Source: an optimization exercise on an open RTL-to-GDS flow (aim: small area, a short achievable clock period and few clock cycles). Production flows keep margins and buffers that such runs may drop.
The RTL was checked by simulation tests, not by an equivalence proof against the original design.
The series may have gaps, and a smaller design here may also do less where the tests do not look.

`flow/design.v`:
```
`timescale 1ns / 1ps
module SRegister_Decoder(
    input  [3:0] sel,
    output [7:0] sreg_wr_ctrl_signals   
);
parameter
Rcol = 4'b0001,
Rrow = 4'b0010,
Ri   = 4'b0011, 
Rj   = 4'b0100, 
Rtotal = 4'b0101, 
Raddress = 4'b0110, 
Rbnd = 4'b0111, 
RcolTemp = 4'b1000;
parameter
Rcol_write = 8'b10_00_00_00,
Rrow_write = 8'b01_00_00_00,
Ri_write   = 8'b00_10_00_00,
Rj_write   = 8'b00_01_00_00,
Rtotal_write     = 8'b00_00_10_00,
Raddress_write   = 8'b00_00_01_00,
Rbnd_write       = 8'b00_00_00_10,
RcolTemp_write   = 8'b00_00_00_01 ;
assign sreg_wr_ctrl_signals = (sel == Rcol)? Rcol_write:
                              (sel == Rrow)? Rrow_write: 
                              (sel == Ri)? Ri_write:
                              (sel == Rj)? Rj_write:
                              (sel == Rtotal)? Rtotal_write:
                              (sel == Raddress)? Raddress_write:
                              (sel == Rbnd)? Rbnd_write:
                              (sel == RcolTemp)? RcolTemp_write:
                              8'b0;
endmodule
module AC (
    input clk,
    input rst,
    input write,
    input [17:0] din,
    output reg[17:0] dout
);
always @(posedge clk)
	begin
        if (rst) dout <= 18'b0;
        else if (write) dout <= din;
	end
endmodule
`timescale 1ns / 1ps
module ALU(
    input clk,
    input rst,
    input [3:0] alu_sel,
    input [17:0] a,b,
    output reg[17:0] c,
    output lsb,neg
);
always @(posedge clk) begin
    if (rst) c <= 18'b0;
    else
    case(alu_sel)
    4'b0001: c <= a;
    4'b0010: c <= b;
    4'b0011: c <= b+1;
    4'b0100: c <= b+2;
    4'b0101: c <= b+3;
    4'b0110: c <= b-1;
    4'b0111: c <= b-2;
    4'b1000: c <= b-3;
    4'b1001: c <= b+a;
    4'b1010: c <= b-a;
    4'b1011: c <= b*a;
    4'b1100: c <= b/a;
    4'b1101: c <= {a[8:0],b[8:0]};
    default: c <= c;
    endcase
end
assign lsb = c[0];
assign neg = c[17];
endmodule
`timescale 1ns / 1ps
module ALU_Mux_A(
    input [3:0] select,
    input [17:0] dout1_idr, dout_mdr, 
    dout_rcol, dout_rrow, dout_ri, dout_rj, dout_rtotal, dout_address, dout_rbnd, dout_rcoltemp,
    output [17:0] alu_a
);
parameter 
idr1_sel = 4'b0001,
mdr_sel  = 4'b0010,
rcol_sel = 4'b0011,
rrow_sel = 4'b0100,
ri_sel   = 4'b0101,
rj_sel   = 4'b0110,
rtotal_sel   = 4'b0111,
raddress_sel = 4'b1000,
rbnd_sel     = 4'b1001,
rcoltemp_sel = 4'b1010;
assign alu_a = (select == idr1_sel)? dout1_idr:
               (select == mdr_sel)? dout_mdr:
               (select == rcol_sel)? dout_rcol:
               (select == rrow_sel)? dout_rrow:
               (select == ri_sel)? dout_ri:
               (select == rj_sel)? dout_rj:
               (select == rtotal_sel)? dout_rtotal:
               (select == raddress_sel)? dout_address:
               (select == rbnd_sel)? dout_rbnd:
               (select == rcoltemp_sel)? dout_rcoltemp:
               18'b0;
endmodule 
`timescale 1ns / 1ps
module ALU_Mux_B(
    input [1:0] select,
    input [17:0] dout_tr, dout_ac,
    output [17:0] alu_b
);
parameter 
tr_sel = 2'b01,
ac_sel = 2'b10;
assign alu_b = (select == tr_sel)? dout_tr:
               (select == ac_sel)? dout_ac:
               18'b0;
endmodule 
module control_unit(
input clk,
input rst,
input N_flag,
input lsb,
input [8:0] addr,  
input [8:0] IR,  
output reg [35:0] MIR
);
function [35:0] rom_word;
    input [8:0] a;
    begin
        if (a[8:7] != 2'b00) rom_word = 36'b0;
        else case (a[6:0])
        7'd0: rom_word = 36'b000000001_010000000_0000_0_00_0000_0000_00_0;
        7'd1: rom_word = 36'b000000010_000000001_0000_0_01_0000_0000_00_0;
        7'd2: rom_word = 36'b000000011_010100000_0000_0_00_0000_0000_00_0;
        7'd3: rom_word = 36'b000000000_000000000_0000_0_00_0000_0000_00_0;
        7'd4: rom_word = 36'b000000101_000000001_0000_0_11_0000_0000_00_0;
        7'd5: rom_word = 36'b000000110_001000001_0000_0_01_0000_0000_00_0;
        7'd6: rom_word = 36'b000000111_000000000_0000_0_00_1101_0001_01_0;
        7'd7: rom_word = 36'b000001000_000010000_0000_0_00_0000_0000_00_0;
        7'd8: rom_word = 36'b000001001_000001000_0000_0_00_0000_0000_00_0;
        7'd9: rom_word = 36'b000001010_000000000_0000_0_00_0001_0010_00_0;
        7'd10: rom_word = 36'b000000000_000000010_0000_0_00_0000_0000_00_0;
        7'd11: rom_word = 36'b000001100_000000001_0000_0_01_0000_0000_00_0;
        7'd12: rom_word = 36'b000001101_000100000_0000_0_00_0000_0000_00_0;
        7'd13: rom_word = 36'b000001110_000000000_0000_0_00_0001_0000_00_0;
        7'd14: rom_word = 36'b000001111_000010000_0000_0_00_0000_0000_00_0;
        7'd15: rom_word = 36'b000010000_000001000_0000_0_00_0000_0000_00_0;
        7'd16: rom_word = 36'b000010001_000000000_0000_0_00_0001_0010_00_0;
        7'd17: rom_word = 36'b000000000_000000010_0000_0_00_0000_0000_00_0;
        7'd18: rom_word = 36'b000010011_000000001_0000_0_01_0000_0000_00_0;
        7'd19: rom_word = 36'b000010100_000100000_0000_0_00_0000_0000_00_0;
        7'd20: rom_word = 36'b000010101_000000000_0000_0_00_0001_0000_00_0;
        7'd21: rom_word = 36'b000000000_000000010_0000_0_00_0000_0000_00_0;
        7'd22: rom_word = 36'b000010111_000000001_0000_0_01_0010_0000_10_0;
        7'd23: rom_word = 36'b000011000_000100000_0000_0_00_0000_0000_00_0;
        7'd24: rom_word = 36'b000000000_000000000_0000_0_00_0000_0000_00_0;
        7'd25: rom_word = 36'b000011010_000000001_0000_0_01_0010_0000_10_0;
        7'd26: rom_word = 36'b000011011_000100100_0000_0_00_0000_0000_00_0;
        7'd27: rom_word = 36'b000011100_000000000_0000_0_00_0001_0000_00_0;
        7'd28: rom_word = 36'b000011101_000010000_0000_0_00_0000_0000_00_0;
        7'd29: rom_word = 36'b000000000_000000000_0000_1_00_0000_0000_00_0;
        7'd30: rom_word = 36'b000011111_000000000_0000_0_00_0011_0000_10_0;
        7'd31: rom_word = 36'b000000000_000000010_0000_0_00_0000_0000_00_0;
        7'd32: rom_word = 36'b000100001_000000000_0000_0_00_0100_0000_10_0;
        7'd33: rom_word = 36'b000000000_000000010_0000_0_00_0000_0000_00_0;
        7'd34: rom_word = 36'b000100011_000000000_0000_0_00_0101_0000_10_0;
        7'd35: rom_word = 36'b000000000_000000010_0000_0_00_0000_0000_00_0;
        7'd36: rom_word = 36'b000100101_000000000_0000_0_00_0110_0000_10_0;
        7'd37: rom_word = 36'b000000000_000000010_0000_0_00_0000_0000_00_0;
        7'd38: rom_word = 36'b000100111_000000000_0000_0_00_0111_0000_10_0;
        7'd39: rom_word = 36'b000000000_000000010_0000_0_00_0000_0000_00_0;
        7'd40: rom_word = 36'b000101001_000000000_0000_0_00_1000_0000_10_0;
        7'd41: rom_word = 36'b000000000_000000010_0000_0_00_0000_0000_00_0;
        7'd42: rom_word = 36'b000101011_000000001_0000_0_01_0000_0000_00_0;
        7'd43: rom_word = 36'b000101100_000100000_0000_0_00_0000_0000_00_0;
        7'd44: rom_word = 36'b000101101_000000000_0000_0_00_1001_0000_10_0;
        7'd45: rom_word = 36'b000000000_000000010_0000_0_00_0000_0000_00_0;
        7'd46: rom_word = 36'b000101111_000000001_0000_0_01_0000_0000_00_0;
        7'd47: rom_word = 36'b000110000_000100000_0000_0_00_0000_0000_00_0;
        7'd48: rom_word = 36'b000110001_000000000_0000_0_00_1010_0000_10_0;
        7'd49: rom_word = 36'b000000000_000000010_0000_0_00_0000_0000_00_0;
        7'd50: rom_word = 36'b000110011_000000001_0000_0_01_0000_0000_00_0;
        7'd51: rom_word = 36'b000110100_000000000_0000_0_00_1011_0001_10_0;
        7'd52: rom_word = 36'b000000000_000000010_0000_0_00_0000_0000_00_0;
        7'd53: rom_word = 36'b000110110_000000001_0000_0_01_0000_0000_00_0;
        7'd54: rom_word = 36'b000110111_000000000_0000_0_00_1100_0001_10_0;
        7'd55: rom_word = 36'b000000000_000000010_0000_0_00_0000_0000_00_0;
        7'd56: rom_word = 36'b000111001_000000001_0000_0_01_0000_0000_00_0;
        7'd57: rom_word = 36'b000111010_000000000_0000_0_00_0001_0001_00_0;
        7'd58: rom_word = 36'b000000000_000000010_0000_0_00_0000_0000_00_0;
        7'd59: rom_word = 36'b000111100_000000001_0000_0_01_0000_0000_00_0;
        7'd60: rom_word = 36'b000111101_000100000_0000_0_00_0000_0000_00_0;
        7'd61: rom_word = 36'b000111110_000000000_0000_0_00_1011_0000_10_0;
        7'd62: rom_word = 36'b000000000_000000010_0000_0_00_0000_0000_00_0;
        7'd63: rom_word = 36'b000000000_000000000_0000_0_00_0000_0000_00_0;
        7'd64: rom_word = 36'b001000001_000000001_0000_0_00_0000_0000_00_0;
        7'd65: rom_word = 36'b000000000_100000000_0000_0_00_0000_0000_00_0;
        7'd66: rom_word = 36'b000000000_000000000_0000_0_01_0000_0000_00_0;
        7'd67: rom_word = 36'b000000000_000000000_0000_0_00_0000_0000_00_0;
        7'd68: rom_word = 36'b001000101_000000001_0000_0_00_0000_0000_00_0;
        7'd69: rom_word = 36'b000000000_100000000_0000_0_00_0000_0000_00_0;
        7'd70: rom_word = 36'b000000000_000000000_0000_0_01_0000_0000_00_0;
        7'd71: rom_word = 36'b000000000_000000000_0000_0_00_0000_0000_00_0;
        7'd72: rom_word = 36'b001001001_000000001_0000_0_00_0000_0000_00_0;
        7'd73: rom_word = 36'b000000000_100000000_0000_0_00_0000_0000_00_0;
        7'd74: rom_word = 36'b000000000_000000000_0000_0_01_0000_0000_00_0;
        7'd75: rom_word = 36'b001001011_000000000_0000_0_01_0000_0000_00_1;
        default: rom_word = 36'b0;
        endcase
    end
endfunction
parameter FETCH4 = 9'd3;
parameter JUMPLSB = 9'd63;
parameter JUMPNLSB = 9'd67;
parameter JUMPNNEG = 9'd71;
parameter STORER3 = 9'd24;
parameter LDARC3 = 9'd13;
parameter LOAD3 = 9'd20;
parameter STACR3 = 9'd27;
parameter ADD3 = 9'd44;
parameter MULR3 = 9'd61;
parameter SUB3 = 9'd48;
parameter
Rcol = 9'b000000001,
Rrow = 9'b000000010,
Ri   = 9'b000000011, 
Rj   = 9'b000000100, 
Rtotal = 9'b000000101, 
Raddress = 9'b000000110, 
Rbnd  = 9'b000000111, 
RcolTemp = 9'b000001000;
parameter
rcol_sel = 4'b0011,
rrow_sel = 4'b0100,
ri_sel   = 4'b0101,
rj_sel   = 4'b0110,
rtotal_sel   = 4'b0111,
raddress_sel = 4'b1000,
rbnd_sel     = 4'b1001,
rcoltemp_sel = 4'b1010;
wire [3:0] mux_sel;
wire [35:0] ROMA = rom_word(addr);
assign mux_sel = (IR == Rcol)? rcol_sel :
                (IR == Rrow)? rrow_sel :
                (IR == Ri)? ri_sel :
                (IR == Rj)? rj_sel :
                (IR == Rtotal)? rtotal_sel :
                (IR == Raddress)? raddress_sel :
                (IR == Rbnd)? rbnd_sel :
                (IR == RcolTemp)? rcoltemp_sel:  4'b0;
always @(negedge clk)
begin
    if (rst) MIR <= 36'b0;
    else
        case(addr)
            FETCH4 : MIR <= {IR,ROMA[26:0]};
            JUMPLSB  : if (lsb == 1'b0) MIR <= {9'd64,ROMA[26:0]};
                        else MIR <= {9'd66,ROMA[26:0]};
            JUMPNLSB  : if (lsb == 1'b1) MIR <= {9'd68,ROMA[26:0]};
                        else MIR <= {9'd70,ROMA[26:0]};
            JUMPNNEG  : if (N_flag == 1'b0) MIR <= {9'd72,ROMA[26:0]};
                       else MIR <= {9'd74,ROMA[26:0]};         
            STORER3  : MIR <= {ROMA[35:18],IR[3:0],ROMA[13:0]};
            LDARC3 :  MIR <= {ROMA[35:7],mux_sel,ROMA[2:0]};
            LOAD3  :  MIR <= {ROMA[35:7],mux_sel,ROMA[2:0]};
            STACR3 :  MIR <= {ROMA[35:7],mux_sel,ROMA[2:0]};
            ADD3   :  MIR <= {ROMA[35:7],mux_sel,ROMA[2:0]};
            MULR3  :  MIR <= {ROMA[35:7],mux_sel,ROMA[2:0]};
            SUB3   :  MIR <= {ROMA[35:7],mux_sel,ROMA[2:0]};
            default : MIR <= ROMA;
        endcase
	end
endmodule
module IAR (
    input clk,
    input rst,
    input inc,
    input write,
    input [8:0] din,
    output reg[8:0] dout
);
always @(posedge clk)
	begin
        if (inc) dout <= dout + 9'b000000001;
		if (write) dout <= din;
        if (rst) dout <= 9'b0;
	end
endmodule
module IDR (
    input clk,
    input rst,
    input write,
    input [8:0] din,
    output reg[17:0] dout1,
    output reg[8:0]  dout2
);
always @(posedge clk)
	begin
		if (rst) begin
		  dout2 <= 9'b0;
		  dout1 <= 18'b0;
		end else if (write) begin
		  dout2 <= din;
		  dout1 <= {9'b0,din};
		end
	end
endmodule
module IR (
    input clk,
    input rst,
    input write,
    input [8:0] din,
    output reg[8:0] dout
);
always @(posedge clk)
	begin
		if (rst) dout <= 9'b0;
		else if (write) dout <= din;
	end
endmodule
module MAR (
    input clk,
    input rst,
    input write,
    input [17:0] din,
    output reg[17:0] dout
);
always @(posedge clk)
	begin
        if (rst) dout <= 18'b0;
        else if (write) dout <= din;
	end
endmodule
`timescale 1ns / 1ps
module MDR(
    input clk,
    input rst,
    input write1,
    input write2,
    input [8:0] din1,
    input [17:0] din2,
    output reg[8:0] dout1,
    output reg[17:0] dout2
);
always @(posedge clk)
	begin
        if (write1) begin
            dout1 <= din1;
            dout2 <= {9'b0,din1};
        end
        if (write2) begin
            dout1 <= din2[8:0];
            dout2 <= din2;
        end
        if (rst) begin
            dout1 <= 9'b0;
            dout2 <= 18'b0;
        end
	end
endmodule
module PC(
    input clk,
    input rst,
    input inc,
    input write,
    input [8:0] din,
    output reg[8:0] dout
);
always @(posedge clk)
	begin
        if (inc) dout <= dout + 9'b000000001;
		if (write) dout <= din;
        if (rst) dout <= 9'b0;
	end
endmodule
module RX (
    input clk,
    input rst,
    input write,
    input [17:0] din,
    output reg[17:0] dout
);
always @(posedge clk)
	begin
        if (rst) dout <= 18'b0;
        else if (write) dout <= din;
	end
endmodule
module TR (
    input clk,
    input rst,
    input write,
    input [8:0] din,
    output reg[17:0] dout
);
always @(posedge clk)
	begin
		if (rst) dout <= 18'b0;
		else if (write) dout <= {9'b0,din};
	end
endmodule
`timescale 1ns / 1ps
module Top(
    input clk,
    input rst,
    output [8:0] imem_addr,
    input  [8:0] imem_data,
    output [17:0] dmem_addr,
    input  [8:0]  dmem_rdata,
    output        dmem_we,
    output [8:0]  dmem_wdata,
    output        done
);
wire [8:0]  pc_to_iar;
wire [8:0] iar_to_iram ;
wire [8:0]  idr2_to_pc_tr_ir;
wire [8:0] ir_to_ctrlunit;
wire [8:0] iram_to_idr;
wire [8:0] mdr_to_dram;
wire [17:0] mar_to_dram;
wire [8:0] dram_to_mdr;
wire [17:0] idr_to_muxa, mdr_to_muxa, rcol_to_muxa, rrow_to_muxa, 
ri_to_muxa, rj_to_muxa, rtotal_to_muxa, address_to_muxa, rbnd_to_muxa, rcoltemp_to_muxa;
wire [17:0] muxa_to_alu;
wire [17:0] tr_to_muxb, ac_to_muxb;
wire  [17:0] muxb_to_alu;
wire [17:0] alu_c;
wire lsb,neg;
wire [7:0] decoder_to_sreg_signals;
wire [35:0] all_ctrl_signals;
PC PC(
    .clk(clk),
    .rst(rst),
    .write(all_ctrl_signals[26]),
    .inc(all_ctrl_signals[11]),
    .din(idr2_to_pc_tr_ir),
    .dout(pc_to_iar)
);
IAR IAR(
    .clk(clk),
    .rst(rst),
    .write(all_ctrl_signals[25]),
    .inc(all_ctrl_signals[12]),
    .din(pc_to_iar),
    .dout(iar_to_iram)
);
IDR IDR(
    .clk(clk),
    .rst(rst),
    .write(all_ctrl_signals[18]),
    .din(iram_to_idr),
    .dout1(idr_to_muxa),
    .dout2(idr2_to_pc_tr_ir)
);
TR TR(
    .clk(clk),
    .rst(rst),
    .write(all_ctrl_signals[24]),
    .din(idr2_to_pc_tr_ir),
    .dout(tr_to_muxb)
);
IR IR(
    .clk(clk),
    .rst(rst),
    .write(all_ctrl_signals[23]),
    .din(idr2_to_pc_tr_ir),
    .dout(ir_to_ctrlunit)
);
MAR MAR(
    .clk(clk),
    .rst(rst),
    .write(all_ctrl_signals[22]),
    .din(alu_c),
    .dout(mar_to_dram)
);
MDR MDR(
    .clk(clk),
    .rst(rst),
    .write1(all_ctrl_signals[21]),
    .write2(all_ctrl_signals[20]),
    .din1(dram_to_mdr),
    .din2(alu_c),
    .dout1(mdr_to_dram),
    .dout2(mdr_to_muxa)
);
AC AC(
    .clk(clk),
    .rst(rst),
    .write(all_ctrl_signals[19]),
    .din(alu_c),
    .dout(ac_to_muxb)
);
RX Rcol(
    .clk(clk),
    .rst(rst),
    .write(decoder_to_sreg_signals[7]),
    .din(alu_c),
    .dout(rcol_to_muxa)
);
RX Rrow(
    .clk(clk),
    .rst(rst),
    .write(decoder_to_sreg_signals[6]),
    .din(alu_c),
    .dout(rrow_to_muxa)
);
RX Ri(
    .clk(clk),
    .rst(rst),
    .write(decoder_to_sreg_signals[5]),
    .din(alu_c),
    .dout(ri_to_muxa)
);
RX Rj(
    .clk(clk),
    .rst(rst),
    .write(decoder_to_sreg_signals[4]),
    .din(alu_c),
    .dout(rj_to_muxa)
);
RX Rtotal(
    .clk(clk),
    .rst(rst),
    .write(decoder_to_sreg_signals[3]),
    .din(alu_c),
    .dout(rtotal_to_muxa)
);
RX Raddress(
    .clk(clk),
    .rst(rst),
    .write(decoder_to_sreg_signals[2]),
    .din(alu_c),
    .dout(address_to_muxa)
);
RX Rbnd(
    .clk(clk),
    .rst(rst),
    .write(decoder_to_sreg_signals[1]),
    .din(alu_c),
    .dout(rbnd_to_muxa)
);
RX Rcoltemp(
    .clk(clk),
    .rst(rst),
    .write(decoder_to_sreg_signals[0]),
    .din(alu_c),
    .dout(rcoltemp_to_muxa)
);
ALU_Mux_A ALU_Mux_A(
    .select(all_ctrl_signals[6:3]),
    .dout1_idr(idr_to_muxa), 
    .dout_mdr(mdr_to_muxa), 
    .dout_rcol(rcol_to_muxa), 
    .dout_rrow(rrow_to_muxa), 
    .dout_ri(ri_to_muxa), 
    .dout_rj(rj_to_muxa), 
    .dout_rtotal(rtotal_to_muxa), 
    .dout_address(address_to_muxa), 
    .dout_rbnd(rbnd_to_muxa),
    .dout_rcoltemp(rcoltemp_to_muxa),
    .alu_a(muxa_to_alu)
);
ALU_Mux_B ALU_Mux_B(
    .select(all_ctrl_signals[2:1]),
    .dout_tr(tr_to_muxb), 
    .dout_ac(ac_to_muxb),
    .alu_b(muxb_to_alu)
);
ALU ALU(
    .clk(clk),
    .rst(rst),
    .alu_sel(all_ctrl_signals[10:7]),
    .a(muxa_to_alu),
    .b(muxb_to_alu),
    .c(alu_c),
    .lsb(lsb),
    .neg(neg)
);
SRegister_Decoder  SRegister_Decoder(
    .sel(all_ctrl_signals[17:14]),
    .sreg_wr_ctrl_signals(decoder_to_sreg_signals)
);
control_unit control_unit(
    .clk(clk),
    .rst(rst),
    .N_flag(neg),
    .lsb(lsb),
    .addr(all_ctrl_signals[35:27]),
    .IR(ir_to_ctrlunit),
    .MIR(all_ctrl_signals)
);
assign imem_addr    = iar_to_iram;
assign iram_to_idr  = imem_data;
assign dmem_addr    = mar_to_dram;
assign dram_to_mdr  = dmem_rdata;
assign dmem_we      = all_ctrl_signals[13];
assign dmem_wdata   = mdr_to_dram;
assign done         = all_ctrl_signals[0];
endmodule
```
`flow/run.sh`:
```
#!/bin/bash
# synth_recipe.tcl (not shown) runs the flow's synth.tcl, then flattens the netlist and writes it again
# the make line also repeats each setting of config.mk as NAME=value (left out here)
make -C /OpenROAD-flow-scripts/flow DESIGN_CONFIG=/design/flow/config.mk WORK_HOME=/design/flow/orfs CLKGATE_MAP_FILE= SYNTH_SCRIPT=/design/flow/synth_recipe.tcl finish
```
`flow/config.mk`:
```
export PLATFORM = sky130hd
export DESIGN_NAME = Top
export DESIGN_NICKNAME = Top
export VERILOG_FILES = /design/flow/design.v
export SDC_FILE = /design/flow/constraint.sdc
export NUM_CORES = 4
export LEC_CHECK = 0
export CAP_MARGIN = 20
export CORE_MARGIN = 2
export CORE_UTILIZATION = 40
export SLEW_MARGIN = 20
```
`flow/constraint.sdc`:
```
create_clock -name core_clock -period 74.0 [get_ports {clk}]
set_input_delay 14.8000 -clock core_clock [delete_from_list [all_inputs] [get_ports {clk}]]
set_output_delay 14.8000 -clock core_clock [all_outputs]
set_load 0.01 [all_outputs]
```
run_1/layers.png
Drawn at 1.5 px/µm. Two of the layers only.
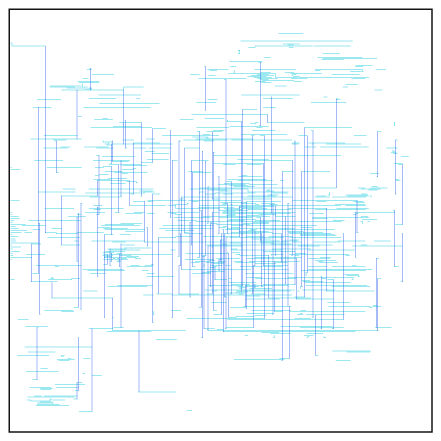
| layer | colour | wire length |
|---|---|---|
| M3 | cyan | 9910 µm |
| M4 | blue | 5800 µm |

run_1/port_trees.png
Drawn at 3 px/µm.
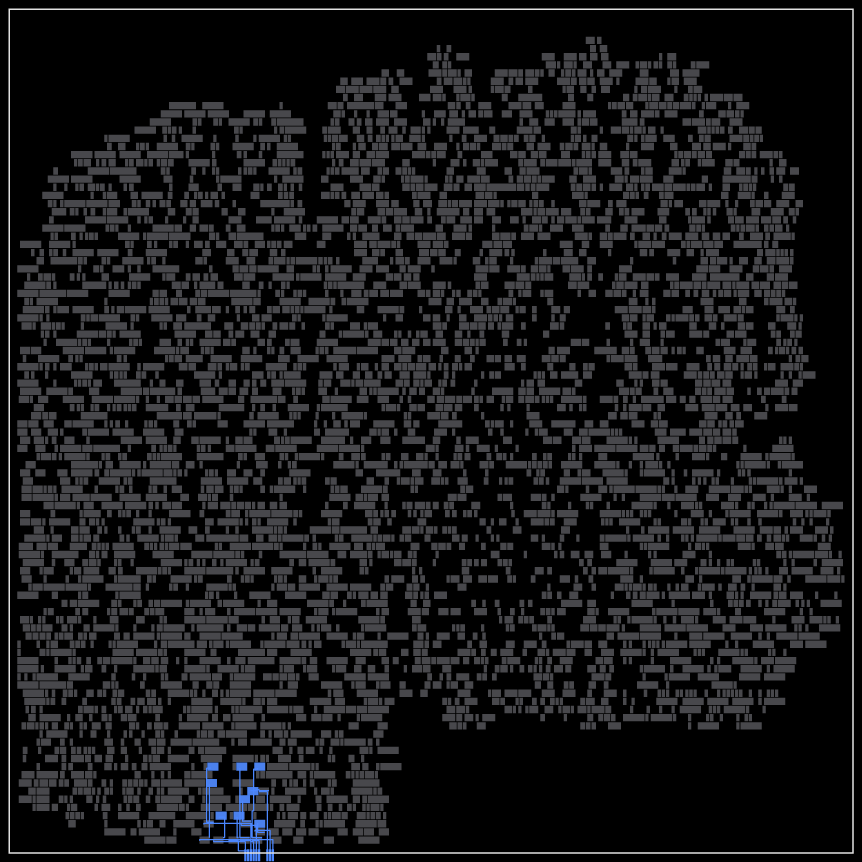
| port | colour | bits | direction | end cells | buffers | wire |
|---|---|---|---|---|---|---|
| imem_data | blue | 9 | input | 9 | 9 | 273 µm |

==> results by group, run 1 <==
Outcome
  – Outcome: finished clean

Flow run
  – Max-capacitance violation count: 0

GRT
  – Largest net degree at the start of global routing: 103
  – Initial antenna violation count: 0
  – Total GRT Usage: 29.0%

Floorplan
  – Site Rows: 101
  – Die H: 281 µm
  – Die W: 281 µm
  – Starting Density: 40.3%
  – Core Area: 75900 µm²

Yosys
  – Most instantiated library cell after synthesis: nand2_1
  – Syn avg cell area: 7.57 µm²
  – Synth Area in Compound Gates: 22.4%
  – Post-synth ARST share: 0%
  – Area contributors post-synth: dfxtp_1 (21%), ha_1 (11%), nand2_1 (7.6%)
  – Main combinational cell family by area after synthesis: compound AO/OA/AOI/OAI gates
  – Cell variety after synth: 109
  – Yosys top cell by area: dfxtp_1
  – Seq/Total Area, Yosys: 21.2%
  – Synth top area share: 21.2%

Drt
  – Drt pass-1 iters: 7
  – Iteration-0 DRC Markers: 2808
  – Number of routed nets with antenna violations: 0
  – Vias/cell: 5.89

Cells and area
  – Nets: 4566
  – Register area: 6520 µm²
  – Diode count: 0
  – Layout Area Growth over Synthesis: 13.6%

Timing
  – Least-Margin Pin Slew: 1180 ps
  – Final setup margin: 1690 ps
  – Fin Hold WS: 416 ps
  – Clk_skew: 45.3 ps
  – Setup TNS: 0 ps
  – Setup Viol. Count Final: 0
  – Max-slew violation count: 0

Clock tree
  – Longest Clk Path Bufs: 3
  – Cts hold-fix bufs: 0
  – CTS clock-pin slew for the worst setup and hold paths: 70 ps

Worst setup path
  – Worst Reg-to-Reg Cells: 160
  – CP arrival: 72780 ps
  – CP startpoint kind: flop
  – CP max stage delay: 670 ps
  – Reg2Reg Launch Point: control_unit.MIR[4]
  – Most common cell on crit path: ha_1
  – Largest delay contributor family on the critical path: compound AO/OA/AOI/OAI gates
  – Crit path to: ALU.c[0]
  – CP Buf/Inv Count: 8
  – CP max stage cell: or4b_2
  – Crit Reg-Reg Endpoint: ALU.c[0]
  – Reg-to-reg slack, setup: 1690 ps
  – Required @ worst endpoint: 74480 ps

Worst hold path
  – Worst Hold Depth: 1

Placed design
  – Placed Cells: 5065
  – Place WS: -926 ps
Testbench counts for the RTL of run 1, summed over its fixed seeds: cycles 609,154.
run_1/route_heat.png
Drawn at 1.5 px/µm. The die is cut into 28 by 28 equal tiles; black is low, pale yellow is high, scaled to the fullest tile. Values are wire area over tile area, all layers added.
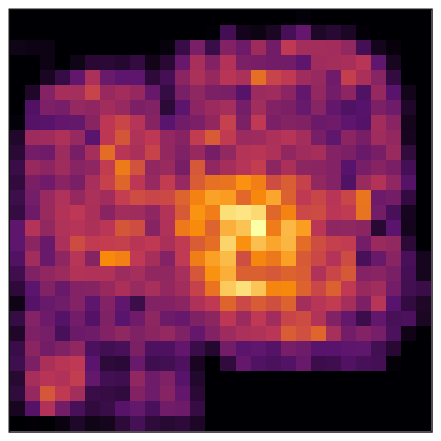
nearly empty tiles: 19%
mean over tiles: 0.25
densest ninth of the die: centre

run 1: worst register-to-register path: cells and delay by family, from the launching register on:
| kind | cells | cell delay (ps) |
|---|---|---|
| buffers and inverters | 8 | 1230 |
| adder cells (fa/ha/maj) | 17 | 4950 |
| multiplexers | 7 | 1930 |
| AND/OR/NAND/NOR | 26 | 5660 |
| flip-flops | 1 | 370 |
| AO/OA/AOI/OAI | 102 | 21100 |
run 1: per-stage QoR:
stage          utilization, %  instance area (µm²)
6_report                 45.8                34800
5_1_grt                  45.8                34800
4_1_cts                  45.1                34200
3_5_place_dp             43.3                32900
3_3_place_gp             43.3                32900
2_1_floorplan               -                30600
run 1: timing repair:
item                                    CTS  global route
gates cloned                              0             1
pin swaps                                 3            35
endpoints found under the setup margin    1             2
resized for setup                         5           103
setup buffers                             7            22
run 1: placed cells by master, fill, tap and decap left out, types with 33 or more instances in the layout:
cell type	instances
o21a_1	58
mux2i_1	92
mux2_2	41
dfxtp_1	320
clkdlybuf4s50_1	56
o21ai_0	146
inv_1	307
xnor2_1	90
buf_4	186
and2_1	38
fa_1	111
nand2_1	623
xor2_1	54
nand2b_1	38
nand3_1	63
a21o_1	47
clkbuf_16	35
a21oi_1	373
nor2_1	412
nor3_1	98
nor2b_1	33
ha_1	273
run 1: state kept, by name, summed over array words and instances (netlist names), named ones only:
signal and cells:
IR.dout 9, Rj.dout 18, ALU.c 18, PC.dout 9, IAR.dout 9, Rcol.dout 18, MAR.dout 18, control_unit.MIR 36
Rrow.dout 18, TR.dout 9, Rcoltemp.dout 18, AC.dout 18, MDR.dout2 18, Raddress.dout 18, Ri.dout 18, Rbnd.dout 18
Rtotal.dout 18, IDR.dout2 9
run 1: cell type report:
class                   count  share of cell area [%]
inverters                 258                    2.79
clock inverters            81                    1.05
flip-flops and latches    325                    18.7
clock buffers              41                    2.59
well taps                1030                    3.70
multi-input cells        3232                    65.2
repair buffers            249                    5.97
run 1: per-layer routing:
metal / global-route usage, % / vias up / wire (µm)
li1: - / 14400 / -
met1: 38.4 / 14700 / 49800
met2: 46.4 / 1353 / 52000
met3: 4.76 / 266 / 9910
met4: 13.1 / 0 / 5800
met5: 0 / - / 0
--- run 2 (changed files replaced; the others as in run 1) ---
==> flow/design.v <==
`timescale 1ns / 1ps
module Top(
    input clk,
    input rst,
    output [8:0] imem_addr,
    input  [8:0] imem_data,
    output [17:0] dmem_addr,
    input  [8:0]  dmem_rdata,
    output        dmem_we,
    output [8:0]  dmem_wdata,
    output        done
);
localparam DS = 3;             
localparam DN = 18 / DS;       
localparam O_LDACR = 4'd0, O_LOAD = 4'd1, O_STORER = 4'd2, O_STACR = 4'd3,
           O_ADD = 4'd4, O_SUB = 4'd5, O_MUL = 4'd6, O_DIV = 4'd7,
           O_IMM = 4'd8, O_MULR = 4'd9, O_LDAC = 4'd10;
localparam C_NOP = 3'd0, C_INC = 3'd1, C_DEC = 3'd2, C_EXIT = 3'd3,
           C_JLSB = 3'd4, C_JNLSB = 3'd5, C_JNNEG = 3'd6, C_MULTI = 3'd7;
reg        rq;                 
reg [8:0]  pc, iw;
reg [1:0]  k;
reg [3:0]  op;
reg [17:0] ac, mar;
reg        c0, c17;            
reg        we, dn;
reg        ld;                 
reg        dvb;                
reg        mlb;                
reg [3:0]  cnt;
reg [17:0] r1, r2, r3, r4, r5, r6, r7, r8;
assign imem_addr  = pc;
assign dmem_addr  = mar;
assign dmem_we    = we;
assign dmem_wdata = ac[8:0];
assign done       = dn;
reg [2:0] c1;
reg [1:0] n1;
reg [3:0] mc;
always @* begin
    c1 = C_NOP; n1 = 2'd0; mc = O_LDACR;
    case (iw)
        9'd4:  begin c1 = C_MULTI; mc = O_LDAC;   end
        9'd11: begin c1 = C_MULTI; mc = O_LDACR;  end
        9'd18: begin c1 = C_MULTI; mc = O_LOAD;   end
        9'd22: begin c1 = C_MULTI; mc = O_STORER; end
        9'd25: begin c1 = C_MULTI; mc = O_STACR;  end
        9'd30: begin c1 = C_INC; n1 = 2'd1; end
        9'd32: begin c1 = C_INC; n1 = 2'd2; end
        9'd34: begin c1 = C_INC; n1 = 2'd3; end
        9'd36: begin c1 = C_DEC; n1 = 2'd1; end
        9'd38: begin c1 = C_DEC; n1 = 2'd2; end
        9'd40: begin c1 = C_DEC; n1 = 2'd3; end
        9'd42: begin c1 = C_MULTI; mc = O_ADD;  end
        9'd46: begin c1 = C_MULTI; mc = O_SUB;  end
        9'd50: begin c1 = C_MULTI; mc = O_MUL;  end
        9'd53: begin c1 = C_MULTI; mc = O_DIV;  end
        9'd56: begin c1 = C_MULTI; mc = O_IMM;  end
        9'd59: begin c1 = C_MULTI; mc = O_MULR; end
        9'd63: c1 = C_JLSB;
        9'd67: c1 = C_JNLSB;
        9'd71: c1 = C_JNNEG;
        9'd75: c1 = C_EXIT;
        default: c1 = C_NOP;
    endcase
end
reg [17:0] rd;
always @* begin
    case (iw[2:0])
        3'd0: rd = r8;
        3'd1: rd = r1;
        3'd2: rd = r2;
        3'd3: rd = r3;
        3'd4: rd = r4;
        3'd5: rd = r5;
        3'd6: rd = r6;
        default: rd = r7;
    endcase
end
wire busy  = ld | dvb;                     
wire k1x   = (k == 2'd1) && (c1 != C_MULTI);
wire needx = k1x || (k == 2'd2) || (k == 2'd3);
wire isj   = (k == 2'd1) && (c1 == C_JLSB || c1 == C_JNLSB || c1 == C_JNNEG);
wire jt    = (c1 == C_JLSB)  ? ~c0 :
             (c1 == C_JNLSB) ?  c0 : ~c17;
wire x1    = k1x && !busy;                        
wire x2    = (k == 2'd2) && !busy && !mlb;         
wire x3    = (k == 2'd3) && !busy;                 
wire ismul = (op == O_MUL) || (op == O_MULR);
wire        sub  = (k == 2'd1) ? (c1 == C_DEC) : (op == O_SUB);
wire [17:0] addb = (k == 2'd1) ? {16'd0, n1} : rd;
wire [17:0] sum  = ac + (sub ? ~addb : addb) + {17'd0, sub};
wire        mact  = (x2 && ismul) || mlb;
wire [17:0] msrc  = (op == O_MULR) ? rd : {9'd0, iw};
wire [17:0] msh   = msrc >> {cnt, 1'b0};
wire [1:0]  mg    = msh[1:0];
wire        mlast = (msh[17:2] == 16'd0);
wire [17:0] prod  = (mg[0] ? ac : 18'd0) + (mg[1] ? {ac[16:0], 1'b0} : 18'd0)
                  + (mlb ? mar : 18'd0);
wire        dfirst = x2 && (op == O_DIV);
wire [8:0]  dv     = dvb ? mar[8:0] : iw;
reg  [8:0]  drem;
reg  [17:0] dq;
reg  [9:0]  dt;
integer i;
always @* begin
    drem = dvb ? mar[17:9] : 9'd0;
    dq   = ac;
    for (i = 0; i < DS; i = i + 1) begin
        dt = {drem, dq[17]};
        if (dt >= {1'b0, dv}) begin
            drem = dt[8:0] - dv;
            dq   = {dq[16:0], 1'b1};
        end else begin
            drem = dt[8:0];
            dq   = {dq[16:0], 1'b0};
        end
    end
end
wire dlast = (cnt == DN - 1);
wire halt = (k == 2'd1) && (c1 == C_EXIT);
wire adv  = !(needx && busy) && !halt && !(mact && !mlast);
wire [17:0] rwd = ac & {18{~rq}};
wire        rwr = x2 && (op == O_STORER);
always @(posedge clk) begin
    if (rq || (rwr && iw[2:0] == 3'd1)) r1 <= rwd;
    if (rq || (rwr && iw[2:0] == 3'd2)) r2 <= rwd;
    if (rq || (rwr && iw[2:0] == 3'd3)) r3 <= rwd;
    if (rq || (rwr && iw[2:0] == 3'd4)) r4 <= rwd;
    if (rq || (rwr && iw[2:0] == 3'd5)) r5 <= rwd;
    if (rq || (rwr && iw[2:0] == 3'd6)) r6 <= rwd;
    if (rq || (rwr && iw[2:0] == 3'd7)) r7 <= rwd;
    if (rq || (rwr && iw[2:0] == 3'd0)) r8 <= rwd;
end
always @(posedge clk) begin
    rq <= rst;
    if (rq) begin
        pc <= 9'd0; k <= 2'd0;
        ac <= 18'd0; c0 <= 1'b0; c17 <= 1'b0;
        we <= 1'b0; dn <= 1'b0; ld <= 1'b0;
        dvb <= 1'b0; mlb <= 1'b0; cnt <= 4'd0;
    end else begin
        we <= 1'b0;
        ld <= 1'b0;
        if (adv) begin
            iw <= imem_data;
            if (isj) begin
                pc <= jt ? imem_data : pc + 9'd1;
                k  <= 2'd0;
            end else begin
                pc <= pc + 9'd1;
                if (k == 2'd1 && c1 == C_MULTI) begin
                    k  <= 2'd2;
                    op <= mc;
                end else if (k == 2'd2 && op == O_LDAC)
                    k <= 2'd3;
                else
                    k <= 2'd1;
            end
        end
        if (x1) begin
            if (c1 == C_INC || c1 == C_DEC) begin
                ac <= sum; c0 <= sum[0]; c17 <= sum[17];
            end
            if (c1 == C_EXIT) dn <= 1'b1;
        end
        if (x2) begin
            case (op)
                O_LOAD:   begin ac <= rd; c0 <= rd[0]; c17 <= rd[17]; end
                O_STORER: begin c0 <= ac[0]; c17 <= ac[17]; end
                O_ADD, O_SUB:
                          begin ac <= sum; c0 <= sum[0]; c17 <= sum[17]; end
                O_IMM:    begin ac <= {9'd0, iw}; c0 <= iw[0]; c17 <= 1'b0; end
                O_STACR:  begin mar <= rd; we <= 1'b1; c0 <= rd[0]; c17 <= rd[17]; end
                O_LDACR:  begin mar <= rd; ld <= 1'b1; end
                O_LDAC:   mar[8:0] <= iw;
                default: ;
            endcase
        end
        if (x3) begin
            mar[17:9] <= iw;
            ld <= 1'b1;
        end
        if (ld) begin
            ac <= {9'd0, dmem_rdata}; c0 <= dmem_rdata[0]; c17 <= 1'b0;
        end
        if (mact) begin
            if (mlast) begin
                ac <= prod; c0 <= prod[0]; c17 <= prod[17];
                mlb <= 1'b0; cnt <= 4'd0;
            end else begin
                mar <= prod;
                ac  <= {ac[15:0], 2'b00};
                mlb <= 1'b1; cnt <= cnt + 4'd1;
            end
        end
        if (dfirst || dvb) begin
            ac <= dq;
            if (dlast) begin
                c0 <= dq[0]; c17 <= dq[17];
                dvb <= 1'b0; cnt <= 4'd0;
            end else begin
                mar <= {drem, dv};
                dvb <= 1'b1; cnt <= cnt + 4'd1;
            end
        end
    end
end
endmodule
run_2/critical_path.png
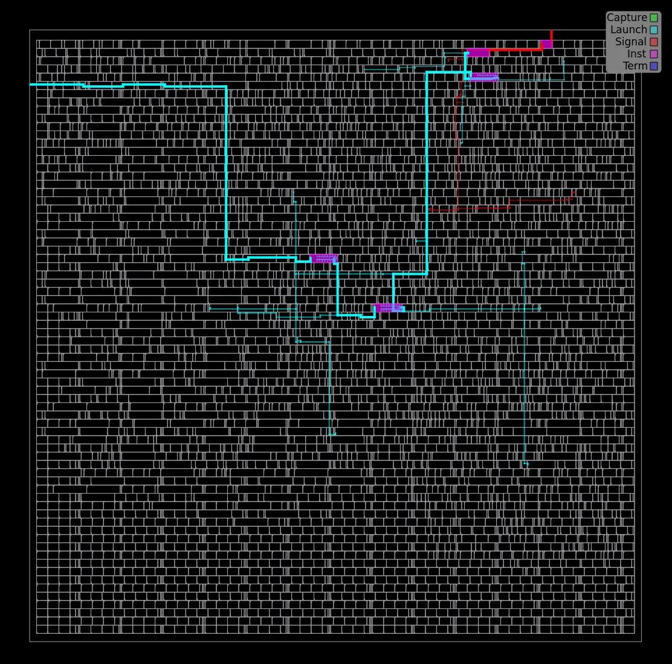
Final Non-Filler Cells: 2214
final setup margin: 57440 ps
fin crit period: 16560 ps
final core occ: 45.6%
setup TNS: 0 ps

run_2/port_trees.png
Drawn at 4 px/µm.
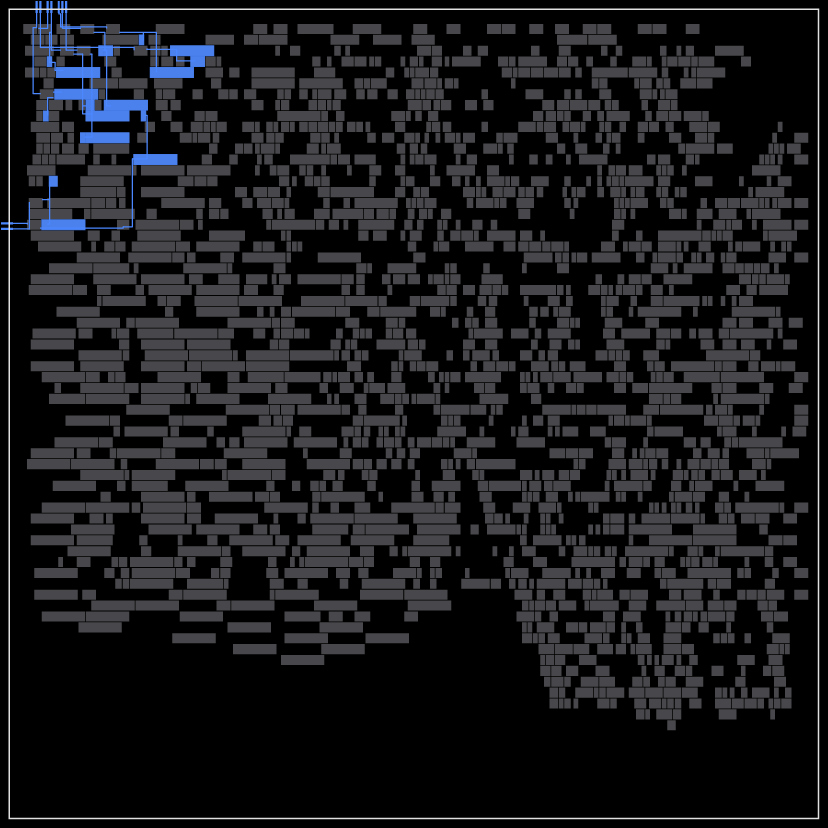
| port | colour | bits | direction | end cells | buffers | wire |
|---|---|---|---|---|---|---|
| imem_data | blue | 9 | input | 19 | 9 | 321 µm |

==> results by group, run 2 <==
Timing
  – Fin Hold WS: 500 ps (+84.0 ps)
  – Setup Viol. Count Final: 0 (unchanged)
  – Max-slew violation count: 0 (unchanged)
  – Clk_skew: 22.8 ps (-22.5 ps)

Worst setup path
  – Largest delay contributor family on the critical path: buffers and inverters
  – Worst Reg-to-Reg Cells: 32 (-80%)
  – CP arrival: 1760 ps (-71020 ps)
  – CP max stage cell: clkdlybuf4s50_1
  – Required @ worst endpoint: 59200 ps (-15280 ps)

Yosys
  – Seq/Total Area, Yosys: 38.8% (+18 points)
  – Cell variety after synth: 94 (-14%)
  – Most instantiated library cell after synthesis: edfxtp_1
  – Post-synth ARST share: 0% (unchanged)
  – Area contributors post-synth: edfxtp_1 (34%), dfxtp_1 (5.2%), ha_1 (5.0%)
  – Synth top area share: 33.5% (+12 points)
  – Yosys top cell by area: edfxtp_1

Cells and area
  – Diode count: 0 (unchanged)
  – Most common cell after layout, fill and taps aside: edfxtp_1
  – Nets: 1781 (-61%)
  – Layout Area Growth over Synthesis: 12.4%

GRT
  – Largest net degree at the start of global routing: 43 (-58%)
  – Initial antenna violation count: 2 (+2)
  – Total GRT Usage: 27.2% (-1.9 points)

Floorplan
  – Core Area: 38600 µm² (-49%)
  – Site Rows: 72 (-29%)

Outcome
  – Outcome: finished clean

Worst hold path
  – Worst Hold Depth: 2 (+1)

Drt
  – Number of routed nets with antenna violations: 0 (unchanged)
  – Drt pass-1 iters: 5 (-2)

Clock tree
  – Setup bufs post-CTS: 0 (-7)
  – Longest Clk Path Bufs: 3 (unchanged)
Testbench counts for the RTL of run 2, summed over its fixed seeds: cycles 157,355.
run_2/m3.png
Drawn at 2 px/µm.
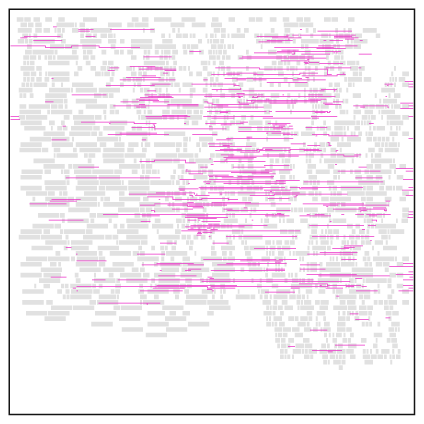
main direction: horizontal
nets with wire on the layer: 224
wire length on this layer: 5210 µm
share of all routed wire: 9.3%
longest straight run: 97.5 µm

[run 2: changes by cell type after synthesis, sizes merged, moves of 48 or more]
cell / previous run / this run
a21oi: 387 / 103
dfxtp: 325 / 41
nor3: 106 / 37
clkbuf: 172 / 54
inv: 250 / 67
xnor2: 90 / 42
nor2: 417 / 128
ha: 274 / 63
o21ai: 170 / 103
nand2: 624 / 165
o21a: 58 / 6
fa: 111 / 21
edfxtp: 0 / 175
[run 2: path summary, 6_finish.rpt]
check	slack [ps]	from	endpoint
worst max-delay path	57440	ac[8]	dmem_wdata[8]
worst min-delay path	500	dn	dn
worst max register to register	65320	iw[0]	mar[13]
worst min register to register	500	dn	dn
[run 2: cell type report]
type / count / area (µm²) / share of cell area (%)
repair buffers: 108 / 968 / 5.50
clock buffers: 25 / 626 / 3.55
multi-input cells: 1258 / 8820 / 50.1
flip-flops and latches: 216 / 6080 / 34.5
well taps: 518 / 648 / 3.68
inverters: 68 / 255 / 1.45
clock inverters: 21 / 221 / 1.26
[run 2: cell families (layout without fill, tap and decap cells)]
| logic type | Yosys count | in the layout | share of synthesized area [%] |
|---|---|---|---|
| and+or+nand+nor | 525 | 525 | 16.4 |
| xor gates and xnor gates | 73 | 73 | 4.17 |
| AOI/OAI and AO/OA | 470 | 470 | 20.6 |
| DFF | 216 | 216 | 38.8 |
| buffers and inverters | 181 | 222 | 5.24 |
| adders and majority gates | 84 | 84 | 7.71 |
| muxes | 106 | 106 | 7.09 |
[run 2: tightest hold or removal path: stages, from the launching register on]
cell and delay [ps]:
dfxtp_1 340, a31oi_1 50, nor2_1 80
[run 2: metrics by stage]
step           setup WS (ps)  utilization, %
2_1_floorplan          58380               -
3_3_place_gp           57830            43.3
3_5_place_dp           57760            43.3
4_1_cts                57470            45.5
5_1_grt                57430            45.6
6_report               57440            45.6
[run 2: layer usage]
| layer | global-route usage, % | wire length [µm] |
|---|---|---|
| met1 | 37.2 | 24000 |
| met2 | 41.4 | 24500 |
| met3 | 5.79 | 5210 |
| met4 | 12.1 | 2670 |
| met5 | 0 | 18 |
## Run 3: what changed since run 2
--- a/flow/design.v
+++ b/flow/design.v
@@ -27,7 +27,7 @@
 reg        ld;                 
 reg        dvb;                
 reg        mlb;                
-reg [3:0]  cnt;
+reg [4:0]  cnt;
 reg [17:0] r1, r2, r3, r4, r5, r6, r7, r8;
 assign imem_addr  = pc;
 assign dmem_addr  = mar;
@@ -87,16 +87,29 @@
 wire x2    = (k == 2'd2) && !busy && !mlb;         
 wire x3    = (k == 2'd3) && !busy;                 
 wire ismul = (op == O_MUL) || (op == O_MULR);
-wire        sub  = (k == 2'd1) ? (c1 == C_DEC) : (op == O_SUB);
-wire [17:0] addb = (k == 2'd1) ? {16'd0, n1} : rd;
-wire [17:0] sum  = ac + (sub ? ~addb : addb) + {17'd0, sub};
-wire        mact  = (x2 && ismul) || mlb;
-wire [17:0] msrc  = (op == O_MULR) ? rd : {9'd0, iw};
-wire [17:0] msh   = msrc >> {cnt, 1'b0};
-wire [1:0]  mg    = msh[1:0];
-wire        mlast = (msh[17:2] == 16'd0);
-wire [17:0] prod  = (mg[0] ? ac : 18'd0) + (mg[1] ? {ac[16:0], 1'b0} : 18'd0)
-                  + (mlb ? mar : 18'd0);
+wire        mfirst = x2 && ismul;
+wire        mact   = mfirst || mlb;
+wire [17:0] msrc   = (op == O_MULR) ? rd : {9'd0, iw};
+wire [17:0] msh    = msrc >> cnt;
+wire        mlast  = mlb ? (msh[17:1] == 17'd0) : (msrc[17:2] == 16'd0);
+wire        sub = (k == 2'd1) ? (c1 == C_DEC) : (op == O_SUB && !mlb);
+wire        xz  = mlb ? 1'b0 :
+                  (k == 2'd1) ? 1'b0 :
+                  (op == O_LOAD || op == O_IMM || op == O_STACR) ? 1'b1 :
+                  ismul ? ~msrc[0] : 1'b0;
+reg  [17:0] addy;
+always @* begin
+    if (mlb)                    addy = msh[0] ? mar : 18'd0;
+    else if (k == 2'd1)         addy = {16'd0, n1};
+    else case (op)
+        O_ADD, O_SUB, O_LOAD, O_STACR: addy = rd;
+        O_IMM:                  addy = {9'd0, iw};
+        O_MUL, O_MULR:          addy = msrc[1] ? {ac[16:0], 1'b0} : 18'd0;
+        default:                addy = 18'd0;         
+    endcase
+end
+wire [17:0] addx = xz ? 18'd0 : ac;
+wire [17:0] sum  = addx + (sub ? ~addy : addy) + {17'd0, sub};
 wire        dfirst = x2 && (op == O_DIV);
 wire [8:0]  dv     = dvb ? mar[8:0] : iw;
 reg  [8:0]  drem;
@@ -138,7 +151,7 @@
         pc <= 9'd0; k <= 2'd0;
         ac <= 18'd0; c0 <= 1'b0; c17 <= 1'b0;
         we <= 1'b0; dn <= 1'b0; ld <= 1'b0;
-        dvb <= 1'b0; mlb <= 1'b0; cnt <= 4'd0;
+        dvb <= 1'b0; mlb <= 1'b0; cnt <= 5'd0;
     end else begin
         we <= 1'b0;
         ld <= 1'b0;
@@ -166,12 +179,10 @@
         end
         if (x2) begin
             case (op)
-                O_LOAD:   begin ac <= rd; c0 <= rd[0]; c17 <= rd[17]; end
-                O_STORER: begin c0 <= ac[0]; c17 <= ac[17]; end
-                O_ADD, O_SUB:
+                O_LOAD, O_ADD, O_SUB, O_IMM, O_MUL, O_MULR:
                           begin ac <= sum; c0 <= sum[0]; c17 <= sum[17]; end
-                O_IMM:    begin ac <= {9'd0, iw}; c0 <= iw[0]; c17 <= 1'b0; end
-                O_STACR:  begin mar <= rd; we <= 1'b1; c0 <= rd[0]; c17 <= rd[17]; end
+                O_STORER: begin c0 <= sum[0]; c17 <= sum[17]; end
+                O_STACR:  begin mar <= rd; we <= 1'b1; c0 <= sum[0]; c17 <= sum[17]; end
                 O_LDACR:  begin mar <= rd; ld <= 1'b1; end
                 O_LDAC:   mar[8:0] <= iw;
                 default: ;
@@ -184,24 +195,25 @@
         if (ld) begin
             ac <= {9'd0, dmem_rdata}; c0 <= dmem_rdata[0]; c17 <= 1'b0;
         end
+        if (mlb) begin
+            ac <= sum; c0 <= sum[0]; c17 <= sum[17];
+        end
         if (mact) begin
             if (mlast) begin
-                ac <= prod; c0 <= prod[0]; c17 <= prod[17];
-                mlb <= 1'b0; cnt <= 4'd0;
+                mlb <= 1'b0; cnt <= 5'd0;
             end else begin
-                mar <= prod;
-                ac  <= {ac[15:0], 2'b00};
-                mlb <= 1'b1; cnt <= cnt + 4'd1;
+                mar <= mlb ? {mar[16:0], 1'b0} : {ac[15:0], 2'b00};
+                mlb <= 1'b1; cnt <= mlb ? cnt + 5'd1 : 5'd2;
             end
         end
         if (dfirst || dvb) begin
             ac <= dq;
             if (dlast) begin
                 c0 <= dq[0]; c17 <= dq[17];
-                dvb <= 1'b0; cnt <= 4'd0;
+                dvb <= 1'b0; cnt <= 5'd0;
             end else begin
                 mar <= {drem, dv};
-                dvb <= 1'b1; cnt <= cnt + 4'd1;
+                dvb <= 1'b1; cnt <= cnt + 5'd1;
             end
         end
     end
==> flow/flow/run.sh (new file) <==
#!/bin/bash
# Standard layout, with stronger port buffers than the default choice.
set -euo pipefail
export BUFFER_PORTS_ARGS="-buffer_cell sky130_fd_sc_hd__buf_2"
bash standard.sh > standard.log 2>&1
==> flow/standard.sh (new file) <==
#!/bin/bash
# synth_recipe.tcl (not shown) runs the flow's synth.tcl, then flattens the netlist and writes it again
# the make line also repeats each setting of config.mk as NAME=value (left out here)
make -C /OpenROAD-flow-scripts/flow DESIGN_CONFIG=/design/flow/config.mk WORK_HOME=/design/flow/orfs CLKGATE_MAP_FILE= SYNTH_SCRIPT=/design/flow/synth_recipe.tcl "${@:-finish}"
removed: flow/run.sh
==> results by group, run 3 <==
Worst setup path
  – Worst Reg-to-Reg Cells: 35 (+9.4%)
  – CP max stage cell: dfxtp_1
  – CP arrival: 1380 ps (-380 ps)
  – Reg2Reg Launch Point: dvb
  – Required @ worst endpoint: 59200 ps (about the same)

Yosys
  – Post-synth ARST share: 0% (unchanged)
  – Synth top area share: 37.5% (+3.9 points)
  – Main combinational cell family by area after synthesis: compound AO/OA/AOI/OAI gates
  – Seq/Total Area, Yosys: 43.5% (+4.7 points)
  – Simple-Gate Fraction of Synth Area: 16.9% (+0.47 points)
  – Yosys top cell by area: edfxtp_1
  – Mux contribution to synthesized area: 5.80% (-1.3 points)
  – Area contributors post-synth: edfxtp_1 (37%), dfxtp_1 (6.0%), a21oi_1 (4.7%)
  – Cell variety after synth: 88 (-6.4%)

GRT
  – Met1 usage: 34.9% (-2.3 points)
  – Largest net degree at the start of global routing: 53 (+23%)
  – Met3 Use GR: 4.55% (-1.2 points)

Outcome
  – Outcome: finished clean

Floorplan
  – Site Rows: 68 (-5.6%)
  – Core Area: 34500 µm² (-11%)

Timing
  – Final setup margin: 57820 ps (+385 ps)
  – Setup TNS: 0 ps (unchanged)

Placed design
  – Place WS: 58390 ps (+636 ps)

Cells and area
  – Most common cell after layout, fill and taps aside: edfxtp_1
  – Final Non-Filler Cells: 1964 (-11%)
  – Nets: 1559 (-12%)

Clock tree
  – Setup bufs post-CTS: 0 (unchanged)

Drt
  – Number of routed nets with antenna violations: 0 (unchanged)

Worst hold path
  – Min-delay src: dn
Testbench counts for the RTL of run 3, summed over its fixed seeds: cycles 157,379.
run 3: logic make-up (layout without fill, tap and decap cells):
logic type / count (synthesis) / count (layout)
flops: 217 / 217
mux: 78 / 78
xor+xnor: 51 / 51
simple gates: 486 / 486
buf+inv: 141 / 176
fa+ha+maj: 50 / 50
other cells: 0 / 1
compound gates: 450 / 450
run 3: through the flow:
stage	hold slack, ps	instance area [µm²]	util, %
after floorplan	485	14000	-
after global placement	457	14700	42.7
after detailed placement	462	14800	42.7
after CTS	488	15500	45.0
after global routing	558	15500	45.0
final	481	15500	45.0
run 3: area by class of cell:
cell class / count / area share [%]
clock buffer: 28 / 4.10
clock inverter: 18 / 0.926
inverter: 33 / 0.797
sequential: 217 / 39.3
tap: 455 / 3.66
antenna: 1 / 0.0161
timing repair buffer: 97 / 3.77
multi-input combinational: 1115 / 47.5
run 3: how the worst max path moves through the flow:
stage	start	endpoint	slack [ps]	cells after the start
finish	ac[1]	dmem_wdata[1]	57820	1
global route	ac[8]	dmem_wdata[8]	57790	1
CTS	ac[4]	dmem_wdata[4]	57820	1
detailed placement	ac[4]	dmem_wdata[4]	58390	1
global placement	ac[4]	dmem_wdata[4]	58420	1
floorplan	dmem_rdata[6]	ac[6]	58630	3
run 3: metal layers:
layer	part of all wire [%]	routed length, µm
met1	45	20200
met2	43	19600
met3	8.4	3810
met4	3.5	1590
met5	0.029	13
run_3/route_heat.png
Drawn at 2 px/µm. The die is cut into 38 by 38 equal tiles; black is low, pale yellow is high, scaled to the fullest tile. Values are wire area over tile area, all layers added.
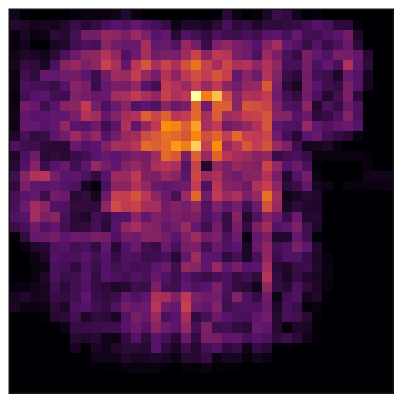
emptiest ninth of the die: lower right
mean over tiles: 0.21
tiles over half the peak: 6.4%

run_3/port_trees.png
Drawn at 4 px/µm.
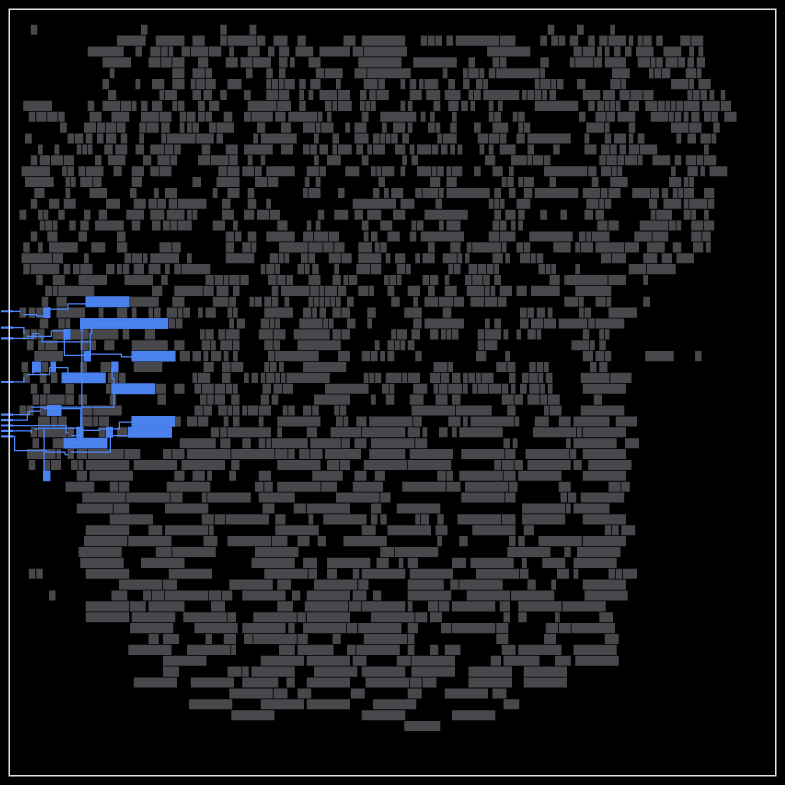
| port | colour | bits | direction | end cells | buffers | wire |
|---|---|---|---|---|---|---|
| imem_data | blue | 9 | input | 19 | 9 | 324 µm |

run_3/congestion_map.png
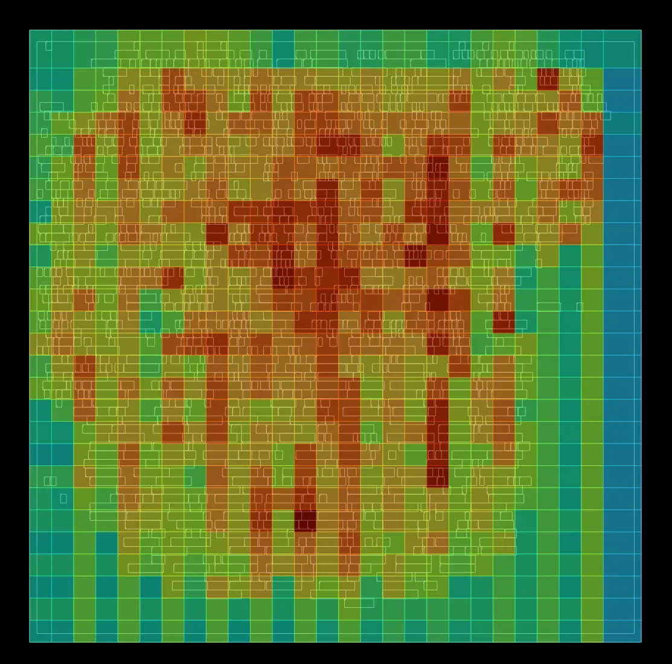
met2 Use GR: 37.6%
Total GRT Usage: 24.6%
final core occ: 45.0%
busiest layer in global routing: met2

## Run 4: what changed since run 3
==> flow/run.sh (new file) <==
#!/bin/bash
# synth_recipe.tcl (not shown) runs the flow's synth.tcl, then flattens the netlist and writes it again
# the make line also repeats each setting of config.mk as NAME=value (left out here)
make -C /OpenROAD-flow-scripts/flow DESIGN_CONFIG=/design/flow/config.mk WORK_HOME=/design/flow/orfs CLKGATE_MAP_FILE= SYNTH_SCRIPT=/design/flow/synth_recipe.tcl finish
removed: flow/flow/run.sh
removed: flow/standard.sh
==> results by group, run 4 <==
Outcome
  – Outcome: finished clean

Placed design
  – Hpwl dp: 31000 µm
  – Placed Cells: 1917

Yosys
  – Seq/Total Area, Yosys: 43.5% (unchanged)
  – Synth Area in Compound Gates: 21.3%
  – Simple-Gate Fraction of Synth Area: 16.9% (unchanged)
  – Mux contribution to synthesized area: 5.80% (unchanged)
  – Synth top area share: 37.5% (unchanged)
  – Area contributors post-synth: edfxtp_1 (37%), dfxtp_1 (6.0%), a21oi_1 (4.7%)
  – FF+latch count, synth: 217
  – Post-synth ARST share: 0% (unchanged)
  – Main combinational cell family by area after synthesis: compound AO/OA/AOI/OAI gates
  – Xor/xnor cell area share of the yosys netlist: 3.24%
  – Yosys top cell by area: edfxtp_1
  – Cell variety after synth: 88 (unchanged)

Clock tree
  – CTS clock-pin slew for the worst setup and hold paths: 60 ps
  – Post-CTS sizing: 0
  – CTS tree: built
  – Sinks on the clock net: 217
  – Setup bufs post-CTS: 0 (unchanged)

Cells and area
  – Most common cell after layout, fill and taps aside: edfxtp_1
  – Final Non-Filler Cells: 1964 (unchanged)
  – Layout Area Growth over Synthesis: 13.3%
  – Most frequent cells in the layout: edfxtp_1 (175), nor2_1 (147), a21oi_1 (131)
  – Nets: 1559 (unchanged)

Worst setup path
  – Crit Path Class: reg2out
  – CP endpoint kind: output port
  – CP arrival: 1830 ps (+450 ps)
  – Crit-path cells: clkdlybuf4s50_1
  – Required @ worst endpoint: 59200 ps (about the same)
  – CP max stage cell: clkdlybuf4s50_1

Timing
  – Final hold violation count: 0
  – Fin Hold WS: 485 ps (+4.51 ps)
  – Fmax: 60.1 MHz
  – Setup TNS: 0 ps (unchanged)

Drt
  – Drt pass-1 iters: 6
  – Remaining routing DRC violations: 0
  – Number of routed nets with antenna violations: 0 (unchanged)

GRT
  – Largest net degree at the start of global routing: 53 (unchanged)
  – Vias in the first global route: 11400

Flow run
  – Max-capacitance violation count: 0

Floorplan
  – I/O pin total: 58
  – Site Rows: 68 (unchanged)
  – Core Area: 34500 µm² (unchanged)
[run 4: per-stage QoR]
| stage | utilization, % | area (µm²) | setup WS (ps) |
|---|---|---|---|
| after floorplan | - | 14000 | 58630 |
| after global placement | 43.5 | 15000 | 58000 |
| after detailed placement | 43.5 | 15000 | 57990 |
| after CTS | 46.0 | 15900 | 57390 |
| after global routing | 46.0 | 15900 | 57370 |
| final | 46.0 | 15900 | 57370 |
[run 4: path summary, 6_finish.rpt]
path | from | to | slack [ps] | cells after the start
worst max-delay path | ac[8] | dmem_wdata[8] | 57370 | 1
worst min-delay path | dn | dn | 490 | 2
worst min register to register | dn | dn | 490 | 2
worst max register to register | iw[0] | mar[9] | 65430 | 35
[run 4: area by class of cell]
| cell class | count | area, µm² |
|---|---|---|
| clock inverters | 8 | 131 |
| flip-flops and latches | 217 | 6100 |
| well taps | 455 | 569 |
| inverters | 33 | 124 |
| repair buffers | 97 | 878 |
| clock buffers | 38 | 716 |
| multi-input cells | 1115 | 7380 |
| fillers | 3344 | 18600 |
| diodes | 1 | 2.50 |
[run 4: cells by family (layout without fill, tap and decap cells)]
family / count (synthesis) / count (layout)
flops: 217 / 217
other cells: 0 / 1
fa+ha+maj: 50 / 50
compound gates: 450 / 450
simple gates: 486 / 486
xor+xnor: 51 / 51
mux: 78 / 78
buf+inv: 141 / 176
[run 4: metal layers]
metal | track usage (%) | share of wire [%]
met1 | 33.7 | 43
met2 | 38.3 | 44
met3 | 5.09 | 9.1
met4 | 9.50 | 3.8
met5 | 0 | 0
run_4/layers.png
Drawn at 2 px/µm. Two of the layers only.
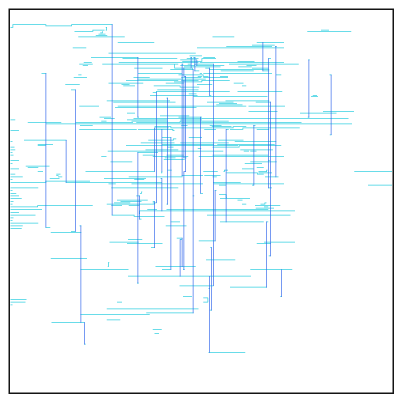
| layer | colour | wire length |
|---|---|---|
| M3 | cyan | 4120 µm |
| M4 | blue | 1710 µm |

run_4/route_heat.png
Drawn at 2 px/µm. The die is cut into 38 by 38 equal tiles; black is low, pale yellow is high, scaled to the fullest tile. Values are wire area over tile area, all layers added.
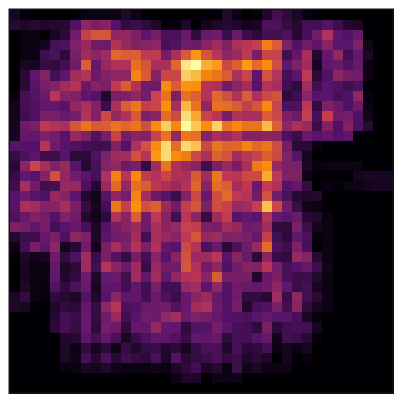
emptiest ninth of the die: lower right
mean over tiles: 0.21
nearly empty tiles: 22%
fullest tile: 0.85
tiles over half the peak: 13%

run_4/congestion_map.png
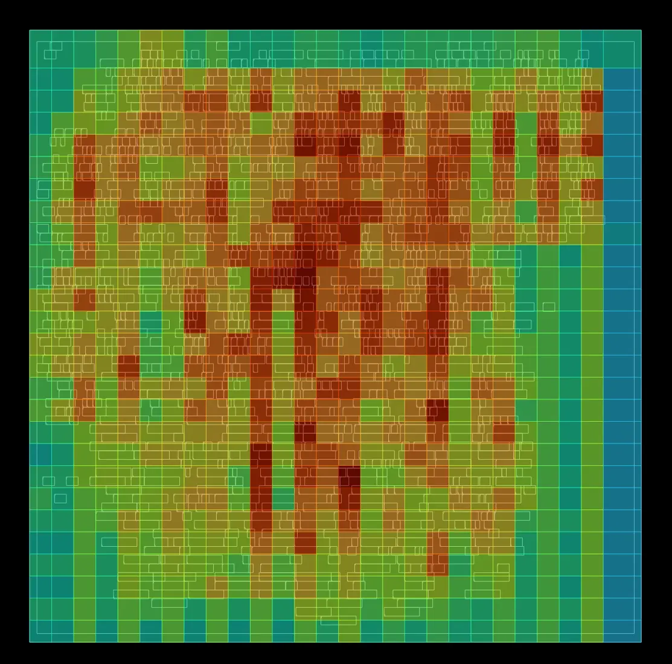
WL/cell: 23.0 µm
Total GRT Usage: 24.7%
met3 Use GR: 5.09%
met1 usage: 33.7%
met2 Use GR: 38.3%


## Gallery

Worst path highlighted.
picture 1
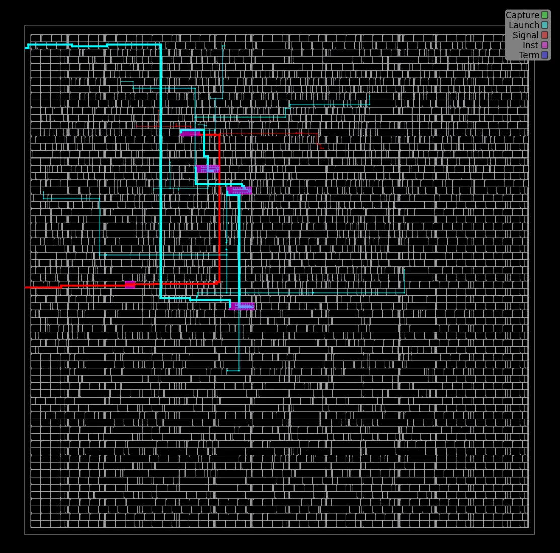
picture 2
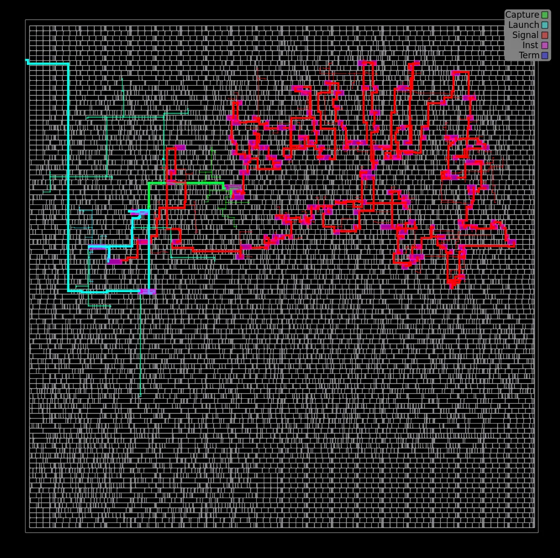
| from | picture |
|---|---|
| run 1 | picture 2 |
| run 4 | picture 1 |
- most cells: picture 2


==> layout pictures side by side <==
The metal 3 layer.
Plate I
Drawn at 1.5 px/µm.
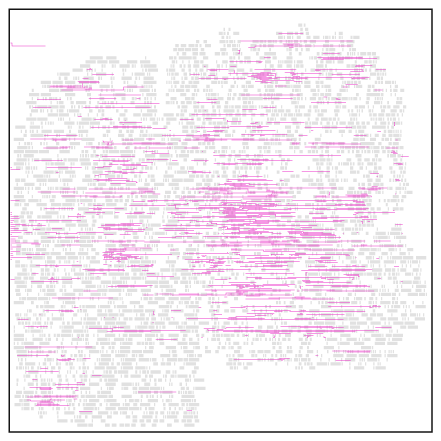
Plate II
Drawn at 2 px/µm.
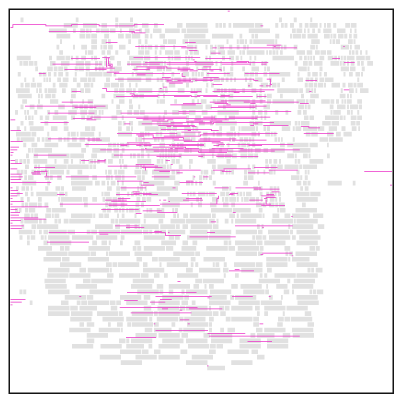
Plate I comes from run 1.
Plate II comes from run 3.
- largest die: Plate I

Key to Plate II:
main direction: horizontal
share of all routed wire: 8.4%

## re-timing with driven ports
No port has a modelled driver above. Below, the same layouts with a new extraction and two added sets of constraints. Step 1 assumes that a clkbuf_16 drives the clock port and a buf_2 every other input. Step 2 also shifts input and output timing later by t, the mid clock arrival at the registers, as if the neighbouring blocks saw the same clock. a / b / c = ideal / step 1 / step 2; a / b = the first two.
run	shift t [ns]	setup WS [ns]	pins driven straight from the clock port
run 2	0.611	57.440 / 57.387 / 57.716	1
run 3	0.594	57.825 / 57.772 / 58.366	1
run 4	0.601	57.372 / 57.316 / 57.917	1
After both steps every run listed still meets setup and hold.
